This design comes from an exercise in tuning for small area on the open sky130 flow, not from production work.
At most, simulation tests tie the RTL to the original design; equivalence was not proved.
Some runs may be left out. An edit can pass the tests and still lose a function that they never use.
Function not checked in runs 2 and 4 to 6: the RTL went through the layout flow alone.

==> flow/config.mk <==
export PLATFORM = sky130hd
export DESIGN_NAME = Game
export DESIGN_NICKNAME = Game
export VERILOG_FILES = /design/flow/design.v
export SDC_FILE = /design/flow/constraint.sdc
export NUM_CORES = 4
export LEC_CHECK = 0
export CAP_MARGIN = 20
export CORE_MARGIN = 2
export CORE_UTILIZATION = 40
export SLEW_MARGIN = 20
==> flow/constraint.sdc <==
create_clock -name core_clock -period 10.0 [get_ports {Clk100M}]
set_input_delay 2.0000 -clock core_clock [delete_from_list [all_inputs] [get_ports {Clk100M}]]
set_output_delay 2.0000 -clock core_clock [all_outputs]
set_load 0.01 [all_outputs]
==> flow/design.v <==
`timescale 1ns / 1ps
module Clock #(
    parameter integer DIV_1HZ  = 2000,
    parameter integer DIV_DISP = 10,
    parameter integer DIV_BTN  = 3
  )(
    input Clk100M,
    input rst,
    output reg ClkDisp,
    output reg Clk1Hz,
    output reg ClkBtn,
    output reg [31:0] counterBtn
    );
integer counter1Hz;
integer counterDisp;
always @(posedge Clk100M) begin
  if (rst) begin
    counter1Hz <= 0;
    counterDisp <= 0;
    counterBtn <= 0;
    Clk1Hz <= 0;
    ClkDisp <= 0;
    ClkBtn <= 0;
  end
  else begin
  if (counter1Hz == DIV_1HZ - 1) begin
    counter1Hz <= 0;
    Clk1Hz <= 1;
  end
  else begin
    Clk1Hz <= 0;
    counter1Hz <= counter1Hz + 1;
  end
  if (counterDisp == DIV_DISP - 1) begin
    counterDisp <= 0;
    ClkDisp <= 1;
  end
  else begin
    ClkDisp <= 0;
    counterDisp <= counterDisp + 1;
  end
  if (counterBtn == DIV_BTN - 1) begin
    counterBtn <= 0;
    ClkBtn <= 1;
  end
  else begin
    counterBtn <= counterBtn + 1;
    ClkBtn <= 0;
  end
  end
end
endmodule
`timescale 1ns / 1ps
module BtnInput(
   input clk,
   input rst,
   input en,    
   input btnU,  
   input btnD,  
   input btnS,  
   output reg up,
   output reg down,
   output reg start
    );
	always @(posedge clk) begin
		if (rst)
			up <= 0;
		else if (en) begin
			if (btnU)
				up <= 1;
			else
				up <= 0;
		end
	end
	always @(posedge clk) begin
		if (rst)
			down <= 0;
		else if (en) begin
			if (btnD)
				down <= 1;
			else
				down <= 0;
		end
	end
  always @(posedge clk) begin
    if (rst)
      start <= 0;
    else if (en) begin
      if (btnS)
        start <= 1;
      else
        start <= 0;
    end
  end
endmodule
`timescale 1ns / 1ps
module BtnBlip(
        input Clk100M,
        input rst,
        input D,
        output reg blip
);
reg prevVal;
always @(posedge Clk100M) begin
  if (rst) begin
    blip <= 0;
    prevVal <= 0;
  end
  else if (D == 1) begin
    if (prevVal == 1) begin
      blip <= 0;
    end
    else begin
      blip <= 1;
      prevVal <= 1;
    end
  end
  else begin  
    blip <= 0;
    prevVal <= 0;
  end
end
endmodule
`timescale 1ns / 1ps
module RandomNum(
  input clk,
  input rst,
  input [31:0] counter,
  output [12:0] randomNum
 );
wire feedback =random[12] ^ random[3] ^ random[2] ^ random[0];
reg[12:0] random;
 always @(posedge clk) begin
  if(rst) begin
    random<=13'hf;
  end
  else begin
    random<={random[11:0], feedback};
  end
 end
 assign randomNum = random;
endmodule
`timescale 1ns / 1ps
module SymGen(
        input Clk100M,
        input rst,
        input [31:0] symGenMax,  
        input [31:0] counter,
        input genSym,  
        output reg generated,  
        output reg special,  
        output reg [7:0] generatedSym
);
wire [12:0] randomNum;
RandomNum rn(
  .clk(Clk100M),
  .rst(rst),
  .counter(counter),
  .randomNum(randomNum)
);
function [7:0] newSym;
input [12:0] number;
  case(number %16)
    0: newSym=8'b11101010;
    1: newSym=8'b11110001;
    2: newSym=8'b11010110;
    3: newSym=8'b10001001;
    4: newSym=8'b10011110;
    5: newSym=8'b11100101;
    6: newSym=8'b10110110;
    7: newSym=8'b10111111;
    8: newSym=8'b11011010;
    9: newSym=8'b11010101;
    10: newSym=8'b11100110;
    11: newSym=8'b10011101;
    12: newSym=8'b11111000;
    13: newSym=8'b10110011;
    14: newSym=8'b11110100;
    15: newSym=8'b11101101;
    default: newSym=8'b11111101;
  endcase
endfunction
integer symGenCount;
always @(posedge Clk100M) begin
  if (rst) begin
    special <= 0;
    generated <= 0;
    symGenCount <= 0;
    generatedSym <= 8'b11111111;
  end
  else if (genSym && (symGenCount >= symGenMax - 1)) begin
    generated <= 1;
    symGenCount <= 0;
    generatedSym <= newSym(randomNum);
    if((~generatedSym) & (8'b00000001))
      special<=1;
    else
      special<=0;
  end
  else begin
    generated <= 0;
    special <= 0;
    symGenCount <= symGenCount + 1;
  end
end
endmodule
`timescale 1ns / 1ps
module Starter(
          input Clk100M,
          input rst,
          input Clk1Hz,
          input newLevel,
          input start,
          output reg prelimSig
);
reg started;
always @(posedge Clk100M) begin
  if (rst) begin
    started <= 0;
    prelimSig <= 0;
  end
  else if (start) begin
    started <= 1;
    prelimSig <= 1;
  end
  else if (newLevel) begin
    prelimSig <= 1;
  end
  else begin
    prelimSig <= 0;
  end
end
endmodule
`timescale 1ns / 1ps
module CountDownTimer(
              input Clk100M,
              input rst,
              input Clk1Hz,
              input start,
              input [3:0] curLevel,
              output reg doneCounting,
              output reg [7:0] seg0,
              output reg [7:0] seg1
);
function [7:0] intToSeg;
input [3:0] number;
  case(number)
    0: intToSeg=8'b11000000;
    1: intToSeg=8'b11111001;
    2: intToSeg=8'b10100100;
    3: intToSeg=8'b10110000;
    4: intToSeg=8'b10011001;
    5: intToSeg=8'b10010010;
    6: intToSeg=8'b10000010;
    7: intToSeg=8'b11011000;
    8: intToSeg=8'b10000000;
    9: intToSeg=8'b10010000;
    default: intToSeg=8'b11111111;
  endcase
endfunction
integer curCount;
reg counting;
reg finished;
always @(posedge Clk100M) begin
  if (rst) begin
    counting <= 0;
    doneCounting <= 0;
  end
  else if (start && counting == 0) begin
    counting <= 1;
  end
  else if (finished && counting == 1) begin
    counting <= 0;
    doneCounting <= 1;
  end
  else begin
    doneCounting <= 0;
  end
end
always @(posedge Clk100M) begin
  if (rst) begin
    seg0 <= 8'b11111111;
    seg1 <= 8'b11111111;
    curCount <= 6;
    finished <= 0;
  end
  else if (Clk1Hz) begin
  if (counting && curCount == 6) begin  
    seg0 <= 8'b11000111;  
    seg1 <= intToSeg(curLevel);  
    curCount <= curCount - 1;
  end
  else if (counting && curCount > 0) begin  
    seg0 <= intToSeg(curCount);
    seg1 <= 8'b11111111;
    curCount <= curCount - 1;
    finished <= 0;
  end
  else if (counting && curCount == 0) begin
    finished <= 1;
    curCount <= 6;
    seg0 <= 8'b11111111;
    seg1 <= 8'b11111111;
  end
  else begin
    finished <= 0;
  end
  end
end
endmodule
`timescale 1ns / 1ps
module PrelimPeriod(
          input Clk100M,
          input rst,
          input Clk1Hz,
          input prelimSig,
          input [3:0] curLevel,
          output reg gameSig,
          output [7:0] prelimSeg0,
          output [7:0] prelimSeg1,
          output reg [7:0] prelimSeg2,
          output reg [7:0] prelimSeg3
);
wire doneCounting;
reg startCountDown;
CountDownTimer t(.Clk100M(Clk100M),
                 .rst(rst),
                 .Clk1Hz(Clk1Hz),
                 .curLevel(curLevel),
                 .start(startCountDown),
                 .doneCounting(doneCounting),
                 .seg0(prelimSeg0),
                 .seg1(prelimSeg1));
always @(posedge Clk100M) begin
  if (rst) begin
    startCountDown <= 0;
    gameSig <= 0;
    prelimSeg2 <= 8'b11111111;
    prelimSeg3 <= 8'b11111111;
  end
  else begin
  if (prelimSig) begin
    startCountDown <= 1;
    prelimSeg2 <= 8'b11111111;
    prelimSeg3 <= 8'b11111111;
  end
  else begin
    startCountDown <= 0;
  end
  if (doneCounting) begin
    gameSig <= 1;
  end
  else begin
    gameSig <= 0;
  end
  end
end
endmodule
`timescale 1ns / 1ps
module GamePeriod(
          input Clk100M,
          input rst,
          input Clk1Hz,
          input gameSig,
          input [31:0] symGenMax,
          input [31:0] counter,
          output reg [0:0] startGen,
          output reg [0:0] stopGen,
          output reg [0:0] answerSig,
          output reg [7:0] numSpecial,
          output reg [7:0] gameSeg0,
          output reg [7:0] gameSeg1,
          output reg [7:0] gameSeg2,
          output reg [7:0] gameSeg3
);
integer gameTime;
reg runTiming;
reg periodFinished;
wire generated, special;
reg generateSymbols;
wire [7:0] generatedSym;
SymGen sg(
      .Clk100M(Clk100M),
      .rst(rst),
      .symGenMax(symGenMax),
      .counter(counter),
      .genSym(generateSymbols),
      .generated(generated),
      .special(special),
      .generatedSym(generatedSym)
);
always @(posedge Clk100M) begin
  if (rst) begin
    answerSig <= 0;
    startGen <= 0;
    stopGen <= 0;
    runTiming <= 0;
    numSpecial <= 0;
    gameSeg0 <= 8'b11111111;
    gameSeg1 <= 8'b11111111;
    gameSeg2 <= 8'b11111111;
    gameSeg3 <= 8'b11111111;
  end
  else begin
  if (gameSig) begin
    gameSeg0 <= 8'b11111111;
    gameSeg1 <= 8'b11111111;
    gameSeg2 <= 8'b11111111;
    gameSeg3 <= 8'b11111111;
    numSpecial <= 0;
    runTiming <= 1;
    startGen <= 1;
  end
  else begin
    startGen <= 0;
  end
  if (periodFinished && runTiming == 1) begin
    runTiming <= 0;
    stopGen <= 1;
    answerSig <= 1;
  end
  else begin
    stopGen <= 0;
    answerSig <= 0;
  end
  if (generated) begin
    if (special) begin
      numSpecial <= numSpecial + 1;
    end
    gameSeg3 <= gameSeg2;
    gameSeg2 <= gameSeg1;
    gameSeg1 <= gameSeg0;
    gameSeg0 <= generatedSym;
  end
  end
end
always @(posedge Clk100M) begin
  if (rst) begin
    gameTime <= 0;
    periodFinished <= 0;
    generateSymbols <= 0;
  end
  else if (Clk1Hz) begin
  if (runTiming && !periodFinished && gameTime < 14) begin
    generateSymbols <= 1;
    gameTime <= gameTime + 1;
    periodFinished <= 0;
  end
  else if (runTiming && gameTime == 14) begin
    generateSymbols <= 0;  
    gameTime <= gameTime +1;
  end
  else if (runTiming && gameTime == 15) begin
    generateSymbols <= 0;
    periodFinished <= 1;
    gameTime <= 0;
  end
  else begin
    generateSymbols <= 0;
    periodFinished <= 0;
  end
  end
end
endmodule
`timescale 1ns / 1ps
module AnswerPeriod(
          input Clk100M,
          input rst,
          input Clk1Hz,
          input answerSig,
          input [7:0] userCount,
          output reg postSig,
          output reg stopCount,
          output reg [7:0] answerSeg0,
          output reg [7:0] answerSeg1,
          output reg [7:0] answerSeg2,
          output reg [7:0] answerSeg3
);
function [7:0] intToSeg;
input [3:0] number;
  case(number)
    0: intToSeg=8'b11000000;
    1: intToSeg=8'b11111001;
    2: intToSeg=8'b10100100;
    3: intToSeg=8'b10110000;
    4: intToSeg=8'b10011001;
    5: intToSeg=8'b10010010;
    6: intToSeg=8'b10000010;
    7: intToSeg=8'b11011000;
    8: intToSeg=8'b10000000;
    9: intToSeg=8'b10010000;
    default: intToSeg=8'b11111111;
  endcase
endfunction
integer answerTime;
reg periodFinished;
reg runTiming;
always @(posedge Clk100M) begin
  if (rst) begin
    runTiming <= 0;
    postSig <= 0;
    stopCount <= 0;
    answerSeg0 <= 8'b11111111;
    answerSeg1 <= 8'b11111111;
    answerSeg2 <= 8'b11111111;
    answerSeg3 <= 8'b11111111;
  end
  else if (answerSig && runTiming == 0) begin
    answerSeg0 <= 8'b11111111;
    answerSeg1 <= 8'b11111111;
    answerSeg2 <= 8'b11111111;
    answerSeg3 <= 8'b11111111;
    runTiming <= 1;
  end
  else if (periodFinished && runTiming == 1) begin
    runTiming <= 0;
    stopCount <= 1;
    postSig <= 1;
  end
  else begin
    stopCount <= 0;
    postSig <= 0;
    answerSeg0 <= intToSeg(userCount / 10);
    answerSeg1 <= intToSeg(userCount % 10);
    answerSeg3 <= 8'b11000001;
  end
end
always @(posedge Clk100M) begin
  if (rst) begin
    answerTime <= 0;
    periodFinished <= 0;
  end
  else if (Clk1Hz) begin
  if (runTiming && !periodFinished && answerTime < 5) begin
    answerTime <= answerTime + 1;
    periodFinished <= 0;
  end
  else if (runTiming && answerTime == 5) begin
    periodFinished <= 1;
    answerTime <= 0;
  end
  else begin
    periodFinished <= 0;
  end
  end
end
endmodule
`timescale 1ns / 1ps
module PostPeriod(
          input Clk100M,
          input rst,
          input Clk1Hz,
          input postSig,
          input [7:0] magicSymbolCount,
          output reg levelComplete,
          output reg [7:0] postSeg0,
          output reg [7:0] postSeg1,
          output reg [7:0] postSeg2,
          output reg [7:0] postSeg3
);
function [7:0] intToSeg;
input [3:0] number;
  case(number)
    0: intToSeg=8'b11000000;
    1: intToSeg=8'b11111001;
    2: intToSeg=8'b10100100;
    3: intToSeg=8'b10110000;
    4: intToSeg=8'b10011001;
    5: intToSeg=8'b10010010;
    6: intToSeg=8'b10000010;
    7: intToSeg=8'b11011000;
    8: intToSeg=8'b10000000;
    9: intToSeg=8'b10010000;
    default: intToSeg=8'b11111111;
  endcase
endfunction
integer postTime;
reg periodFinished;
reg runTiming;
always @(posedge Clk100M) begin
  if (rst) begin
    runTiming <= 0;
    levelComplete <= 0;
    postSeg0 <= 8'b11111111;
    postSeg1 <= 8'b11111111;
    postSeg2 <= 8'b11111111;
    postSeg3 <= 8'b11111111;
  end
  else begin
  if (postSig && runTiming == 0) begin
    postSeg0 <= 8'b11111111;
    postSeg1 <= 8'b11111111;
    postSeg2 <= 8'b11111111;
    postSeg3 <= 8'b11111111;
    runTiming <= 1;
  end
  else if (periodFinished && runTiming == 1) begin
    runTiming <= 0;
    levelComplete <= 1;
  end
  else begin
    levelComplete <= 0;
  end
  postSeg0 <= intToSeg(magicSymbolCount / 10);
  postSeg1 <= intToSeg(magicSymbolCount % 10);
  postSeg3 <= 8'b10001000;
  end
end
always @(posedge Clk100M) begin
  if (rst) begin
    postTime <= 0;
    periodFinished <= 0;
  end
  else if (Clk1Hz) begin
  if (runTiming && !periodFinished && postTime < 5) begin
    postTime <= postTime + 1;
    periodFinished <= 0;
  end
  else if (runTiming && postTime == 5) begin
    periodFinished <= 1;
    postTime <= 0;
  end
  else begin
    periodFinished <= 0;
  end
  end
end
endmodule
`timescale 1ns / 1ps
module UserCount(
                  input Clk100M,
                  input rst,
                  input start,
                  input stop,
                  input up,
                  input down,
                  output reg [7:0] count
);
reg counting;
always @(posedge Clk100M) begin
  if (rst) begin
    count <= 0;
    counting <= 0;
  end
  else if (stop) begin
    counting <= 0;
  end
  else if (start) begin
    count <= 0;
    counting <= 1;
  end
  else if (up && counting) begin
    count <= count + 1;
  end
  else if (down && counting) begin
    count <= count - 1;
  end
  else begin
  end
end
endmodule
`timescale 1ns / 1ps
module Score(
          input Clk100M,
          input rst,
          input start,
          input stop,
          input [7:0] userCount,
          input [7:0] magicSymbolCount,
          output reg [7:0] difference
);
reg counting;
always @(posedge Clk100M) begin
  if (rst) begin
    difference <= 0;
    counting <= 0;
  end
  else begin
  if (stop) begin
    counting <= 0;
  end
  if (start) begin
    difference <= 0;
    counting <= 1;
  end
  if (counting) begin
    if(magicSymbolCount == userCount)
      difference <=0;
    else
      difference <=1;
  end
  end
end
endmodule
`timescale 1ns / 1ps
module Judge(
          input Clk100M,
          input rst,
          input levelComplete,
          input [4:0] difference,
          output reg incLevel,
          output reg lose
);
always @(posedge Clk100M) begin
  if (rst) begin
    incLevel <= 0;
    lose <= 0;
  end
  else if (levelComplete) begin
    if (difference) begin
      lose <= 1;
      incLevel <= 0;
    end
    else begin  
      incLevel <= 1;
      lose <= 0;
    end
  end
  else begin
    incLevel <= 0;
  end
end
endmodule
`timescale 1ns / 1ps
module LevelControl #(
          parameter [31:0] SYM_GEN_START = 2000,  
          parameter [31:0] SYM_GEN_STEP  = 500,   
          parameter [3:0]  MAX_LEVEL     = 3
        )(
          input Clk100M,
          input rst,
          input incLevel,
          output reg newLevel,
          output reg victory,
          output reg [3:0] curLevel,
          output reg [31:0] symGenMax  
);
always @(posedge Clk100M) begin
  if (rst) begin
    victory <= 0;
    curLevel <= 1;
    symGenMax <= SYM_GEN_START;
    newLevel <= 0;
  end
  else if (incLevel) begin
    if (curLevel == MAX_LEVEL) begin  
      victory <= 1;
    end
    else begin
      curLevel <= curLevel + 1;
      symGenMax <= symGenMax - SYM_GEN_STEP*curLevel;  
      newLevel <= 1;
    end
  end
  else begin
    newLevel <= 0;
  end
end
endmodule
`timescale 1ns / 1ps
module CurPeriod(
          input Clk100M,
          input rst,
          input prelimSig,
          input gameSig,
          input answerSig,
          input postSig,
          output reg pre,
          output reg game,
          output reg answer,
          output reg post
);
always @(posedge Clk100M) begin
  if (rst) begin
    pre <= 0;
    game <= 0;
    answer <= 0;
    post <= 0;
  end
  else if (prelimSig) begin
    pre <= 1;
    game <= 0;
    answer <= 0;
    post <= 0;
  end
  else if (gameSig) begin
    pre <= 0;
    game <= 1;
    answer <= 0;
    post <= 0;
  end
  else if (answerSig) begin
    pre <= 0;
    game <= 0;
    answer <= 1;
    post <= 0;
  end
  else if (postSig) begin
    pre <= 0;
    game <= 0;
    answer <= 0;
    post <= 1;
  end
  else begin
  end
end
endmodule
`timescale 1ns / 1ps
module DisplayCntrl(
                input Clk100M,
                input rst,
                input lose,
                input victory,
                input pre,
                input game,
                input answer,
                input post,
                input [7:0] prelimSeg0,
                input [7:0] prelimSeg1,
                input [7:0] prelimSeg2,
                input [7:0] prelimSeg3,
                input [7:0] gameSeg0,
                input [7:0] gameSeg1,
                input [7:0] gameSeg2,
                input [7:0] gameSeg3,
                input [7:0] answerSeg0,
                input [7:0] answerSeg1,
                input [7:0] answerSeg2,
                input [7:0] answerSeg3,
                input [7:0] postSeg0,
                input [7:0] postSeg1,
                input [7:0] postSeg2,
                input [7:0] postSeg3,
                output reg [7:0] segOut0,
                output reg [7:0] segOut1,
                output reg [7:0] segOut2,
                output reg [7:0] segOut3
);
function [7:0] intToSeg;
input [3:0] number;
  case(number)
    0: intToSeg=8'b11000000;
    1: intToSeg=8'b11111001;
    2: intToSeg=8'b10100100;
    3: intToSeg=8'b10110000;
    4: intToSeg=8'b10011001;
    5: intToSeg=8'b10010010;
    6: intToSeg=8'b10000010;
    7: intToSeg=8'b11011000;
    8: intToSeg=8'b10000000;
    9: intToSeg=8'b10010000;
    default: intToSeg=8'b11111111;
  endcase
endfunction
always @(posedge Clk100M) begin
  if (rst) begin
    segOut0 <= 8'b11111111;
    segOut1 <= 8'b11111111;
    segOut2 <= 8'b11111111;
    segOut3 <= 8'b11111111;
  end
  else if (lose) begin
    segOut0 <= 8'b11000111;  
    segOut1 <= 8'b11000000;  
    segOut2 <= 8'b10010010;  
    segOut3 <= 8'b10000110;  
  end
  else if (victory) begin
    segOut0 <= 8'b10010001;  
    segOut1 <= 8'b10001000;  
    segOut2 <= 8'b10010001;  
    segOut3 <= 8'b11111111; 
  end
  else if (pre) begin
    segOut0 <= prelimSeg0;
    segOut1 <= prelimSeg1;
    segOut2 <= prelimSeg2;
    segOut3 <= prelimSeg3;
  end
  else if (game) begin
    segOut0 <= gameSeg0;
    segOut1 <= gameSeg1;
    segOut2 <= gameSeg2;
    segOut3 <= gameSeg3;  
  end 
  else if (answer) begin
    segOut0 <= answerSeg0;
    segOut1 <= answerSeg1;
    segOut2 <= answerSeg2;
    segOut3 <= answerSeg3;
  end 
  else if (post) begin
    segOut0 <= postSeg0;
    segOut1 <= postSeg1;
    segOut2 <= postSeg2;
    segOut3 <= postSeg3;
  end
  else begin
    segOut0 <= 8'b10001001;
    segOut1 <= 8'b11111001;
    segOut2 <= 8'b11111111;
    segOut3 <= 8'b11111111;
  end
end
endmodule
`timescale 1ns / 1ps
module GamePlay(
                input Clk100M,
                input rst,
                input Clk1Hz,
                input ClkDisp,
                input userUp,
                input userDown,
                input start,
                input [31:0] counter,
                output [7:0] seg0,
                output [7:0] seg1,
                output [7:0] seg2,
                output [7:0] seg3
);
wire prelimSig;  
wire newLevel;
Starter st(
          .Clk100M(Clk100M),
          .rst(rst),
          .Clk1Hz(Clk1Hz),
          .start(start),
          .newLevel(newLevel),
          .prelimSig(prelimSig));
wire [7:0] prelimSeg0;
wire [7:0] prelimSeg1;
wire [7:0] prelimSeg2;
wire [7:0] prelimSeg3;
wire gameSig;
wire [3:0] curLevel;
PrelimPeriod prelim(
          .Clk100M(Clk100M),
          .rst(rst),
          .Clk1Hz(Clk1Hz),
          .prelimSig(prelimSig),
          .curLevel(curLevel),
          .gameSig(gameSig),
          .prelimSeg0(prelimSeg0),
          .prelimSeg1(prelimSeg1),
          .prelimSeg2(prelimSeg2),
          .prelimSeg3(prelimSeg3));
wire [7:0] gameSeg0;
wire [7:0] gameSeg1;
wire [7:0] gameSeg2;
wire [7:0] gameSeg3;
wire [7:0] numSpecial;
wire startGen, stopGen, answerSig;
wire [31:0] symGenMax;
GamePeriod gp(
          .Clk100M(Clk100M),
          .rst(rst),
          .Clk1Hz(Clk1Hz),
          .symGenMax(symGenMax),
          .gameSig(gameSig),
          .startGen(startGen),
          .stopGen(stopGen),
          .counter(counter),
          .answerSig(answerSig),
          .numSpecial(numSpecial),
          .gameSeg0(gameSeg0),
          .gameSeg1(gameSeg1),
          .gameSeg2(gameSeg2),
          .gameSeg3(gameSeg3));
wire [7:0] answerSeg0;
wire [7:0] answerSeg1;
wire [7:0] answerSeg2;
wire [7:0] answerSeg3;
wire postSig, stopCount;
wire [7:0] userCount; 
AnswerPeriod ap(
          .Clk100M(Clk100M),
          .rst(rst),
          .Clk1Hz(Clk1Hz),
          .answerSig(answerSig),
          .userCount(userCount),
          .postSig(postSig),
          .stopCount(stopCount),
          .answerSeg0(answerSeg0),
          .answerSeg1(answerSeg1),
          .answerSeg2(answerSeg2),
          .answerSeg3(answerSeg3));
wire [7:0] postSeg0;
wire [7:0] postSeg1;
wire [7:0] postSeg2;
wire [7:0] postSeg3;
wire levelComplete;
PostPeriod pp(
          .Clk100M(Clk100M),
          .rst(rst),
          .Clk1Hz(Clk1Hz),
          .postSig(postSig),
          .magicSymbolCount(numSpecial),
          .levelComplete(levelComplete),
          .postSeg0(postSeg0),
          .postSeg1(postSeg1),
          .postSeg2(postSeg2),
          .postSeg3(postSeg3));
UserCount uc(
           .Clk100M(Clk100M),
           .rst(rst),
           .start(startGen),
           .stop(stopCount),
           .up(userUp),  
           .down(userDown),
           .count(userCount));
wire [7:0] difference;
Score s(
          .Clk100M(Clk100M),
          .rst(rst),
          .start(startGen),
          .stop(stopCount),
          .userCount(userCount),
          .magicSymbolCount(numSpecial),
          .difference(difference));
wire incLevel, lose;
Judge j(
          .Clk100M(Clk100M),
          .rst(rst),
          .levelComplete(levelComplete),
          .difference(difference),
          .incLevel(incLevel),
          .lose(lose));
wire victory;
LevelControl lc(
          .Clk100M(Clk100M),
          .rst(rst),
          .incLevel(incLevel),
          .newLevel(newLevel),
          .victory(victory),
          .curLevel(curLevel),
          .symGenMax(symGenMax));
wire pre, game, answer, post;
CurPeriod cp(
          .Clk100M(Clk100M),
          .rst(rst),
          .prelimSig(prelimSig),
          .gameSig(gameSig),
          .answerSig(answerSig),
          .postSig(postSig),
          .pre(pre),
          .game(game),
          .answer(answer),
          .post(post));
DisplayCntrl dc(
                .Clk100M(Clk100M),
                .rst(rst),
                .lose(lose),
                .victory(victory),
                .pre(pre),
                .game(game),
                .answer(answer),
                .post(post),
                .prelimSeg0(prelimSeg0),
                .prelimSeg1(prelimSeg1),
                .prelimSeg2(prelimSeg2),
                .prelimSeg3(prelimSeg3),
                .gameSeg0(gameSeg0),
                .gameSeg1(gameSeg1),
                .gameSeg2(gameSeg2),
                .gameSeg3(gameSeg3),
                .answerSeg0(answerSeg0),
                .answerSeg1(answerSeg1),
                .answerSeg2(answerSeg2),
                .answerSeg3(answerSeg3),
                .postSeg0(postSeg0),
                .postSeg1(postSeg1),
                .postSeg2(postSeg2),
                .postSeg3(postSeg3),
                .segOut0(seg0),
                .segOut1(seg1),
                .segOut2(seg2),
                .segOut3(seg3));
endmodule
`timescale 1ns / 1ps
module Display(
        input Clk100M,
        input rst,
        input ClkDisp,
        input wire [7:0] seg0,
        input wire [7:0] seg1,
        input wire [7:0] seg2,
        input wire [7:0] seg3,
        input start,
        output reg [7:0] segOut,
        output reg [7:0] anOut
);
reg [1:0] count;
always @(posedge Clk100M) begin
  if (rst) begin
    segOut <= 8'b11111111;
    anOut <= 4'b1111;
    count <= 2'b00;
  end
  else if (ClkDisp) begin
  if (count == 0) begin
    anOut <= 4'b0111;
    segOut <= seg0;
    count <= count + 1;
  end
  else if (count == 1) begin
    anOut <= 4'b1011;
    segOut <= seg1;
    count <= count + 1;
  end
  else if (count == 2) begin
    anOut <= 4'b1101;
    segOut <= seg2;
    count <= count + 1;
  end
  else if (count == 3) begin
    anOut <= 4'b1110;
    segOut <= seg3;
    count <= 2'b00;
  end
  else begin
  end
  end
end
endmodule
`timescale 1ns / 1ps
module Game(
  input Clk100M,
  input rst,   
  input btnS,  
  input btnU,  
  input btnD,  
  output wire [7:0] seg,
  output wire [3:0] an
 );
wire Clk1Hz, ClkDisp, ClkBtn;
wire [31:0] counterBtn;
Clock c(.Clk100M(Clk100M),
            .rst(rst),
            .Clk1Hz(Clk1Hz),
            .ClkDisp(ClkDisp),
            .ClkBtn(ClkBtn),
            .counterBtn(counterBtn));
wire up, down, start;
BtnInput b(.clk(Clk100M),
                .rst(rst),
                .en(ClkBtn),
                .btnU(btnU),
                .btnD(btnD),
                .btnS(btnS),
                .up(up),
                .down(down),
                .start(start));
wire upB, downB, startB;
BtnBlip bup(.Clk100M(Clk100M),.rst(rst),.D(up),.blip(upB));
BtnBlip bdown(.Clk100M(Clk100M),.rst(rst),.D(down),.blip(downB));
BtnBlip bstart(.Clk100M(Clk100M),.rst(rst),.D(start),.blip(startB));
wire [7:0] seg0;
wire [7:0] seg1;
wire [7:0] seg2;
wire [7:0] seg3;
GamePlay gp( .Clk100M(Clk100M),
                      .rst(rst),
                      .Clk1Hz(Clk1Hz),
                      .ClkDisp(ClkDisp),
                      .userUp(upB),
                      .userDown(downB),
                      .start(startB),
                      .counter(counterBtn),
                      .seg0(seg0),
                      .seg1(seg1),
                      .seg2(seg2),
                      .seg3(seg3));
wire [7:0] anFull;
Display disp(
       .Clk100M(Clk100M),
       .rst(rst),
       .ClkDisp(ClkDisp),
       .start(startB),
        .seg0(seg0),
        .seg1(seg1),
        .seg2(seg2),
        .seg3(seg3),
        .segOut(seg),
        .anOut(anFull)
);
assign an = anFull[3:0];
endmodule
==> flow/run.sh <==
#!/bin/bash
# synth_recipe.tcl (not shown) runs the flow's synth.tcl, then flattens the netlist and writes it again
# the make line also repeats each setting of config.mk as NAME=value (left out here)
make -C /OpenROAD-flow-scripts/flow DESIGN_CONFIG=/design/flow/config.mk WORK_HOME=/design/flow/orfs CLKGATE_MAP_FILE= SYNTH_SCRIPT=/design/flow/synth_recipe.tcl finish
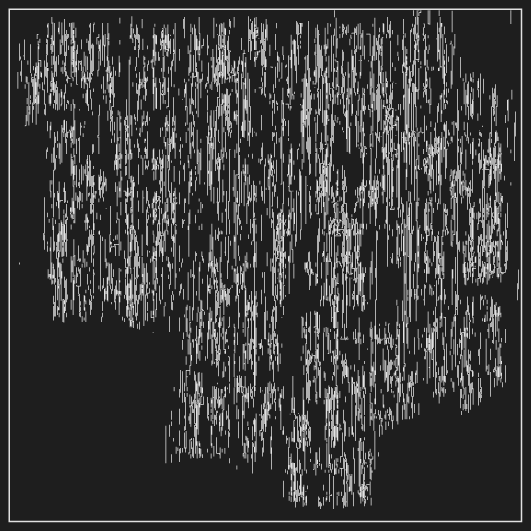
(run_1/layer_met2.png)
(2 px per µm)
share of all routed wire: 46%
wire length on this layer: 26.1 mm
longest straight run: 113 µm
main direction: vertical
nets with wire on the layer: 2,522

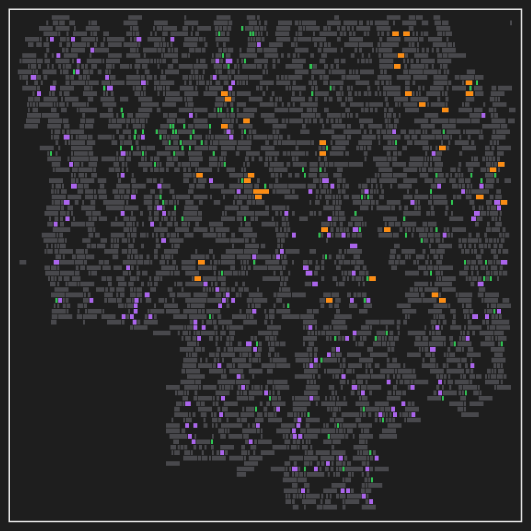
(run_1/logic_types.png)
(2 px per µm)
| family | color | cells | most used |
|---|---|---|---|
| multiplexers | orange | 33 | mux2i_1 |
| inverters | green | 109 | inv_1 |
| AND and OR gates | purple | 158 | or3_1 |

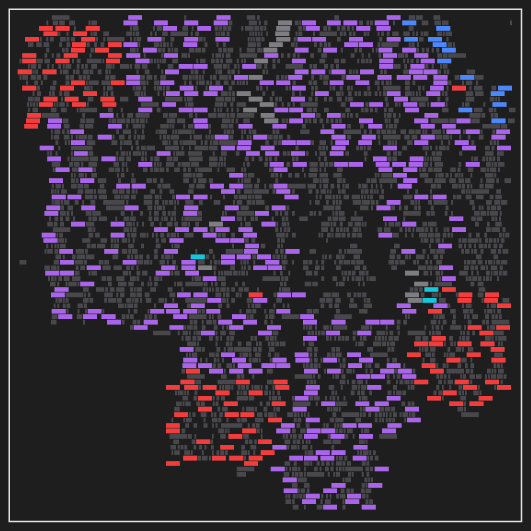
(run_1/by_instance.png)
(2 px per µm)
| scope | color | placed flops |
|---|---|---|
| disp | blue | 13 |
| c | red | 99 |
| b | cyan | 3 |
| gp | purple | 360 |
not colored: 20
non-filler cells, final: 3,897
final core utilization: 44.44%
area of the die: 65,200 µm²

==> results.sh, run 1 <==
export IMPL_status="complete, no violations"
export IMPL_met1_usage_pct=22.58
export IMPL_synth_mux_area_fraction_pct=1.367
export IMPL_setup_viol_count_final=0
export IMPL_dpl_hpwl_um=39300
export IMPL_seq_area_um2=9910
export IMPL_ys_flop_type="dfxtp_1"
export IMPL_ys_types=93
export IMPL_syn_nets=3201
export IMPL_multi_input_area_share_pct=51.93
export IMPL_crit_family="compound AO/OA/AOI/OAI gates"
export IMPL_tns_ps=0
export IMPL_path_buf_inv=2
export IMPL_grt_busiest_layer="met2"
export IMPL_pin_count=17
export IMPL_synth_adder_area_share_pct=7.091
export IMPL_ys_ff_latch=495
export IMPL_cts_repair_resized=0
export IMPL_drt_first_pass_iters=5
export IMPL_reg2reg_slack_ps=3820
export IMPL_synth_top_family_by_area="simple AND/OR/NAND/NOR gates"
export IMPL_ys_top_cells_by_area="dfxtp_1 (39%), nor2_1 (6.6%), ha_1 (6.3%), xor2_1 (5.3%), xnor2_1 (4.1%)"
export IMPL_yosys_area_top_type="dfxtp_1"
export IMPL_clk_pin_slew_ps=60
export IMPL_fmax_ghz=0.1619
export IMPL_seq_area_frac_synth_pct=39.22
export IMPL_nMultiInputCombCells=2324
export IMPL_synth_xor_xnor_area_share_pct=9.527
export IMPL_final_common_cell="dfxtp_1"
export IMPL_worst_skew_pair_late_latency_ps=620
export IMPL_dominant_cells="multi-input gates"
export IMPL_grt_pass1_vias=19700
export IMPL_hold_class="flip-flop to flip-flop"
export IMPL_ant_nets=0
export IMPL_async_flop_share_pct=0
export IMPL_buffer_area_share_pct=0.8527
export IMPL_clockRootBuffer="clkbuf_16"
export IMPL_first_iter_violations=1132
export IMPL_rsz0062_at_grt="no"
export IMPL_crit_start="gp.gp.numSpecial[6]$_SDFF_PP0_"
export IMPL_sh_seq_area_pct=35.54
export IMPL_ys_warn_count=19
export IMPL_multiInputGateArea_um2=14480
export IMPL_rows=92
export IMPL_cts_tree="done"
export IMPL_layout_setup_ws_ps=3825
export IMPL_cap_violations=0
export IMPL_grt_usage_pct=16.82
==> run_1/io_placement.png <==
(2 px per µm) Pins as bars across the die edge, other pins in gray.
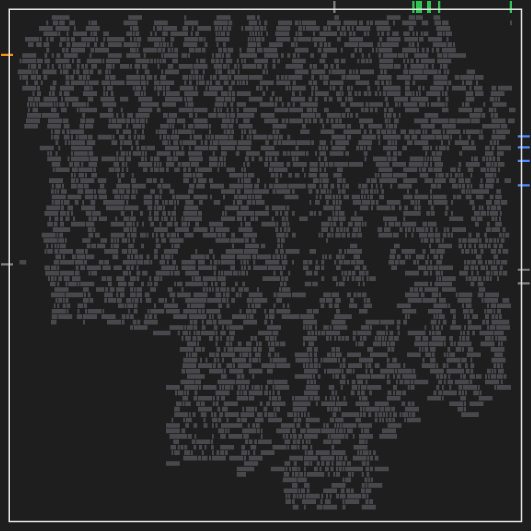

## Run 2: files that changed since run 1, shown whole
==> flow/design.v <==
`timescale 1ns / 1ps
module Game(
  input Clk100M,
  input rst,   
  input btnS,  
  input btnU,  
  input btnD,  
  output wire [7:0] seg,
  output wire [3:0] an
 );
localparam [4:0] C_FF = 5'd10, C_L = 5'd11, C_E = 5'd12, C_Y = 5'd13,
                 C_A = 5'd14, C_U = 5'd15, C_H = 5'd19;
reg [1:0] bcnt;    
reg [3:0] dcnt;    
reg [7:0] m;       
wire tickBtn  = (bcnt == 2'd0);
wire tickDisp = (dcnt == 4'd0);
wire tick1Hz  = tickDisp & (m == 8'd198);
always @(posedge Clk100M) begin
  if (rst) begin
    bcnt <= 2'd3;
    dcnt <= 4'd10;
    m <= 8'd255;
  end
  else begin
    bcnt <= tickBtn ? 2'd2 : bcnt - 2'd1;
    dcnt <= tickDisp ? 4'd9 : dcnt - 4'd1;
    if (tickDisp) m <= (m == 8'd199) ? 8'd0 : m + 8'd1;
  end
end
reg uL, dL, sL;    
reg uR, dR, sR;    
always @(posedge Clk100M) begin
  if (rst) begin
    uL <= 0; dL <= 0; sL <= 0;
    uR <= 0; dR <= 0; sR <= 0;
  end
  else if (tickBtn) begin
    uL <= btnU; dL <= btnD; sL <= btnS;
    uR <= btnU & ~uL; dR <= btnD & ~dL; sR <= btnS & ~sL;
  end
end
wire blipPhase = (bcnt == 2'd1);
wire upB = uR & blipPhase;
wire downB = dR & blipPhase;
wire startB = sR & blipPhase;
reg [12:0] rnd;
reg [10:0] sgc;
reg generated, special, genBit0;
reg prelimSig, startCountDown, counting, doneCounting, finished, gameSig;
reg [2:0] curCount;
reg [1:0] lvl;
reg answerSig, startGen, gpRun, gpPF;
reg [5:0] numSpecial;    
reg [3:0] gameTime;
wire genSym = (gameTime != 4'd0) && (gameTime != 4'd15);   
reg [4:0] gs0, gs1, gs2, gs3;    
reg apRun, postSig, aFlag;
reg [2:0] aTime;    
wire apPF = aTime[2] & aTime[1];
reg ppRun, levelComplete;
reg [2:0] pTime;    
wire ppPF = pTime[2] & pTime[1];
reg [7:0] userCount;
reg ucCounting;
reg difference, sCounting;
reg incLevel, lose;
reg victory, newLevel;
reg [1:0] curLevel;
reg pre, game, answer, post;
always @(posedge Clk100M) begin
  if (rst) rnd <= 13'hf;
  else rnd <= {rnd[11:0], rnd[12] ^ rnd[3] ^ rnd[2] ^ rnd[0]};
end
wire [10:0] th = curLevel[1] ? (curLevel[0] ? 11'd499 : 11'd1499) : 11'd1999;
wire genNow = genSym & (sgc >= th);
always @(posedge Clk100M) begin
  generated <= genNow;
  special <= genNow & ~genBit0;
  if (genNow) sgc <= 0;
  else if (~&sgc) sgc <= sgc + 11'd1;
end
always @(posedge Clk100M) begin
  if (rst) genBit0 <= 1;
  else if (genNow) genBit0 <= rnd[0];
end
wire lose_n = levelComplete ? difference : lose;
wire victory_n = (incLevel && curLevel == 2'd3) ? 1'b1 : victory;
wire pre_n    = prelimSig ? 1'b1 : (gameSig | answerSig | postSig) ? 1'b0 : pre;
wire game_n   = prelimSig ? 1'b0 : gameSig ? 1'b1 : (answerSig | postSig) ? 1'b0 : game;
wire answer_n = (prelimSig | gameSig) ? 1'b0 : answerSig ? 1'b1 : postSig ? 1'b0 : answer;
wire post_n   = (prelimSig | gameSig | answerSig) ? 1'b0 : postSig ? 1'b1 : post;
reg [2:0] cc_n;
reg [1:0] lvl_n;
reg fin_n;
always @* begin
  cc_n = curCount; lvl_n = lvl; fin_n = finished;
  if (tick1Hz) begin
    if (counting && curCount == 3'd6) begin
      lvl_n = curLevel; cc_n = 3'd5;
    end
    else if (counting && curCount != 3'd0) begin
      cc_n = curCount - 3'd1; fin_n = 0;
    end
    else if (counting) begin
      fin_n = 1; cc_n = 3'd6;
    end
    else fin_n = 0;
  end
end
wire [4:0] newSym = {1'b1, rnd[4:1]};
wire [4:0] gs0_n = generated ? newSym : gameSig ? {1'b0, gs0[3:0]} : gs0;
wire [4:0] gs1_n = generated ? gs0 : gameSig ? {1'b0, gs1[3:0]} : gs1;
wire [4:0] gs2_n = generated ? gs1 : gameSig ? {1'b0, gs2[3:0]} : gs2;
wire [4:0] gs3_n = generated ? gs2 : gameSig ? {1'b0, gs3[3:0]} : gs3;
wire aFlag_n = (answerSig && !apRun) ? 1'b0 : (apPF && apRun) ? aFlag : 1'b1;
always @(posedge Clk100M) begin
  if (rst) begin
    prelimSig <= 0; startCountDown <= 0; counting <= 0; doneCounting <= 0;
    finished <= 0; gameSig <= 0; curCount <= 3'd6;
    answerSig <= 0; startGen <= 0; gpRun <= 0; gpPF <= 0;
    gameTime <= 0;
    apRun <= 0; postSig <= 0; aFlag <= 0; aTime <= 0;
    ppRun <= 0; levelComplete <= 0; pTime <= 0;
    ucCounting <= 0; sCounting <= 0;
    incLevel <= 0; lose <= 0; victory <= 0; newLevel <= 0; curLevel <= 2'd1;
    pre <= 0; game <= 0; answer <= 0; post <= 0;
  end
  else begin
    prelimSig <= startB | newLevel;
    startCountDown <= prelimSig;
    gameSig <= doneCounting;
    if (startCountDown && !counting) counting <= 1;
    else if (finished && counting) begin
      counting <= 0; doneCounting <= 1;
    end
    else doneCounting <= 0;
    curCount <= cc_n; finished <= fin_n;
    startGen <= gameSig;
    if (gameSig) gpRun <= 1;
    if (gpPF && gpRun) begin
      gpRun <= 0; answerSig <= 1;
    end
    else answerSig <= 0;
    if (tick1Hz) begin
      if (gpRun && !gpPF && gameTime < 4'd14) begin
        gameTime <= gameTime + 4'd1; gpPF <= 0;
      end
      else if (gpRun && gameTime == 4'd14) gameTime <= 4'd15;
      else if (gpRun && gameTime == 4'd15) begin
        gpPF <= 1; gameTime <= 0;
      end
      else gpPF <= 0;
    end
    if (answerSig && !apRun) apRun <= 1;
    else if (apPF && apRun) begin
      apRun <= 0; postSig <= 1;
    end
    else postSig <= 0;
    aFlag <= aFlag_n;
    if (tick1Hz) begin
      if (apRun && aTime < 3'd5) aTime <= aTime + 3'd1;
      else if (apRun && aTime == 3'd5) aTime <= 3'd6;
      else if (apPF) aTime <= 3'd0;
    end
    if (postSig && !ppRun) ppRun <= 1;
    else if (ppPF && ppRun) begin
      ppRun <= 0; levelComplete <= 1;
    end
    else levelComplete <= 0;
    if (tick1Hz) begin
      if (ppRun && pTime < 3'd5) pTime <= pTime + 3'd1;
      else if (ppRun && pTime == 3'd5) pTime <= 3'd6;
      else if (ppPF) pTime <= 3'd0;
    end
    if (postSig) ucCounting <= 0;
    else if (startGen) ucCounting <= 1;
    if (postSig) sCounting <= 0;
    if (startGen) sCounting <= 1;
    lose <= lose_n;
    incLevel <= levelComplete & ~difference;
    if (incLevel) begin
      if (curLevel == 2'd3) victory <= 1;
      else begin
        curLevel <= curLevel + 2'd1; newLevel <= 1;
      end
    end
    else newLevel <= 0;
    pre <= pre_n; game <= game_n; answer <= answer_n; post <= post_n;
  end
end
always @(posedge Clk100M) begin
  lvl <= lvl_n;
  gs0 <= gs0_n; gs1 <= gs1_n; gs2 <= gs2_n; gs3 <= gs3_n;
  if (gameSig) numSpecial <= 0;
  if (generated && special) numSpecial <= numSpecial + 6'd1;
  if (postSig) ;
  else if (startGen) userCount <= 0;
  else if (upB && ucCounting) userCount <= userCount + 8'd1;
  else if (downB && ucCounting) userCount <= userCount - 8'd1;
  if (startGen) difference <= 0;
  if (sCounting) difference <= ({2'b00, numSpecial} != userCount);
end
wire [7:0] num = answer_n ? userCount : {2'b00, numSpecial};
wire [7:0] q = num / 8'd10;
wire [7:0] r = num % 8'd10;
wire [4:0] tensC = (q[3:0] > 4'd9) ? C_FF : {1'b0, q[3:0]};
wire [4:0] onesC = {1'b0, r[3:0]};
wire [1:0] k = m[1:0] + 2'd1;    
reg [4:0] nxt;
always @* begin
  if (lose_n) begin
    case (k)
      2'd0: nxt = C_L;
      2'd1: nxt = 5'd0;
      2'd2: nxt = 5'd5;
      default: nxt = C_E;
    endcase
  end
  else if (victory_n) begin
    case (k)
      2'd0: nxt = C_Y;
      2'd1: nxt = C_A;
      2'd2: nxt = C_Y;
      default: nxt = C_FF;
    endcase
  end
  else if (pre_n) begin
    case (k)
      2'd0: nxt = (cc_n == 3'd6) ? C_FF : (cc_n == 3'd5) ? C_L : {2'b00, cc_n} + 5'd1;
      2'd1: nxt = (cc_n == 3'd5) ? {3'b000, lvl_n} : C_FF;
      default: nxt = C_FF;
    endcase
  end
  else if (game_n) begin
    case (k)
      2'd0: nxt = gs0_n[4] ? gs0_n : C_FF;
      2'd1: nxt = gs1_n[4] ? gs1_n : C_FF;
      2'd2: nxt = gs2_n[4] ? gs2_n : C_FF;
      default: nxt = gs3_n[4] ? gs3_n : C_FF;
    endcase
  end
  else if (answer_n) begin
    case (k)
      2'd0: nxt = aFlag_n ? tensC : C_FF;
      2'd1: nxt = aFlag_n ? onesC : C_FF;
      2'd2: nxt = C_FF;
      default: nxt = aFlag_n ? C_U : C_FF;
    endcase
  end
  else if (post_n) begin
    case (k)
      2'd0: nxt = tensC;
      2'd1: nxt = onesC;
      2'd2: nxt = C_FF;
      default: nxt = C_A;
    endcase
  end
  else begin
    case (k)
      2'd0: nxt = C_H;
      2'd1: nxt = 5'd1;
      default: nxt = C_FF;
    endcase
  end
end
reg [4:0] pend;    
reg [4:0] code;    
always @(posedge Clk100M) begin
  if (dcnt == 4'd2) pend <= nxt;
end
always @(posedge Clk100M) begin
  if (rst) code <= C_FF;
  else if (tickDisp) code <= pend;
end
reg [7:0] segR;
always @* begin
  case (code)
    5'd0:  segR = 8'b11000000;
    5'd1:  segR = 8'b11111001;
    5'd2:  segR = 8'b10100100;
    5'd3:  segR = 8'b10110000;
    5'd4:  segR = 8'b10011001;
    5'd5:  segR = 8'b10010010;
    5'd6:  segR = 8'b10000010;
    5'd7:  segR = 8'b11011000;
    5'd8:  segR = 8'b10000000;
    5'd9:  segR = 8'b10010000;
    5'd10: segR = 8'b11111111;
    5'd11: segR = 8'b11000111;
    5'd12: segR = 8'b10000110;
    5'd13: segR = 8'b10010001;
    5'd14: segR = 8'b10001000;
    5'd15: segR = 8'b11000001;
    5'd16: segR = 8'b11101010;
    5'd17: segR = 8'b11110001;
    5'd18: segR = 8'b11010110;
    5'd19: segR = 8'b10001001;
    5'd20: segR = 8'b10011110;
    5'd21: segR = 8'b11100101;
    5'd22: segR = 8'b10110110;
    5'd23: segR = 8'b10111111;
    5'd24: segR = 8'b11011010;
    5'd25: segR = 8'b11010101;
    5'd26: segR = 8'b11100110;
    5'd27: segR = 8'b10011101;
    5'd28: segR = 8'b11111000;
    5'd29: segR = 8'b10110011;
    5'd30: segR = 8'b11110100;
    default: segR = 8'b11101101;
  endcase
end
assign seg = segR;
assign an = (&m[7:3]) ? 4'b1111 : ~(4'b1000 >> m[1:0]);
endmodule
==> flow/config.mk <==
export PLATFORM = sky130hd
export DESIGN_NAME = Game
export DESIGN_NICKNAME = Game
export VERILOG_FILES = /design/flow/design.v
export SDC_FILE = /design/flow/constraint.sdc
export NUM_CORES = 4
export LEC_CHECK = 0
export ABC_AREA = 1
export CAP_MARGIN = 20
export CORE_MARGIN = 2
export CORE_UTILIZATION = 40
export SLEW_MARGIN = 20
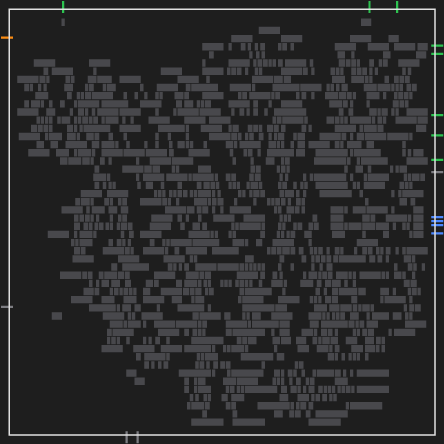
(run_2/io_placement.png)
(3 px per µm) Pins as bars across the die edge, other pins in gray.
| port | color | pins | direction | edge |
|---|---|---|---|---|
| an | blue | 4 | output | right |
| seg | green | 8 | output | 5 right, 3 top |
| Clk100M | orange | 1 | input | left |
all pins by edge: 10 right, 3 top, 2 left, 2 bottom

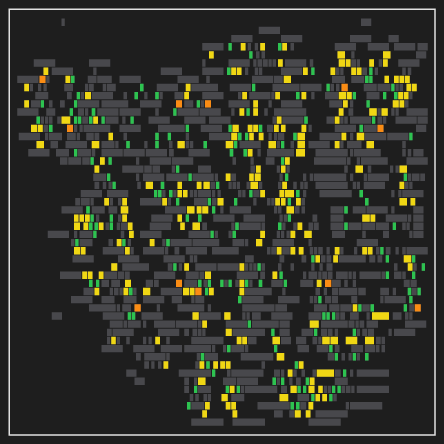
(run_2/logic_types.png)
(3 px per µm)
| family | color | cells | most used |
|---|---|---|---|
| AND and OR gates | orange | 11 | or2_2 |
| inverters | green | 162 | inv_1 |
| inverting AOI/OAI gates | yellow | 207 | o21ai_0 |

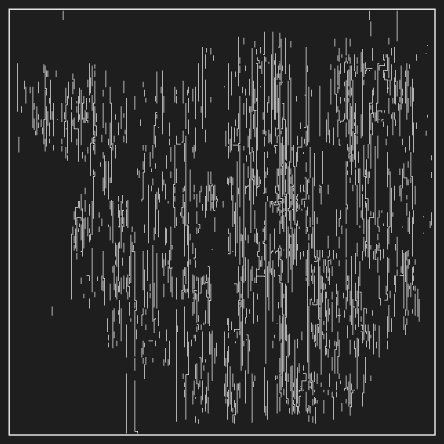
(run_2/layer_met2.png)
(3 px per µm)
longest straight run: 39.8 µm
main direction: vertical

==> results.sh, run 2 <==
export IMPL_crit_family="simple AND/OR/NAND/NOR gates"
export IMPL_drt_first_pass_iters=5
export IMPL_ys_flop_type="dfxtp_1"
export IMPL_ys_top_cells_by_area="dfxtp_1 (32%), nand2_1 (8.9%), edfxtp_1 (7.9%), ha_1 (7.8%), inv_1 (7.6%)"
export IMPL_tns_ps=0
export IMPL_fin_cells=1263
export IMPL_ys_ff_latch=141
export IMPL_ys_types=51
export IMPL_path_buf_inv=2
export IMPL_async_flop_share_pct=0
export IMPL_grt_usage_pct=16.30
export IMPL_met1_usage_pct=21.92
export IMPL_multiInputGateArea_um2=3845
export IMPL_seq_area_frac_synth_pct=40.01
export IMPL_yosys_area_top_type="dfxtp_1"
export IMPL_utilization_pct=45.68
export IMPL_status="complete, no violations"
export IMPL_ys_warn_count=1
export IMPL_crit_start="postSig$_SDFFE_PP0N_"
export IMPL_fp_dieArea_um2=20010
export IMPL_grt_busiest_layer="met2"
export IMPL_nMultiInputCombCells=677
export IMPL_synth_xor_xnor_area_share_pct=2.086
export IMPL_syn_nets=1052
export IMPL_cts_repair_resized=0
export IMPL_hold_class="flip-flop to flip-flop"
export IMPL_multi_input_area_share_pct=45.15
export IMPL_seq_area_um2=3023
export IMPL_pin_count=17
export IMPL_clk_pin_slew_ps=60
export IMPL_setup_viol_count_final=0
export IMPL_sh_seq_area_pct=35.50
export IMPL_rows=50
export IMPL_cts_tree="done"
export IMPL_layout_setup_ws_ps=5948
export IMPL_synth_mux_area_fraction_pct=0
export IMPL_cap_violations=0
export IMPL_first_iter_violations=350
export IMPL_grt_pass1_vias=5630
export IMPL_buffer_area_share_pct=1.881
==> run_2/io_fan.png <==
(4 px per µm)
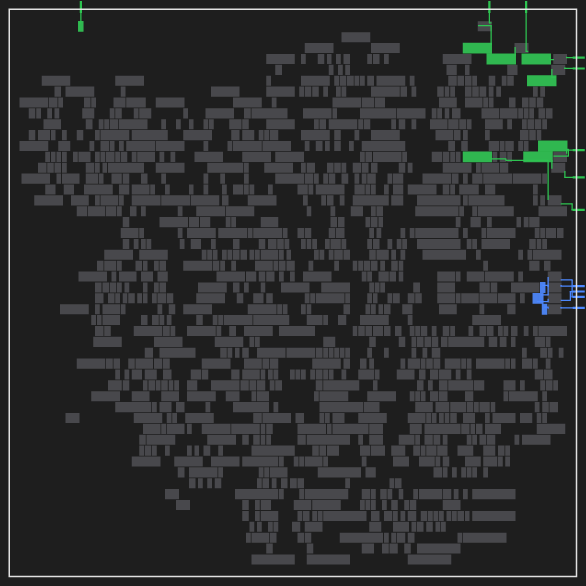

## Run 3: what changed since run 2
--- a/flow/design.v
+++ b/flow/design.v
@@ -51,15 +51,12 @@
 reg [2:0] curCount;
 reg [1:0] lvl;
-reg answerSig, startGen, gpRun, gpPF;
-reg [5:0] numSpecial;    
+reg answerSig, startGen, gpRun, gpPF, genSym;
+reg [7:0] numSpecial;
 reg [3:0] gameTime;
-wire genSym = (gameTime != 4'd0) && (gameTime != 4'd15);   
 reg [4:0] gs0, gs1, gs2, gs3;    
-reg apRun, postSig, aFlag;
-reg [2:0] aTime;    
-wire apPF = aTime[2] & aTime[1];
-reg ppRun, levelComplete;
-reg [2:0] pTime;    
-wire ppPF = pTime[2] & pTime[1];
+reg apRun, postSig, aFlag, apPF;
+reg [2:0] aTime;
+reg ppRun, levelComplete, ppPF;
+reg [2:0] pTime;
 reg [7:0] userCount;
 reg ucCounting;
@@ -76,12 +73,14 @@
 wire genNow = genSym & (sgc >= th);
 always @(posedge Clk100M) begin
-  generated <= genNow;
-  special <= genNow & ~genBit0;
-  if (genNow) sgc <= 0;
-  else if (~&sgc) sgc <= sgc + 11'd1;
-end
-always @(posedge Clk100M) begin
-  if (rst) genBit0 <= 1;
-  else if (genNow) genBit0 <= rnd[0];
+  if (rst) begin
+    sgc <= 0; generated <= 0; special <= 0; genBit0 <= 1;
+  end
+  else if (genNow) begin
+    generated <= 1; sgc <= 0; genBit0 <= rnd[0]; special <= ~genBit0;
+  end
+  else begin
+    generated <= 0; special <= 0;
+    if (~&sgc) sgc <= sgc + 11'd1;
+  end
 end
 wire lose_n = levelComplete ? difference : lose;
@@ -118,10 +117,11 @@
   if (rst) begin
     prelimSig <= 0; startCountDown <= 0; counting <= 0; doneCounting <= 0;
-    finished <= 0; gameSig <= 0; curCount <= 3'd6;
-    answerSig <= 0; startGen <= 0; gpRun <= 0; gpPF <= 0;
-    gameTime <= 0;
-    apRun <= 0; postSig <= 0; aFlag <= 0; aTime <= 0;
-    ppRun <= 0; levelComplete <= 0; pTime <= 0;
-    ucCounting <= 0; sCounting <= 0;
+    finished <= 0; gameSig <= 0; curCount <= 3'd6; lvl <= 2'd0;
+    answerSig <= 0; startGen <= 0; gpRun <= 0; gpPF <= 0; genSym <= 0;
+    numSpecial <= 0; gameTime <= 0;
+    gs0 <= 0; gs1 <= 0; gs2 <= 0; gs3 <= 0;
+    apRun <= 0; postSig <= 0; aFlag <= 0; apPF <= 0; aTime <= 0;
+    ppRun <= 0; levelComplete <= 0; ppPF <= 0; pTime <= 0;
+    userCount <= 0; ucCounting <= 0; difference <= 0; sCounting <= 0;
     incLevel <= 0; lose <= 0; victory <= 0; newLevel <= 0; curLevel <= 2'd1;
     pre <= 0; game <= 0; answer <= 0; post <= 0;
@@ -136,20 +136,28 @@
     end
     else doneCounting <= 0;
-    curCount <= cc_n; finished <= fin_n;
+    curCount <= cc_n; lvl <= lvl_n; finished <= fin_n;
     startGen <= gameSig;
-    if (gameSig) gpRun <= 1;
+    if (gameSig) begin
+      numSpecial <= 0; gpRun <= 1;
+    end
     if (gpPF && gpRun) begin
       gpRun <= 0; answerSig <= 1;
     end
     else answerSig <= 0;
+    if (generated && special) numSpecial <= numSpecial + 8'd1;
+    gs0 <= gs0_n; gs1 <= gs1_n; gs2 <= gs2_n; gs3 <= gs3_n;
     if (tick1Hz) begin
       if (gpRun && !gpPF && gameTime < 4'd14) begin
-        gameTime <= gameTime + 4'd1; gpPF <= 0;
+        genSym <= 1; gameTime <= gameTime + 4'd1; gpPF <= 0;
+      end
+      else if (gpRun && gameTime == 4'd14) begin
+        genSym <= 0; gameTime <= 4'd15;
       end
-      else if (gpRun && gameTime == 4'd14) gameTime <= 4'd15;
       else if (gpRun && gameTime == 4'd15) begin
-        gpPF <= 1; gameTime <= 0;
+        genSym <= 0; gpPF <= 1; gameTime <= 0;
+      end
+      else begin
+        genSym <= 0; gpPF <= 0;
       end
-      else gpPF <= 0;
     end
     if (answerSig && !apRun) apRun <= 1;
@@ -160,7 +168,11 @@
     aFlag <= aFlag_n;
     if (tick1Hz) begin
-      if (apRun && aTime < 3'd5) aTime <= aTime + 3'd1;
-      else if (apRun && aTime == 3'd5) aTime <= 3'd6;
-      else if (apPF) aTime <= 3'd0;
+      if (apRun && !apPF && aTime < 3'd5) begin
+        aTime <= aTime + 3'd1; apPF <= 0;
+      end
+      else if (apRun && aTime == 3'd5) begin
+        apPF <= 1; aTime <= 0;
+      end
+      else apPF <= 0;
     end
     if (postSig && !ppRun) ppRun <= 1;
@@ -170,12 +182,23 @@
     else levelComplete <= 0;
     if (tick1Hz) begin
-      if (ppRun && pTime < 3'd5) pTime <= pTime + 3'd1;
-      else if (ppRun && pTime == 3'd5) pTime <= 3'd6;
-      else if (ppPF) pTime <= 3'd0;
+      if (ppRun && !ppPF && pTime < 3'd5) begin
+        pTime <= pTime + 3'd1; ppPF <= 0;
+      end
+      else if (ppRun && pTime == 3'd5) begin
+        ppPF <= 1; pTime <= 0;
+      end
+      else ppPF <= 0;
     end
     if (postSig) ucCounting <= 0;
-    else if (startGen) ucCounting <= 1;
+    else if (startGen) begin
+      userCount <= 0; ucCounting <= 1;
+    end
+    else if (upB && ucCounting) userCount <= userCount + 8'd1;
+    else if (downB && ucCounting) userCount <= userCount - 8'd1;
     if (postSig) sCounting <= 0;
-    if (startGen) sCounting <= 1;
+    if (startGen) begin
+      difference <= 0; sCounting <= 1;
+    end
+    if (sCounting) difference <= (numSpecial != userCount);
     lose <= lose_n;
     incLevel <= levelComplete & ~difference;
@@ -190,17 +213,5 @@
   end
 end
-always @(posedge Clk100M) begin
-  lvl <= lvl_n;
-  gs0 <= gs0_n; gs1 <= gs1_n; gs2 <= gs2_n; gs3 <= gs3_n;
-  if (gameSig) numSpecial <= 0;
-  if (generated && special) numSpecial <= numSpecial + 6'd1;
-  if (postSig) ;
-  else if (startGen) userCount <= 0;
-  else if (upB && ucCounting) userCount <= userCount + 8'd1;
-  else if (downB && ucCounting) userCount <= userCount - 8'd1;
-  if (startGen) difference <= 0;
-  if (sCounting) difference <= ({2'b00, numSpecial} != userCount);
-end
-wire [7:0] num = answer_n ? userCount : {2'b00, numSpecial};
+wire [7:0] num = answer_n ? userCount : numSpecial;
 wire [7:0] q = num / 8'd10;
 wire [7:0] r = num % 8'd10;
--- a/flow/config.mk
+++ b/flow/config.mk
@@ -6,5 +6,4 @@
 export NUM_CORES = 4
 export LEC_CHECK = 0
-export ABC_AREA = 1
 export CAP_MARGIN = 20
 export CORE_MARGIN = 2
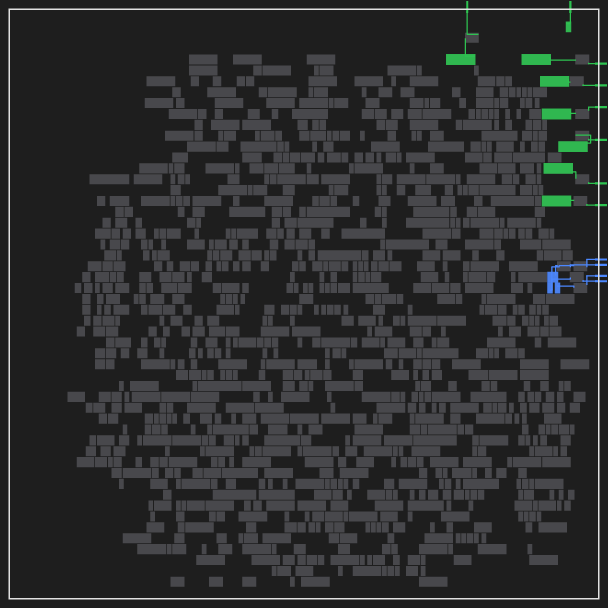
(run_3/io_fan.png)
(4 px per µm)
| port | color | bits | direction | end cells | wire |
|---|---|---|---|---|---|
| an | blue | 4 | output | 4 | 44.6 µm |
| seg | green | 8 | output | 8 | 56.5 µm |

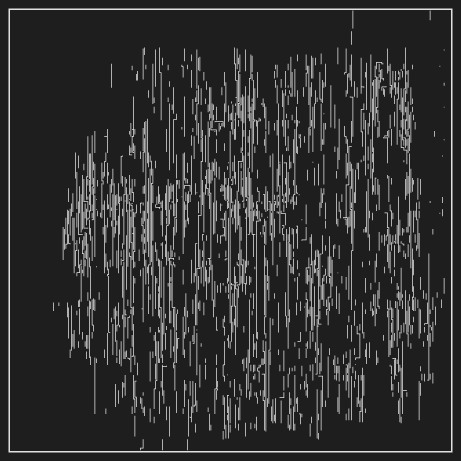
(run_3/layer_met2.png)
(3 px per µm)
wire length on this layer: 7,950 µm
longest straight run: 45.6 µm
main direction: vertical
share of all routed wire: 44%
nets with wire on the layer: 790

==> results.sh, run 3 <==
export IMPL_status="complete, no violations"
export IMPL_clk_pin_slew_ps=60
export IMPL_ys_flop_type="dfxtp_1"
export IMPL_multi_input_area_share_pct=53.02
export IMPL_cp_slowest_stage_delay_ps=710
export IMPL_seq_area_frac_synth_pct=36.33
export IMPL_first_iter_violations=385
export IMPL_grt_usage_pct=17.04
export IMPL_diodes=0
export IMPL_reg2reg_depth=13
export IMPL_ys_types=80
export IMPL_nMultiInputCombCells=764
export IMPL_synth_mux_area_fraction_pct=5.550
export IMPL_seq_cell_count=146
export IMPL_path_buf_inv=1
export IMPL_cp_depth=3
export IMPL_grt_pass1_vias=6265
export IMPL_utilization_pct=45.37
export IMPL_grt_busiest_layer="met2"
export IMPL_multiInputGateArea_um2=4851
export IMPL_clock_buffers=21
export IMPL_tns_ps=0
export IMPL_postCtsSetupBuffers=0
export IMPL_layout_setup_ws_ps=5803
export IMPL_cts_tree="done"
export IMPL_rows=52
export IMPL_dpl_hpwl_um=12330
export IMPL_met1_usage_pct=23.43
export IMPL_critPathRequiredTime_ps=8000
export IMPL_buffer_area_share_pct=2.106
export IMPL_ys_ff_latch=146
export IMPL_async_flop_share_pct=0
export IMPL_fin_cells=1270
export IMPL_drt_first_pass_iters=5
export IMPL_fp_dieArea_um2=21620
export IMPL_synth_xor_xnor_area_share_pct=4.083
export IMPL_cap_violations=0
export IMPL_sh_seq_area_pct=32.49
export IMPL_pin_count=17
export IMPL_setup_viol_count_final=0
export IMPL_crit_family="adder cells"
export IMPL_hold_class="flip-flop to flip-flop"
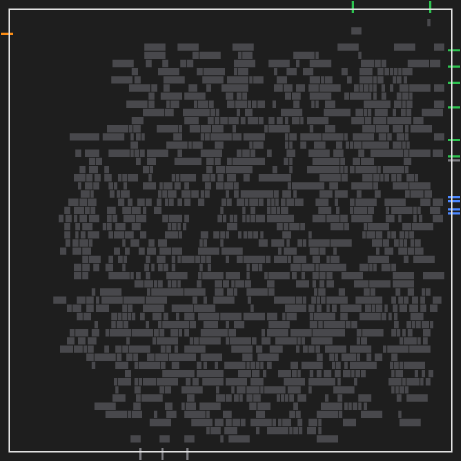
(run_3/io_placement.png)
(3 px per µm) Pins as bars across the die edge, other pins in gray.
| port | color | pins | direction | edge |
|---|---|---|---|---|
| an | blue | 4 | output | right |
| seg | green | 8 | output | 6 right, 2 top |
| Clk100M | orange | 1 | input | left |

==> run_3/routing.png <==
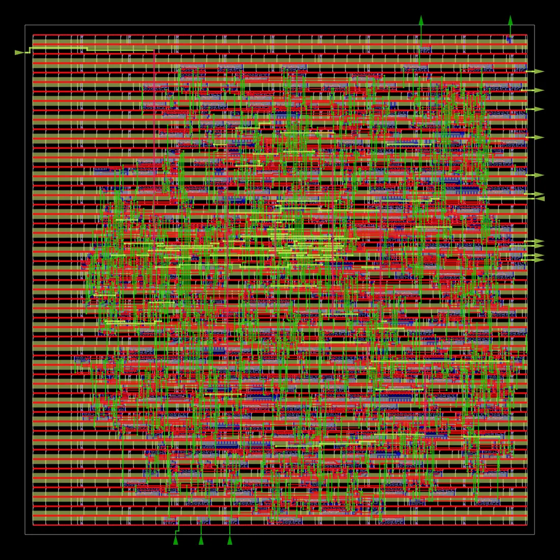

## Run 4: files that changed since run 3, shown whole
removed: flow/run.sh
==> flow/design.v <==
`timescale 1ns / 1ps
module Game(
  input Clk100M,
  input rst,   
  input btnS,  
  input btnU,  
  input btnD,  
  output wire [7:0] seg,
  output wire [3:0] an
 );
localparam [4:0] C_FF = 5'd0, C_0 = 5'd10, C_L = 5'd11, C_E = 5'd12, C_Y = 5'd13,
                 C_A = 5'd14, C_U = 5'd15, C_H = 5'd19;
reg [1:0] bcnt;    
reg [3:0] dcnt;    
reg [7:0] m;       
wire tickBtn  = (bcnt == 2'd0);
wire tickDisp = (dcnt == 4'd0);
wire tick1Hz  = tickDisp & (m == 8'd198);
always @(posedge Clk100M) begin
  if (rst) begin
    bcnt <= 2'd3;
    dcnt <= 4'd10;
    m <= 8'd255;
  end
  else begin
    bcnt <= tickBtn ? 2'd2 : bcnt - 2'd1;
    dcnt <= tickDisp ? 4'd9 : dcnt - 4'd1;
    if (tickDisp) m <= (m == 8'd199) ? 8'd0 : m + 8'd1;
  end
end
reg uL, dL, sL;    
reg uR, dR, sR;    
always @(posedge Clk100M) begin
  if (rst) begin
    uL <= 0; dL <= 0; sL <= 0;
    uR <= 0; dR <= 0; sR <= 0;
  end
  else if (tickBtn) begin
    uL <= btnU; dL <= btnD; sL <= btnS;
    uR <= btnU & ~uL; dR <= btnD & ~dL; sR <= btnS & ~sL;
  end
end
wire blipPhase = (bcnt == 2'd1);
wire upB = uR & blipPhase;
wire downB = dR & blipPhase;
wire startB = sR & blipPhase;
reg [12:0] rnd;
reg [10:0] sgc;
reg generated, special, genBit0;
reg prelimSig, startCountDown, counting, doneCounting, finished, gameSig;
reg [2:0] cdn;    
reg [1:0] lvl;
reg answerSig, startGen, gpRun, gpPF;
reg [5:0] numSpecial;    
reg [3:0] gameTime;
wire genSym = (gameTime != 4'd0) && (gameTime != 4'd15);   
reg [4:0] gs0, gs1, gs2, gs3;    
reg apRun, postSig, aFlag;
reg [2:0] aTime;    
wire apPF = aTime[2] & aTime[1];
reg ppRun, levelComplete;
reg [2:0] pTime;    
wire ppPF = pTime[2] & pTime[1];
reg [7:0] userCount;
reg ucCounting;
reg difference, sCounting;
reg incLevel, lose;
reg victory, newLevel;
reg [1:0] curLevel;
reg pre, game, answer, post;
always @(posedge Clk100M) begin
  if (rst) rnd <= 13'hf;
  else rnd <= {rnd[11:0], rnd[12] ^ rnd[3] ^ rnd[2] ^ rnd[0]};
end
wire [10:0] th = curLevel[1] ? (curLevel[0] ? 11'd499 : 11'd1499) : 11'd1999;
wire genNow = genSym & (sgc >= th);
always @(posedge Clk100M) begin
  generated <= genNow;
  special <= genNow & ~genBit0;
  if (genNow) sgc <= 0;
  else if (~&sgc) sgc <= sgc + 11'd1;
end
always @(posedge Clk100M) begin
  if (rst) genBit0 <= 1;
  else if (genNow) genBit0 <= rnd[0];
end
wire lose_n = levelComplete ? difference : lose;
wire victory_n = (incLevel && curLevel == 2'd3) ? 1'b1 : victory;
wire pre_n    = prelimSig ? 1'b1 : (gameSig | answerSig | postSig) ? 1'b0 : pre;
wire game_n   = prelimSig ? 1'b0 : gameSig ? 1'b1 : (answerSig | postSig) ? 1'b0 : game;
wire answer_n = (prelimSig | gameSig) ? 1'b0 : answerSig ? 1'b1 : postSig ? 1'b0 : answer;
wire post_n   = (prelimSig | gameSig | answerSig) ? 1'b0 : postSig ? 1'b1 : post;
reg [2:0] cc_n;
reg [1:0] lvl_n;
reg fin_n;
always @* begin
  cc_n = cdn; lvl_n = lvl; fin_n = finished;
  if (tick1Hz) begin
    if (counting && cdn == 3'd7) begin
      lvl_n = curLevel; cc_n = 3'd6;
    end
    else if (counting && cdn != 3'd1) begin
      cc_n = cdn - 3'd1; fin_n = 0;
    end
    else if (counting) begin
      fin_n = 1; cc_n = 3'd7;
    end
    else fin_n = 0;
  end
end
wire [4:0] newSym = {1'b1, rnd[4:1]};
wire [4:0] gs0_n = generated ? newSym : gameSig ? {1'b0, gs0[3:0]} : gs0;
wire [4:0] gs1_n = generated ? gs0 : gameSig ? {1'b0, gs1[3:0]} : gs1;
wire [4:0] gs2_n = generated ? gs1 : gameSig ? {1'b0, gs2[3:0]} : gs2;
wire [4:0] gs3_n = generated ? gs2 : gameSig ? {1'b0, gs3[3:0]} : gs3;
wire aFlag_n = (answerSig && !apRun) ? 1'b0 : (apPF && apRun) ? aFlag : 1'b1;
always @(posedge Clk100M) begin
  if (rst) begin
    prelimSig <= 0; startCountDown <= 0; counting <= 0; doneCounting <= 0;
    finished <= 0; gameSig <= 0; cdn <= 3'd7;
    answerSig <= 0; startGen <= 0; gpRun <= 0; gpPF <= 0;
    gameTime <= 0;
    apRun <= 0; postSig <= 0; aFlag <= 0; aTime <= 0;
    ppRun <= 0; levelComplete <= 0; pTime <= 0;
    ucCounting <= 0; sCounting <= 0;
    incLevel <= 0; lose <= 0; victory <= 0; newLevel <= 0; curLevel <= 2'd1;
    pre <= 0; game <= 0; answer <= 0; post <= 0;
  end
  else begin
    prelimSig <= startB | newLevel;
    startCountDown <= prelimSig;
    gameSig <= doneCounting;
    if (startCountDown && !counting) counting <= 1;
    else if (finished && counting) begin
      counting <= 0; doneCounting <= 1;
    end
    else doneCounting <= 0;
    cdn <= cc_n; finished <= fin_n;
    startGen <= gameSig;
    if (gameSig) gpRun <= 1;
    if (gpPF && gpRun) begin
      gpRun <= 0; answerSig <= 1;
    end
    else answerSig <= 0;
    if (tick1Hz) begin
      if (gpRun && !gpPF && gameTime < 4'd14) begin
        gameTime <= gameTime + 4'd1; gpPF <= 0;
      end
      else if (gpRun && gameTime == 4'd14) gameTime <= 4'd15;
      else if (gpRun && gameTime == 4'd15) begin
        gpPF <= 1; gameTime <= 0;
      end
      else gpPF <= 0;
    end
    if (answerSig && !apRun) apRun <= 1;
    else if (apPF && apRun) begin
      apRun <= 0; postSig <= 1;
    end
    else postSig <= 0;
    aFlag <= aFlag_n;
    if (tick1Hz) begin
      if (apRun && aTime < 3'd5) aTime <= aTime + 3'd1;
      else if (apRun && aTime == 3'd5) aTime <= 3'd6;
      else if (apPF) aTime <= 3'd0;
    end
    if (postSig && !ppRun) ppRun <= 1;
    else if (ppPF && ppRun) begin
      ppRun <= 0; levelComplete <= 1;
    end
    else levelComplete <= 0;
    if (tick1Hz) begin
      if (ppRun && pTime < 3'd5) pTime <= pTime + 3'd1;
      else if (ppRun && pTime == 3'd5) pTime <= 3'd6;
      else if (ppPF) pTime <= 3'd0;
    end
    if (postSig) ucCounting <= 0;
    else if (startGen) ucCounting <= 1;
    if (postSig) sCounting <= 0;
    if (startGen) sCounting <= 1;
    lose <= lose_n;
    incLevel <= levelComplete & ~difference;
    if (incLevel) begin
      if (curLevel == 2'd3) victory <= 1;
      else begin
        curLevel <= curLevel + 2'd1; newLevel <= 1;
      end
    end
    else newLevel <= 0;
    pre <= pre_n; game <= game_n; answer <= answer_n; post <= post_n;
  end
end
always @(posedge Clk100M) begin
  lvl <= lvl_n;
  gs0 <= gs0_n; gs1 <= gs1_n; gs2 <= gs2_n; gs3 <= gs3_n;
  if (gameSig) numSpecial <= 0;
  if (generated && special) numSpecial <= numSpecial + 6'd1;
  if (postSig) ;
  else if (startGen) userCount <= 0;
  else if (upB && ucCounting) userCount <= userCount + 8'd1;
  else if (downB && ucCounting) userCount <= userCount - 8'd1;
  if (startGen) difference <= 0;
  if (sCounting) difference <= ({2'b00, numSpecial} != userCount);
end
wire [7:0] num = answer_n ? userCount : {2'b00, numSpecial};
wire [7:0] q = num / 8'd10;
wire [7:0] r = num % 8'd10;
wire [4:0] tensC = (q[3:0] == 4'd0) ? C_0 : (q[3:0] > 4'd9) ? C_FF : {1'b0, q[3:0]};
wire [4:0] onesC = (r[3:0] == 4'd0) ? C_0 : {1'b0, r[3:0]};
wire [1:0] k = m[1:0] + 2'd1;    
wire showNum = (answer_n & aFlag_n) | post_n;
wire idle_n = ~(pre_n | game_n | answer_n | post_n);
reg [4:0] gsSel, numSel, preSel, idleSel, fixSel;
always @* begin
  case (k)
    2'd0: gsSel = gs0_n;
    2'd1: gsSel = gs1_n;
    2'd2: gsSel = gs2_n;
    default: gsSel = gs3_n;
  endcase
  case (k)
    2'd0: numSel = tensC;
    2'd1: numSel = onesC;
    2'd2: numSel = C_FF;
    default: numSel = answer_n ? C_U : C_A;
  endcase
  preSel = (k == 2'd0) ? ((cc_n == 3'd7) ? C_FF : (cc_n == 3'd6) ? C_L : {2'b00, cc_n}) :
           (k == 2'd1 && cc_n == 3'd6) ? {3'b000, lvl_n} : C_FF;
  idleSel = (k == 2'd0) ? C_H : (k == 2'd1) ? 5'd1 : C_FF;
  if (lose_n)
    case (k)
      2'd0: fixSel = C_L;
      2'd1: fixSel = C_0;
      2'd2: fixSel = 5'd5;
      default: fixSel = C_E;
    endcase
  else
    case (k)
      2'd0: fixSel = C_Y;
      2'd1: fixSel = C_A;
      2'd2: fixSel = C_Y;
      default: fixSel = C_FF;
    endcase
end
wire [4:0] gsCode = {gsSel[4], gsSel[3:0] & {4{gsSel[4]}}};
wire [4:0] nxt = (lose_n | victory_n) ? fixSel :
                 ({5{pre_n}} & preSel) | ({5{game_n}} & gsCode) |
                 ({5{showNum}} & numSel) | ({5{idle_n}} & idleSel);
reg [4:0] pend;    
reg [4:0] code;    
always @(posedge Clk100M) begin
  if (dcnt == 4'd2) pend <= nxt;
end
always @(posedge Clk100M) begin
  if (rst) code <= C_FF;
  else if (tickDisp) code <= pend;
end
localparam [31:0] SEG0 = 32'haaaaa813;
localparam [31:0] SEG1 = 32'h25d51861;
localparam [31:0] SEG2 = 32'hcef41805;
localparam [31:0] SEG3 = 32'h99994093;
localparam [31:0] SEG4 = 32'h7bd622bb;
localparam [31:0] SEG5 = 32'hf4e3000f;
localparam [31:0] SEG6 = 32'hd7278c83;
localparam [31:0] SEG7 = 32'hffffffff;
assign seg = {SEG7[code], SEG6[code], SEG5[code], SEG4[code], SEG3[code], SEG2[code], SEG1[code], SEG0[code]};
assign an = (&m[7:3]) ? 4'b1111 : ~(4'b1000 >> m[1:0]);
endmodule
==> flow/flow/run.sh <==
#!/bin/bash
# Standard ORFS layout; only the clock tree synthesis arguments differ:
# no dummy loads and smaller clock buffers.
set -euo pipefail
export CTS_ARGS="-sink_clustering_enable -repair_clock_nets -dont_use_dummy_load -buf_list sky130_fd_sc_hd__clkbuf_8"
bash standard.sh > standard_make.log 2>&1
==> flow/standard.sh <==
#!/bin/bash
# synth_recipe.tcl (not shown) runs the flow's synth.tcl, then flattens the netlist and writes it again
# the make line also repeats each setting of config.mk as NAME=value (left out here)
make -C /OpenROAD-flow-scripts/flow DESIGN_CONFIG=/design/flow/config.mk WORK_HOME=/design/flow/orfs CLKGATE_MAP_FILE= SYNTH_SCRIPT=/design/flow/synth_recipe.tcl "${@:-finish}"
==> flow/config.mk <==
export PLATFORM = sky130hd
export DESIGN_NAME = Game
export DESIGN_NICKNAME = Game
export VERILOG_FILES = /design/flow/design.v
export SDC_FILE = /design/flow/constraint.sdc
export NUM_CORES = 4
export LEC_CHECK = 0
export ABC_AREA = 1
export CAP_MARGIN = 20
export CORE_MARGIN = 2
export CORE_UTILIZATION = 40
export SLEW_MARGIN = 20
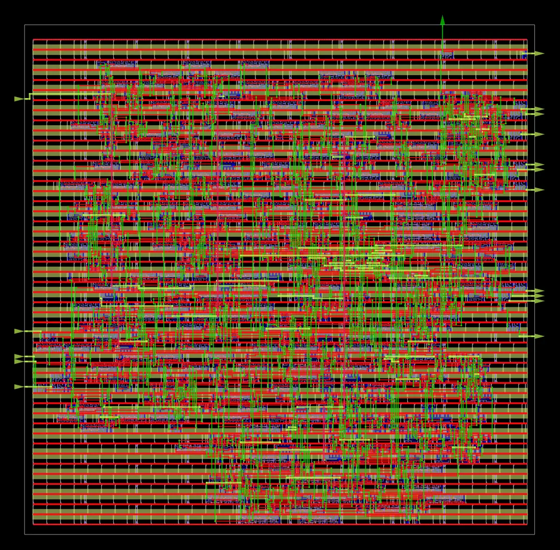
(run_4/routing.png)
metal3 WL: 617 µm
WL per Instance: 12.51 µm
Total Wirelength: 14,880 µm
GRT Total Usage: 16.85%
max layer used: met4

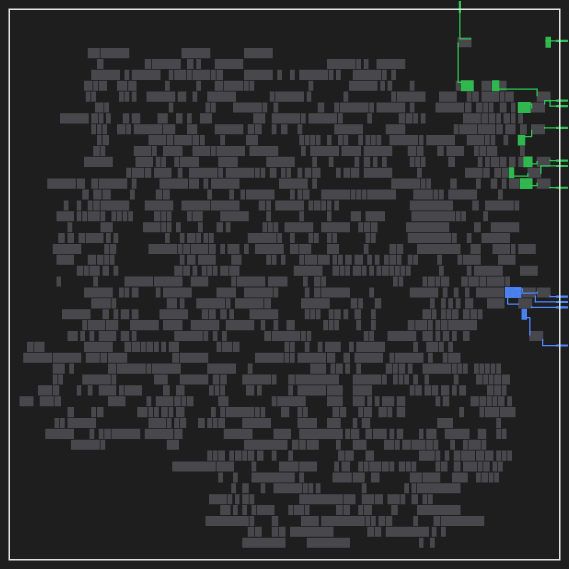
(run_4/io_fan.png)
(4 px per µm)
| port | color | bits | direction | end cells | wire |
|---|---|---|---|---|---|
| an | blue | 4 | output | 4 | 38.0 µm |
| seg | green | 8 | output | 8 | 69.4 µm |
num ports: 17
Port Buffers: 15

==> results.sh, run 4 <==
export IMPL_async_flop_share_pct=0
export IMPL_postCtsSetupBuffers=0
export IMPL_clk_pin_slew_ps=80
export IMPL_sh_seq_area_pct=37.51
export IMPL_dpl_hpwl_um=10730
export IMPL_grt_busiest_layer="met2"
export IMPL_tns_ps=0
export IMPL_cap_violations=0
export IMPL_status="complete, no violations"
export IMPL_setup_viol_count_final=0
export IMPL_first_iter_violations=418
export IMPL_synth_mux_area_fraction_pct=0
export IMPL_synth_xor_xnor_area_share_pct=1.850
export IMPL_buffer_area_share_pct=1.986
export IMPL_met1_usage_pct=23.86
export IMPL_cp_slowest_stage_delay_ps=600
export IMPL_fp_dieArea_um2=18840
export IMPL_path_buf_inv=2
export IMPL_ys_types=51
export IMPL_ys_ff_latch=134
export IMPL_clock_buffers=17
export IMPL_cp_depth=6
export IMPL_reg2reg_depth=28
export IMPL_cts_tree="done"
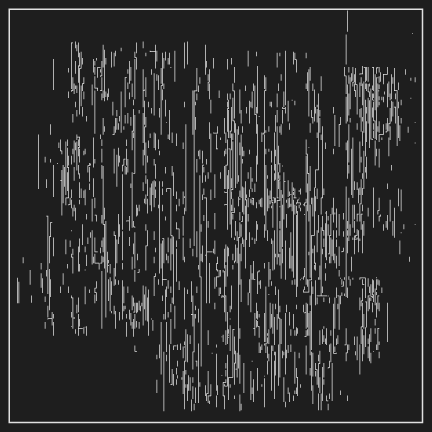
(run_4/layer_met2.png)
(3 px per µm)
longest straight run: 51.7 µm
nets with wire on the layer: 755
main direction: vertical

==> run_4/io_placement.png <==
(3 px per µm) Pins as bars across the die edge, other pins in gray.
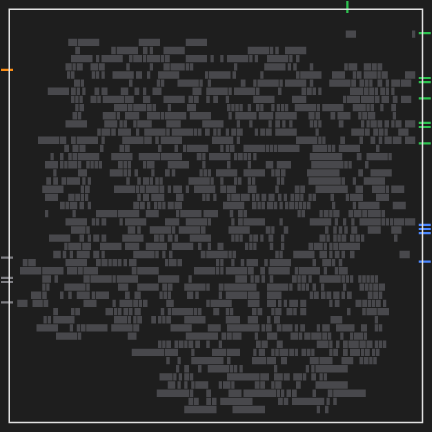

## Run 5: what changed since run 4
==> flow/run.sh (new file) <==
#!/bin/bash
# synth_recipe.tcl (not shown) runs the flow's synth.tcl, then flattens the netlist and writes it again
# the make line also repeats each setting of config.mk as NAME=value (left out here)
make -C /OpenROAD-flow-scripts/flow DESIGN_CONFIG=/design/flow/config.mk WORK_HOME=/design/flow/orfs CLKGATE_MAP_FILE= SYNTH_SCRIPT=/design/flow/synth_recipe.tcl finish
removed: flow/flow/run.sh
removed: flow/standard.sh
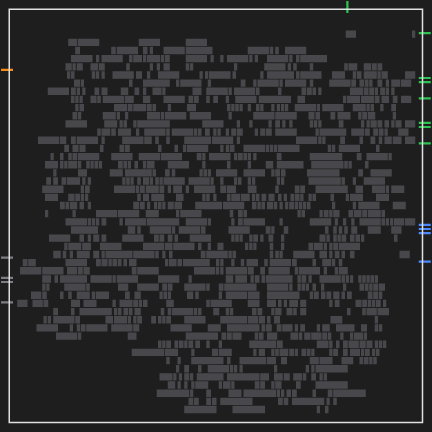
(run_5/io_placement.png)
(3 px per µm) Pins as bars across the die edge, other pins in gray.
| port | color | pins | direction | edge |
|---|---|---|---|---|
| seg | green | 8 | output | 7 right, 1 top |
| an | blue | 4 | output | right |
| Clk100M | orange | 1 | input | left |
all pins by edge: 11 right, 5 left, 1 top
Die Y-Extent: 137.3 µm
die width: 137.3 µm

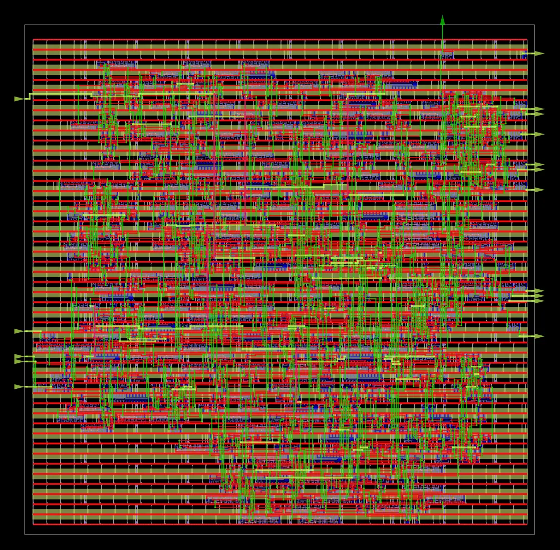
(run_5/routing.png)
WL met1: 7825 µm
WL per Instance: 12.53 µm
GRT Total Usage: 17.16%

==> results.sh, run 5 <==
export IMPL_fp_dieArea_um2=18840
export IMPL_tns_ps=0
export IMPL_layout_setup_ws_ps=5503
export IMPL_pin_count=17
export IMPL_status="complete, no violations"
export IMPL_crit_start="code[2]$_SDFFE_PP0P_"
export IMPL_critPathRequiredTime_ps=8000
export IMPL_path_buf_inv=2
export IMPL_fin_crit_sh_pct=44.97
export IMPL_core_area_um2=17360
export IMPL_seq_area_frac_synth_pct=40.58
export IMPL_drt_first_pass_iters=5
export IMPL_dpl_hpwl_um=10730
export IMPL_clk_pin_slew_ps=60
export IMPL_gp_congestion=0.8343
export IMPL_ys_ff_latch=134
export IMPL_port_buffers=15
export IMPL_ys_types=51
export IMPL_synth_adder_area_share_pct=7.856
export IMPL_wl_met2_um=6511
export IMPL_grt_busiest_layer="met2"
export IMPL_syn_nets=1001
export IMPL_met1_usage_pct=23.94
export IMPL_ys_flop_type="dfxtp_1"
export IMPL_sh_seq_area_pct=35.57
export IMPL_crit_family="buffers and inverters"
export IMPL_clock_buffers=19
export IMPL_reg2reg_depth=28
export IMPL_netlist_area_leader_share_pct=32.13
export IMPL_first_iter_violations=385
export IMPL_synth_mux_area_fraction_pct=0
export IMPL_via_per_inst=4.979
export IMPL_cts_tree="done"
export IMPL_buffer_area_share_pct=1.883
export IMPL_grt_overflow=0
export IMPL_drt_wl_total_um=15080
export IMPL_yosys_top_cells_count="nand2_1 (200), inv_1 (126), dfxtp_1 (114), nor2_1 (112), o21ai_0 (69)"
export IMPL_async_flop_share_pct=0
export IMPL_cap_violations=0
export IMPL_cp_depth=6
export IMPL_postCtsSetupBuffers=0
export IMPL_clockRootBuffer="clkbuf_16"
export IMPL_reg2reg_slack_ps=6860
export IMPL_cp_slowest_stage_delay_ps=580
export IMPL_dr_wl_met3_um=575
export IMPL_setup_viol_count_final=0
export IMPL_synth_xor_xnor_area_share_pct=1.850
export IMPL_highest_layer="met4"
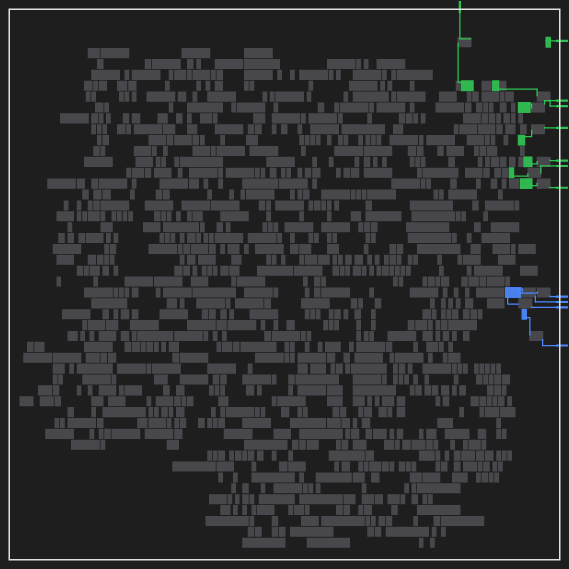
(run_5/io_fan.png)
(4 px per µm)
| port | color | bits | direction | end cells | wire |
|---|---|---|---|---|---|
| seg | green | 8 | output | 8 | 69.4 µm |
| an | blue | 4 | output | 4 | 38.0 µm |

==> run_5/layer_met2.png <==
(3 px per µm)
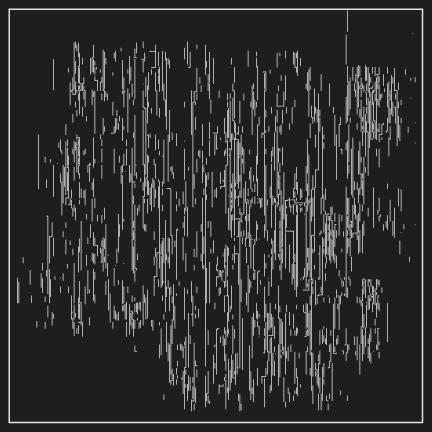

## Run 6: what changed since run 5
==> flow/flow/run.sh (new file) <==
#!/bin/bash
# Own layout flow: the standard ORFS flow (standard.sh) with two changes.
#  1. Synthesis maps the combinational logic with a stronger ABC area script
#     (flow/abc_area.script, used through ABC_AREA=1). Everything else in the
#     synthesis, including how registers are mapped and named, is unchanged.
#  2. Clock tree synthesis without dummy loads and with smaller clock buffers.
# Each step's full output goes to a log file of its own in this folder.
set -euo pipefail
W=$PWD
rm -rf "$W/scripts_abc"
cp -r "$FLOW_HOME/scripts" "$W/scripts_abc"
cp "$W/flow/abc_area.script" "$W/scripts_abc/abc_area.script"
SCRIPTS_DIR="$W/scripts_abc" bash standard.sh synth > synth.log 2>&1
export CTS_ARGS="-sink_clustering_enable -repair_clock_nets -dont_use_dummy_load -buf_list sky130_fd_sc_hd__clkbuf_8"
bash standard.sh > layout.log 2>&1
==> flow/flow/abc_area.script (new file) <==
strash
&get -n
&st
&deepsyn -T 30
&put
dch -f
amap
topo
==> flow/standard.sh (new file) <==
#!/bin/bash
# synth_recipe.tcl (not shown) runs the flow's synth.tcl, then flattens the netlist and writes it again
# the make line also repeats each setting of config.mk as NAME=value (left out here)
make -C /OpenROAD-flow-scripts/flow DESIGN_CONFIG=/design/flow/config.mk WORK_HOME=/design/flow/orfs CLKGATE_MAP_FILE= SYNTH_SCRIPT=/design/flow/synth_recipe.tcl "${@:-finish}"
removed: flow/run.sh
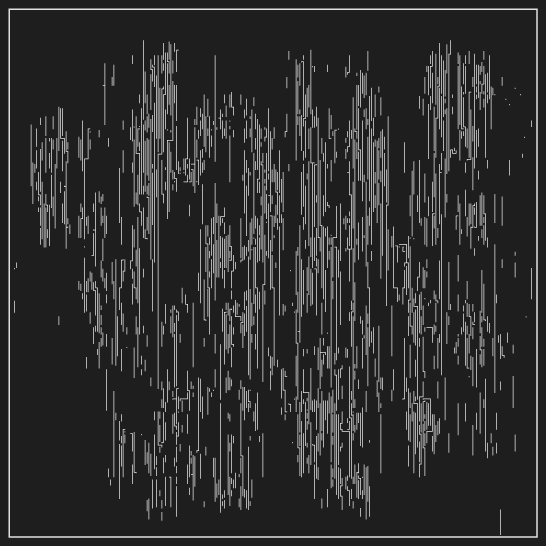
(run_6/layer_met2.png)
(4 px per µm)
main direction: vertical
longest straight run: 58.6 µm
nets with wire on the layer: 716
wire length on this layer: 7,280 µm
share of all routed wire: 49%
via count: 5,564
M2 GR Usage: 30.48%
Total Wirelength: 15,010 µm

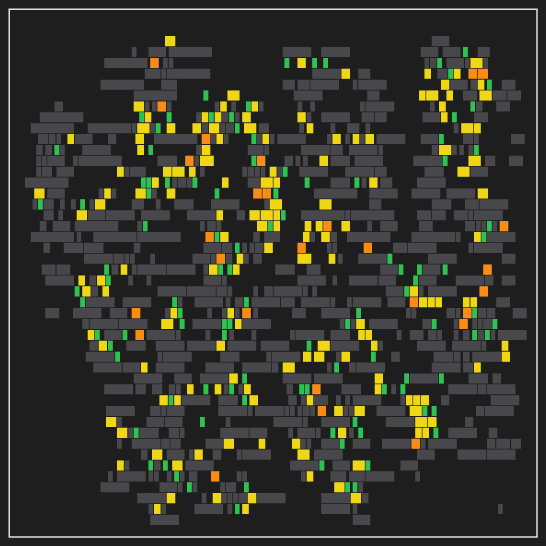
(run_6/logic_types.png)
(4 px per µm)
| family | color | cells | most used |
|---|---|---|---|
| inverters | green | 106 | clkinv_1 |
| AND and OR gates | orange | 27 | or2_0 |
| inverting AOI/OAI gates | yellow | 154 | o21ai_0 |

==> results.sh, run 6 <==
export IMPL_status="complete, no violations"
export IMPL_synth_adder_area_share_pct=8.575
export IMPL_sh_seq_area_pct=40.21
export IMPL_cp_slowest_stage_delay_ps=520
export IMPL_route_detailed_wl_per_inst_um=14.73
export IMPL_cap_violations=0
export IMPL_grt_busiest_layer="met2"
export IMPL_crit_start="gameSig$_SDFF_PP0_"
export IMPL_async_flop_share_pct=0
export IMPL_ys_ff_latch=134
export IMPL_pin_count=17
export IMPL_synth_xor_xnor_area_share_pct=0
export IMPL_reg2reg_slack_ps=5310
export IMPL_cts_tree="done"
export IMPL_path_buf_inv=3
export IMPL_yosys_top_cells_count="nor2_1 (127), dfxtp_1 (114), clkinv_1 (106), nand2_1 (61), ha_1 (43)"
export IMPL_core_area_um2=15890
export IMPL_wl_met2_um=7281
export IMPL_fin_crit_sh_pct=46.87
export IMPL_crit_family="simple AND/OR/NAND/NOR gates"
export IMPL_clock_buffers=17
export IMPL_dr_wl_met3_um=613
export IMPL_syn_nets=819
export IMPL_tns_ps=0
export IMPL_layout_setup_ws_ps=5313
export IMPL_clk_pin_slew_ps=60
export IMPL_drt_first_pass_iters=5
export IMPL_ys_types=53
export IMPL_grt_overflow=0
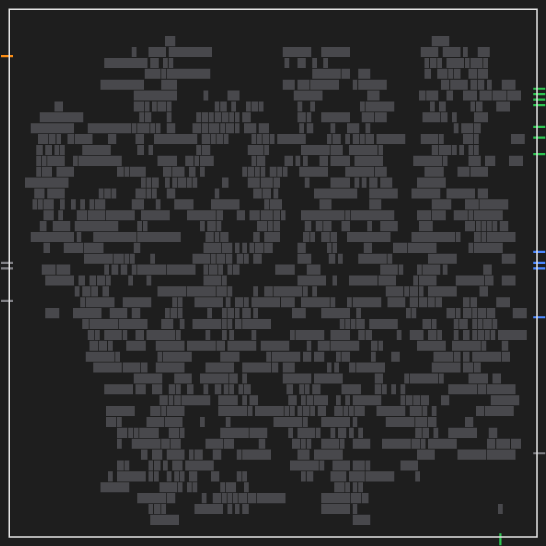
(run_6/io_placement.png)
(4 px per µm) Pins as bars across the die edge, other pins in gray.
| port | color | pins | direction | edge |
|---|---|---|---|---|
| an | blue | 4 | output | right |
| Clk100M | orange | 1 | input | left |
| seg | green | 8 | output | 7 right, 1 bottom |

==> run_6/io_fan.png <==
(4 px per µm)
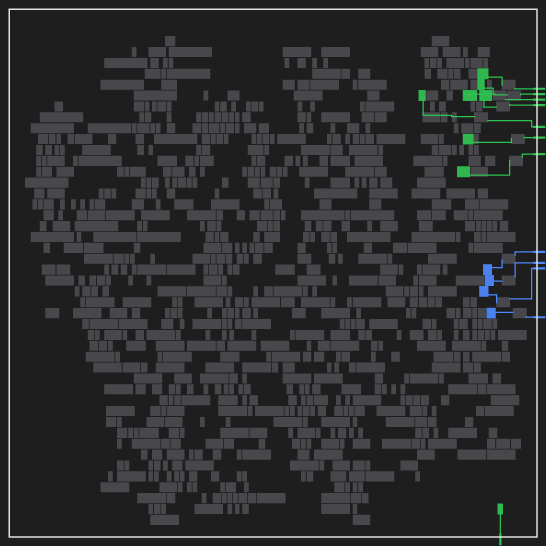

## Run 7: what changed since run 6
--- a/flow/design.v
+++ b/flow/design.v
@@ -47,5 +47,5 @@
 reg [12:0] rnd;
 reg [10:0] sgc;
-reg generated, special, genBit0;
+reg special, genBit0;
 reg prelimSig, startCountDown, counting, doneCounting, finished, gameSig;
 reg [2:0] cdn;    
@@ -75,6 +75,6 @@
 wire [10:0] th = curLevel[1] ? (curLevel[0] ? 11'd499 : 11'd1499) : 11'd1999;
 wire genNow = genSym & (sgc >= th);
-always @(posedge Clk100M) begin
-  generated <= genNow;
+wire generated = (sgc == 11'd0);
+always @(posedge Clk100M) begin
   special <= genNow & ~genBit0;
   if (genNow) sgc <= 0;
@@ -224,6 +224,6 @@
     default: numSel = answer_n ? C_U : C_A;
   endcase
-  preSel = (k == 2'd0) ? ((cc_n == 3'd7) ? C_FF : (cc_n == 3'd6) ? C_L : {2'b00, cc_n}) :
-           (k == 2'd1 && cc_n == 3'd6) ? {3'b000, lvl_n} : C_FF;
+  preSel = (k == 2'd0) ? ((cdn == 3'd7) ? C_FF : (cdn == 3'd6) ? C_L : {2'b00, cdn}) :
+           (k == 2'd1 && cdn == 3'd6) ? {3'b000, lvl} : C_FF;
   idleSel = (k == 2'd0) ? C_H : (k == 2'd1) ? 5'd1 : C_FF;
   if (lose_n)
==> flow/flow/run.sh (replaced) <==
#!/bin/bash
# Own layout flow: the standard ORFS flow (standard.sh) with two changes.
#  1. Synthesis maps the combinational logic with a stronger ABC area script
#     (flow/abc_area.script, used through ABC_AREA=1), and adders are left to
#     ABC as plain logic instead of being mapped to half/full adder cells
#     first (ADDER_MAP_FILE empty). Everything else in the synthesis,
#     including how registers are mapped and named, is unchanged.
#  2. Clock tree synthesis without dummy loads and with smaller clock buffers.
# Each step's full output goes to a log file of its own in this folder.
set -euo pipefail
W=$PWD
rm -rf "$W/scripts_abc"
cp -r "$FLOW_HOME/scripts" "$W/scripts_abc"
cp "$W/flow/abc_area.script" "$W/scripts_abc/abc_area.script"
SCRIPTS_DIR="$W/scripts_abc" ADDER_MAP_FILE= bash standard.sh synth > synth.log 2>&1
export CTS_ARGS="-sink_clustering_enable -repair_clock_nets -dont_use_dummy_load -buf_list sky130_fd_sc_hd__clkbuf_8"
bash standard.sh > layout.log 2>&1
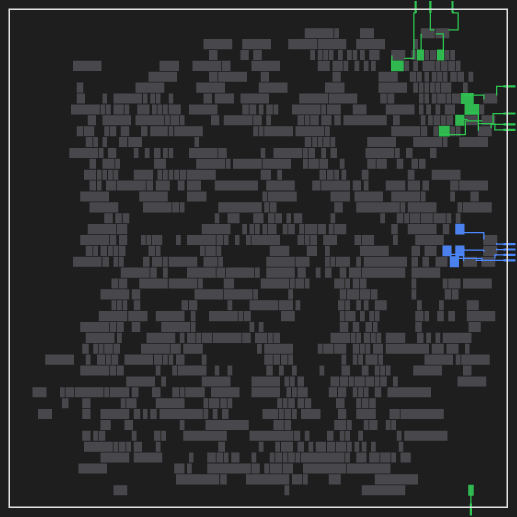
(run_7/io_fan.png)
(4 px per µm)
| port | color | bits | direction | end cells | wire |
|---|---|---|---|---|---|
| seg | green | 8 | output | 8 | 96.8 µm |
| an | blue | 4 | output | 4 | 39.2 µm |

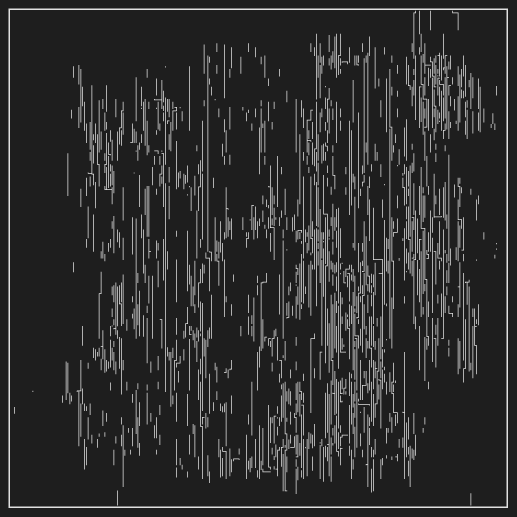
(run_7/layer_met2.png)
(4 px per µm)
main direction: vertical
nets with wire on the layer: 651
share of all routed wire: 45%
wire length on this layer: 5,910 µm

==> results.sh, run 7 <==
export IMPL_status="complete, no violations"
export IMPL_path_buf_inv=3
export IMPL_async_flop_share_pct=0
export IMPL_pin_count=17
export IMPL_met2_usage_pct=29.51
export IMPL_highest_layer="met4"
export IMPL_cts_hold_buf=0
export IMPL_core_area_um2=13990
export IMPL_nNonClkInverters=96
export IMPL_critPathRequiredTime_ps=8000
export IMPL_ys_types=45
export IMPL_cts_buffers=17
export IMPL_holdPathEnd="special$_DFF_P_"
export IMPL_syn_nets=709
export IMPL_setup_viol_count_final=0
export IMPL_yosys_top_cells_count="nor2_1 (134), dfxtp_1 (111), clkinv_1 (96), nand2_1 (49), o21ai_0 (46)"
export IMPL_route_detailed_wl_per_inst_um=14.30
export IMPL_synth_edf_count=22
export IMPL_gp_congestion=0.9665
export IMPL_crit_start="code[2]$_SDFFE_PP0P_"
export IMPL_hold_class="flip-flop to flip-flop"
export IMPL_grt_overflow=0
export IMPL_cts_tree="done"
export IMPL_clk_pin_slew_ps=60
export IMPL_drt_wl_total_um=13140
export IMPL_cap_violations=0
export IMPL_drive_gt1_share_pct=2.977
export IMPL_sh_seq_area_pct=44.95
export IMPL_cts_repair_resized=0
export IMPL_use_met3_pct=5.082
export IMPL_port_buffers=15
export IMPL_fin_crit_sh_pct=46.04
export IMPL_cp_slowest_stage_delay_ps=550
export IMPL_ys_ff_latch=133
export IMPL_clock_path_buffers=2
export IMPL_synth_xor_xnor_area_share_pct=0
export IMPL_reg2reg_slack_ps=5500
export IMPL_final_clk_cell_share_pct=3.648
export IMPL_reg2reg_from="gameSig$_SDFF_PP0_"
export IMPL_fin_cells=919
export IMPL_drt_first_pass_iters=5
export IMPL_cts_num_sinks=133
export IMPL_multi_input_area_share_pct=39.43
export IMPL_clock_buffers=17
export IMPL_synth_adder_area_share_pct=0
export IMPL_grt_busiest_layer="met2"
export IMPL_tns_ps=0
export IMPL_vias=5135
export IMPL_synth_top_family_by_area="compound AO/OA/AOI/OAI gates"
export IMPL_layout_setup_ws_ps=5396
export IMPL_crit_family="buffers and inverters"
export IMPL_diodes=0
export IMPL_wl_met2_um=5905
export IMPL_dr_wl_met3_um=648
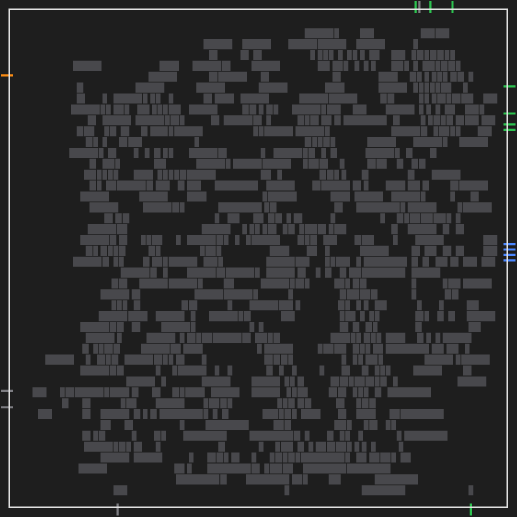
(run_7/io_placement.png)
(4 px per µm) Pins as bars across the die edge, other pins in gray.
| port | color | pins | direction | edge |
|---|---|---|---|---|
| Clk100M | orange | 1 | input | left |
| an | blue | 4 | output | right |
| seg | green | 8 | output | 4 right, 3 top, 1 bottom |

==> run_7/logic_types.png <==
(4 px per µm)
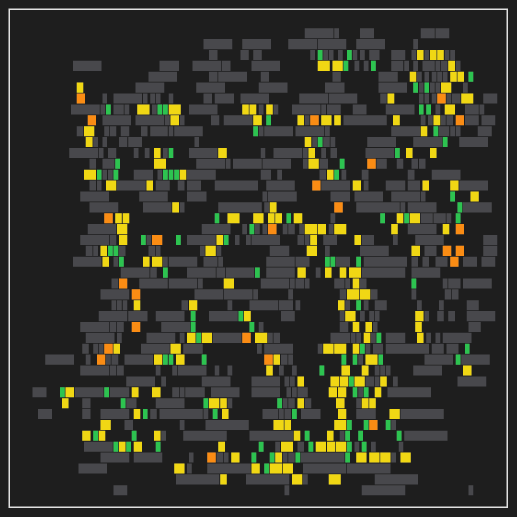

## Run 8: what changed since run 7
--- a/flow/design.v
+++ b/flow/design.v
@@ -47,5 +47,5 @@
 reg [12:0] rnd;
 reg [10:0] sgc;
-reg special, genBit0;
+reg special;
 reg prelimSig, startCountDown, counting, doneCounting, finished, gameSig;
 reg [2:0] cdn;    
@@ -55,6 +55,6 @@
 reg [3:0] gameTime;
 wire genSym = (gameTime != 4'd0) && (gameTime != 4'd15);   
-reg [4:0] gs0, gs1, gs2, gs3;    
-reg apRun, postSig, aFlag;
+reg [4:0] gs0, gs1, gs2, gs3;
+reg apRun, postSig;
 reg [2:0] aTime;    
 wire apPF = aTime[2] & aTime[1];
@@ -75,13 +75,8 @@
 wire [10:0] th = curLevel[1] ? (curLevel[0] ? 11'd499 : 11'd1499) : 11'd1999;
 wire genNow = genSym & (sgc >= th);
-wire generated = (sgc == 11'd0);
-always @(posedge Clk100M) begin
-  special <= genNow & ~genBit0;
+always @(posedge Clk100M) begin
+  special <= genNow & ~gs0[0];
   if (genNow) sgc <= 0;
   else if (~&sgc) sgc <= sgc + 11'd1;
-end
-always @(posedge Clk100M) begin
-  if (rst) genBit0 <= 1;
-  else if (genNow) genBit0 <= rnd[0];
 end
 wire lose_n = levelComplete ? difference : lose;
@@ -109,10 +104,10 @@
   end
 end
-wire [4:0] newSym = {1'b1, rnd[4:1]};
-wire [4:0] gs0_n = generated ? newSym : gameSig ? {1'b0, gs0[3:0]} : gs0;
-wire [4:0] gs1_n = generated ? gs0 : gameSig ? {1'b0, gs1[3:0]} : gs1;
-wire [4:0] gs2_n = generated ? gs1 : gameSig ? {1'b0, gs2[3:0]} : gs2;
-wire [4:0] gs3_n = generated ? gs2 : gameSig ? {1'b0, gs3[3:0]} : gs3;
-wire aFlag_n = (answerSig && !apRun) ? 1'b0 : (apPF && apRun) ? aFlag : 1'b1;
+wire [4:0] newSym = {1'b1, rnd[3:0]};
+wire [4:0] gs0_n = genNow ? newSym : doneCounting ? {1'b0, gs0[3:0]} : gs0;
+wire [4:0] gs1_n = genNow ? gs0 : doneCounting ? {1'b0, gs1[3:0]} : gs1;
+wire [4:0] gs2_n = genNow ? gs1 : doneCounting ? {1'b0, gs2[3:0]} : gs2;
+wire [4:0] gs3_n = genNow ? gs2 : doneCounting ? {1'b0, gs3[3:0]} : gs3;
+wire aFlag_n = ~((answerSig & ~apRun) | (apPF & apRun));
 always @(posedge Clk100M) begin
   if (rst) begin
@@ -121,5 +116,5 @@
     answerSig <= 0; startGen <= 0; gpRun <= 0; gpPF <= 0;
     gameTime <= 0;
-    apRun <= 0; postSig <= 0; aFlag <= 0; aTime <= 0;
+    apRun <= 0; postSig <= 0; aTime <= 0;
     ppRun <= 0; levelComplete <= 0; pTime <= 0;
     ucCounting <= 0; sCounting <= 0;
@@ -158,5 +153,4 @@
     end
     else postSig <= 0;
-    aFlag <= aFlag_n;
     if (tick1Hz) begin
       if (apRun && aTime < 3'd5) aTime <= aTime + 3'd1;
@@ -192,7 +186,7 @@
 always @(posedge Clk100M) begin
   lvl <= lvl_n;
-  gs0 <= gs0_n; gs1 <= gs1_n; gs2 <= gs2_n; gs3 <= gs3_n;
+  gs0[4:1] <= gs0_n[4:1]; gs1 <= gs1_n; gs2 <= gs2_n; gs3 <= gs3_n;
   if (gameSig) numSpecial <= 0;
-  if (generated && special) numSpecial <= numSpecial + 6'd1;
+  if (special) numSpecial <= numSpecial + 6'd1;
   if (postSig) ;
   else if (startGen) userCount <= 0;
@@ -201,4 +195,8 @@
   if (startGen) difference <= 0;
   if (sCounting) difference <= ({2'b00, numSpecial} != userCount);
+end
+always @(posedge Clk100M) begin
+  if (rst) gs0[0] <= 1'b1;
+  else gs0[0] <= gs0_n[0];
 end
 wire [7:0] num = answer_n ? userCount : {2'b00, numSpecial};
@@ -213,8 +211,8 @@
 always @* begin
   case (k)
-    2'd0: gsSel = gs0_n;
-    2'd1: gsSel = gs1_n;
-    2'd2: gsSel = gs2_n;
-    default: gsSel = gs3_n;
+    2'd0: gsSel = gs0;
+    2'd1: gsSel = gs1;
+    2'd2: gsSel = gs2;
+    default: gsSel = gs3;
   endcase
   case (k)
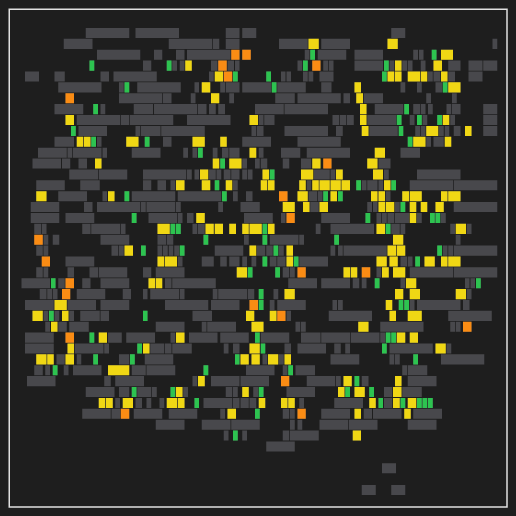
(run_8/logic_types.png)
(4 px per µm)
| family | color | cells | most used |
|---|---|---|---|
| inverting AOI/OAI gates | yellow | 160 | o21ai_0 |
| AND and OR gates | orange | 22 | or2_0 |
| inverters | green | 90 | clkinv_1 |
commonest non-fill, non-tap cell in the layout: nor2_1
multi-input combinational area share: 37.59%
non-filler cells, final: 891

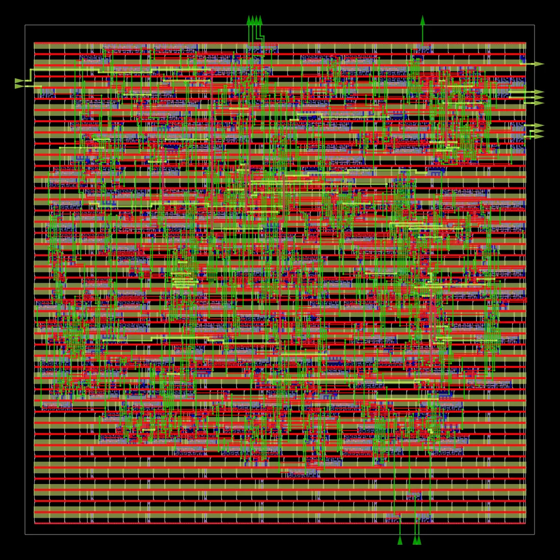
(run_8/routing.png)
via count: 4,917
routed wire length on met2: 6026 µm

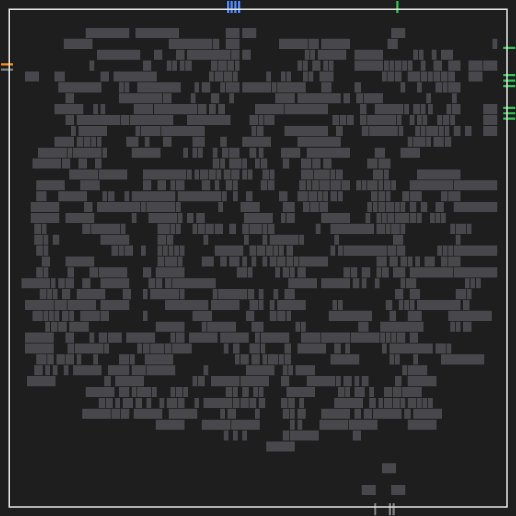
(run_8/io_placement.png)
(4 px per µm) Pins as bars across the die edge, other pins in gray.
| port | color | pins | direction | edge |
|---|---|---|---|---|
| Clk100M | orange | 1 | input | left |
| seg | green | 8 | output | 7 right, 1 top |
| an | blue | 4 | output | top |
all pins by edge: 7 right, 5 top, 3 bottom, 2 left
Die Y-Extent: 124.1 µm
die width: 124.1 µm

==> results.sh, run 8 <==
export IMPL_status="complete, no violations"
export IMPL_fin_crit_sh_pct=45.83
export IMPL_critPathRequiredTime_ps=8000
export IMPL_syn_nets=682
export IMPL_ys_types=47
export IMPL_async_flop_share_pct=0
export IMPL_use_met3_pct=5.311
export IMPL_port_buffers=15
export IMPL_yosys_top_cells_count="nor2_1 (127), dfxtp_1 (91), clkinv_1 (90), o21ai_0 (41), edfxtp_1 (40)"
export IMPL_synth_edf_count=40
export IMPL_cts_repair_resized=0
export IMPL_areaGrowthSynthToFinish_pct=10.94
export IMPL_crit_family="buffers and inverters"
export IMPL_diodes=0
export IMPL_met2_usage_pct=29.82
export IMPL_synth_adder_area_share_pct=0
export IMPL_sh_seq_area_pct=47.25
export IMPL_gp_congestion=0.9034
export IMPL_synth_xor_xnor_area_share_pct=0
export IMPL_cts_tree="done"
export IMPL_holdPathEnd="gs0[2]$_DFFE_PP_"
export IMPL_ys_ff_latch=131
export IMPL_cts_hold_buf=0
export IMPL_cap_violations=0
export IMPL_setup_viol_count_final=0
export IMPL_reg2reg_depth=18
export IMPL_grt_overflow=0
export IMPL_core_area_um2=13990
export IMPL_highest_layer="met4"
export IMPL_synth_top_family_by_area="simple AND/OR/NAND/NOR gates"
export IMPL_cts_num_sinks=131
export IMPL_cts_buffers=17
export IMPL_reg2reg_slack_ps=5590
export IMPL_clk_pin_slew_ps=80
export IMPL_route_detailed_wl_per_inst_um=14.36
export IMPL_pin_count=17
export IMPL_drt_wl_total_um=12800
export IMPL_final_clk_cell_share_pct=3.657
export IMPL_reg2reg_from="postSig$_SDFFE_PP0N_"
export IMPL_clock_buffers=17
export IMPL_dr_wl_met3_um=609
export IMPL_dpl_hpwl_um=9229
export IMPL_drt_first_pass_iters=5
export IMPL_cp_cell_sequence="clkinv_1, nor2_1, clkinv_1, o32ai_1, nor3_1, a211o_1, clkdlybuf4s50_1"
export IMPL_tns_ps=0
export IMPL_hold_class="flip-flop to flip-flop"
export IMPL_path_buf_inv=3
export IMPL_layout_setup_ws_ps=5417
export IMPL_crit_start="code[0]$_SDFFE_PP0P_"
==> run_8/layer_met2.png <==
(4 px per µm)
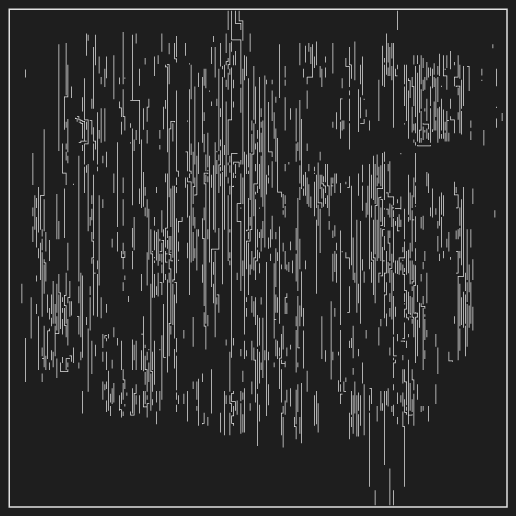

## Run 9: what changed since run 8
--- a/flow/flow/run.sh
+++ b/flow/flow/run.sh
@@ -14,4 +14,5 @@
 cp "$W/flow/abc_area.script" "$W/scripts_abc/abc_area.script"
 SCRIPTS_DIR="$W/scripts_abc" ADDER_MAP_FILE= bash standard.sh synth > synth.log 2>&1
-export CTS_ARGS="-sink_clustering_enable -repair_clock_nets -dont_use_dummy_load -buf_list sky130_fd_sc_hd__clkbuf_8"
+export CTS_ARGS="-sink_clustering_enable -repair_clock_nets -dont_use_dummy_load -buf_list sky130_fd_sc_hd__clkbuf_4"
+export BUFFER_PORTS_ARGS="-inputs -outputs -buffer_cell sky130_fd_sc_hd__buf_1"
 bash standard.sh > layout.log 2>&1
--- a/flow/config.mk
+++ b/flow/config.mk
@@ -9,4 +9,4 @@
 export CAP_MARGIN = 20
 export CORE_MARGIN = 2
-export CORE_UTILIZATION = 40
+export CORE_UTILIZATION = 70
 export SLEW_MARGIN = 20
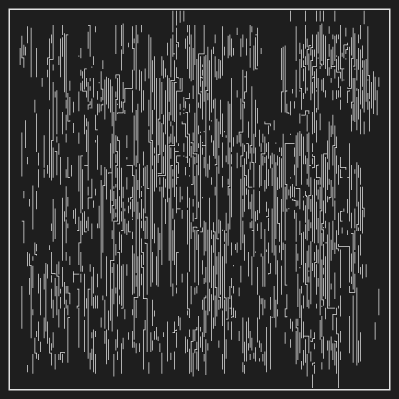
(run_9/layer_met2.png)
(4 px per µm)
longest straight run: 36.0 µm
nets with wire on the layer: 629
share of all routed wire: 49%
main direction: vertical
M2 GR Usage: 49.05%
Total Wirelength: 12,040 µm
via count: 4,961

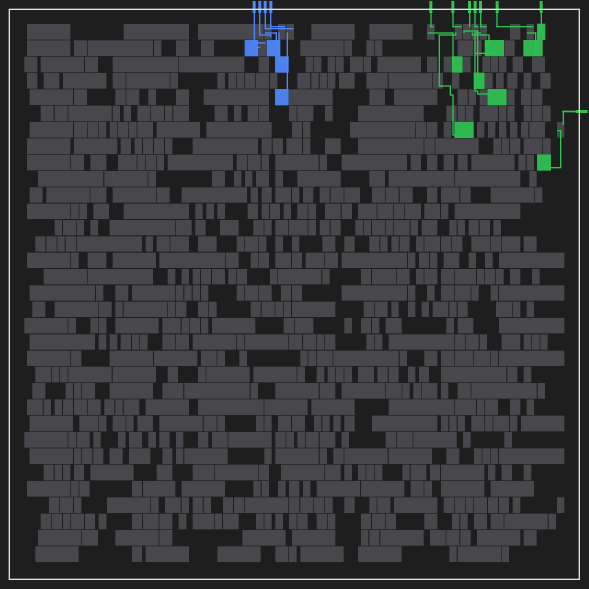
(run_9/io_fan.png)
(6 px per µm)
| port | color | bits | direction | end cells | wire |
|---|---|---|---|---|---|
| an | blue | 4 | output | 4 | 46.7 µm |
| seg | green | 8 | output | 8 | 117 µm |

==> results.sh, run 9 <==
export IMPL_cp_cell_sequence="clkinv_1, a21oi_1, nor2_1, clkinv_1, nor4_1, a31oi_1, o21ai_0, nor2_1, o211ai_1, a21boi_0, o21ai_0, clkinv_1, nor2_1, o31ai_1, clkinv_1, o22ai_1, o2111ai_1, nor3b_1"
export IMPL_synth_adder_area_share_pct=0
export IMPL_path_buf_inv=4
export IMPL_synth_top_family_by_area="simple AND/OR/NAND/NOR gates"
export IMPL_die_width_um=94.77
export IMPL_synth_xor_xnor_area_share_pct=0
export IMPL_cts_num_sinks=131
export IMPL_cap_violations=0
export IMPL_pin_count=17
export IMPL_gp_congestion=0.9671
export IMPL_cts_tree="done"
export IMPL_diodes=0
export IMPL_final_common_cell="nor2_1"
export IMPL_route_detailed_wl_per_inst_um=14.75
export IMPL_synth_edf_count=40
export IMPL_core_area_um2=8093
export IMPL_fin_crit_sh_pct=44.73
export IMPL_clock_buffers=17
export IMPL_cts_repair_resized=0
export IMPL_layout_setup_ws_ps=5527
export IMPL_drt_first_pass_iters=5
export IMPL_ys_types=47
export IMPL_critPathRequiredTime_ps=10220
export IMPL_cts_hold_buf=0
export IMPL_dpl_hpwl_um=8650
export IMPL_crit_start="postSig$_SDFFE_PP0N_"
export IMPL_highest_layer="met4"
export IMPL_status="complete, no violations"
export IMPL_sh_seq_area_pct=49.52
export IMPL_crit_family="compound AO/OA/AOI/OAI gates"
export IMPL_port_buffers=15
export IMPL_wl_met2_um=5905
export IMPL_reg2reg_depth=18
export IMPL_syn_nets=682
export IMPL_reg2reg_slack_ps=5530
export IMPL_hold_class="flip-flop to flip-flop"
export IMPL_fp_dieH_um=94.77
export IMPL_final_clk_cell_share_pct=2.091
export IMPL_clk_pin_slew_ps=100
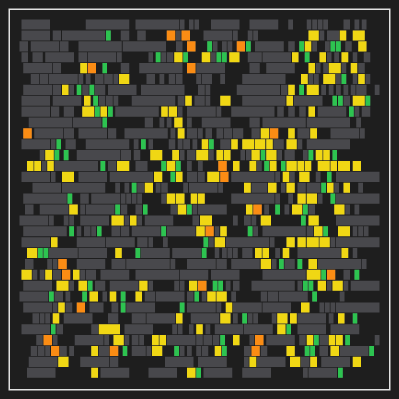
(run_9/logic_types.png)
(4 px per µm)
| family | color | cells | most used |
|---|---|---|---|
| inverters | green | 90 | clkinv_1 |
| inverting AOI/OAI gates | yellow | 160 | o21ai_0 |
| AND and OR gates | orange | 22 | or2_0 |
non-filler cells, final: 816
multi-input combinational area share: 39.39%


==> notes/layouts.md <==
Pictures saved along the way, in no particular order.

Gate-type map.
(3 px per µm)
image #1
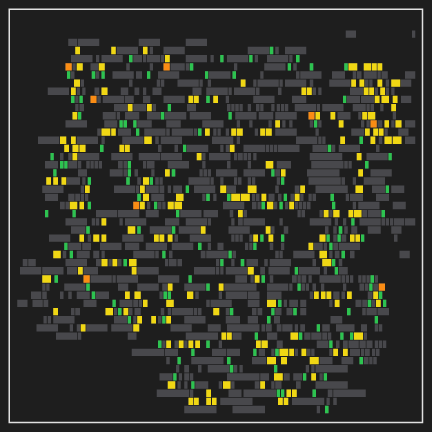
image #2
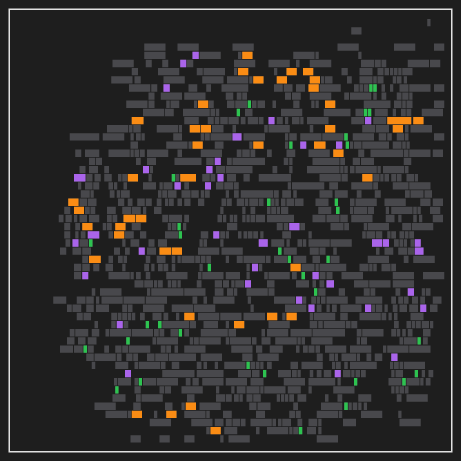
run 4 -> image #1
run 3 -> image #2


==> screenshots <==
The routed nets.
panel A
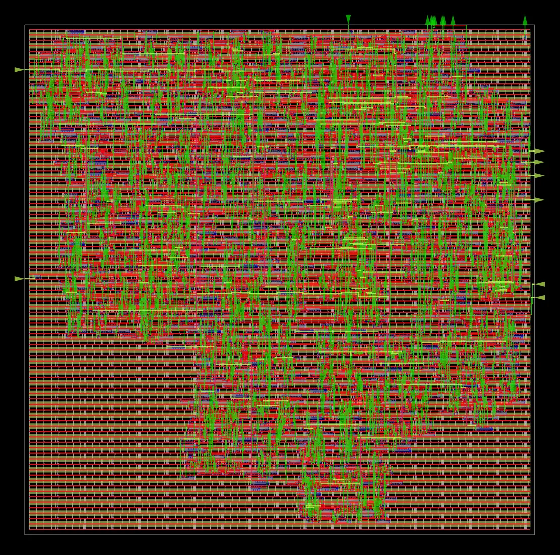
panel B
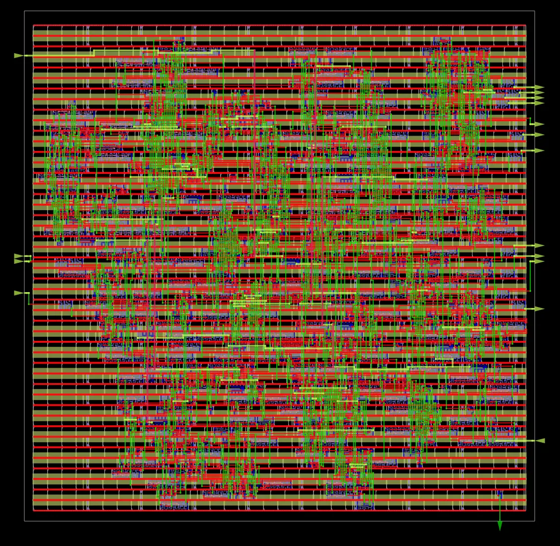
panel C
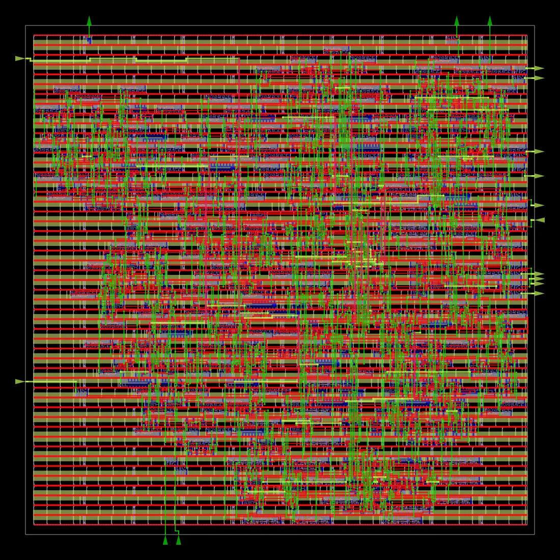
panel D
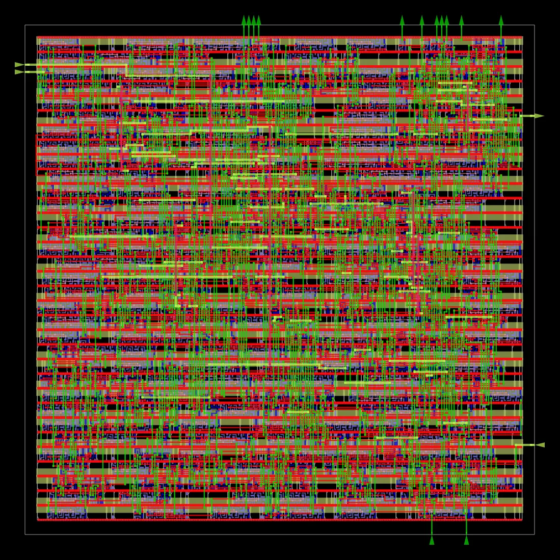
For run 6, see panel B.
For run 2, see panel C.
For run 9, see panel D.
For run 1, see panel A.

## afterwards: timing with drivers on the ports
In the flow no input, the clock included, has a driving cell. The finished layouts below were timed again as built, in two steps. Step 1 assumes that a clkbuf_16 drives the clock port and a buf_2 every other input. Step 2, shift: input delay + t, output delay - t, t = (earliest + latest rising clock arrival at the registers) / 2. This alone moves slack from input paths to output paths. a / b / c = no drivers / after step 1 / after step 2; a / b = the first two.
| run | shift t [ns] | setup slack, ns | worst setup path at the end | latest minus earliest clock arrival (ns) | pins driven straight from the clock port |
|---|---|---|---|---|---|
| run 1 | 0.671 | 3.825 / 3.825 / 3.825 | register to register | 0.034 / 0.033 | 1 |
| run 2 | 0.468 | 5.948 / 5.937 / 5.551 | input to register | 0.013 / 0.013 | 1 |
| run 3 | 0.462 | 5.802 / 5.755 / 6.020 | input to register | 0.013 / 0.013 | 1 |
| run 4 | 0.465 | 5.486 / 5.449 / 5.913 | register to output | 0.024 / 0.025 | 1 |
| run 5 | 0.463 | 5.503 / 5.462 / 5.925 | register to output | 0.008 / 0.008 | 1 |
| run 6 | 0.465 | 5.313 / 5.288 / 5.313 | register to register | 0.026 / 0.026 | 1 |
| run 7 | 0.466 | 5.396 / 5.360 / 5.501 | register to register | 0.026 / 0.026 | 1 |
| run 8 | 0.463 | 5.417 / 5.382 / 5.360 | input to register | 0.027 / 0.027 | 1 |
| run 9 | 0.505 | 5.527 / 5.527 / 5.527 | register to register | 0.052 / 0.052 | 1 |
After both steps every run listed still meets setup and hold. The setup slack of run 2, which loses most, moves by -0.011 ns with the drivers and by -0.397 ns with both steps.
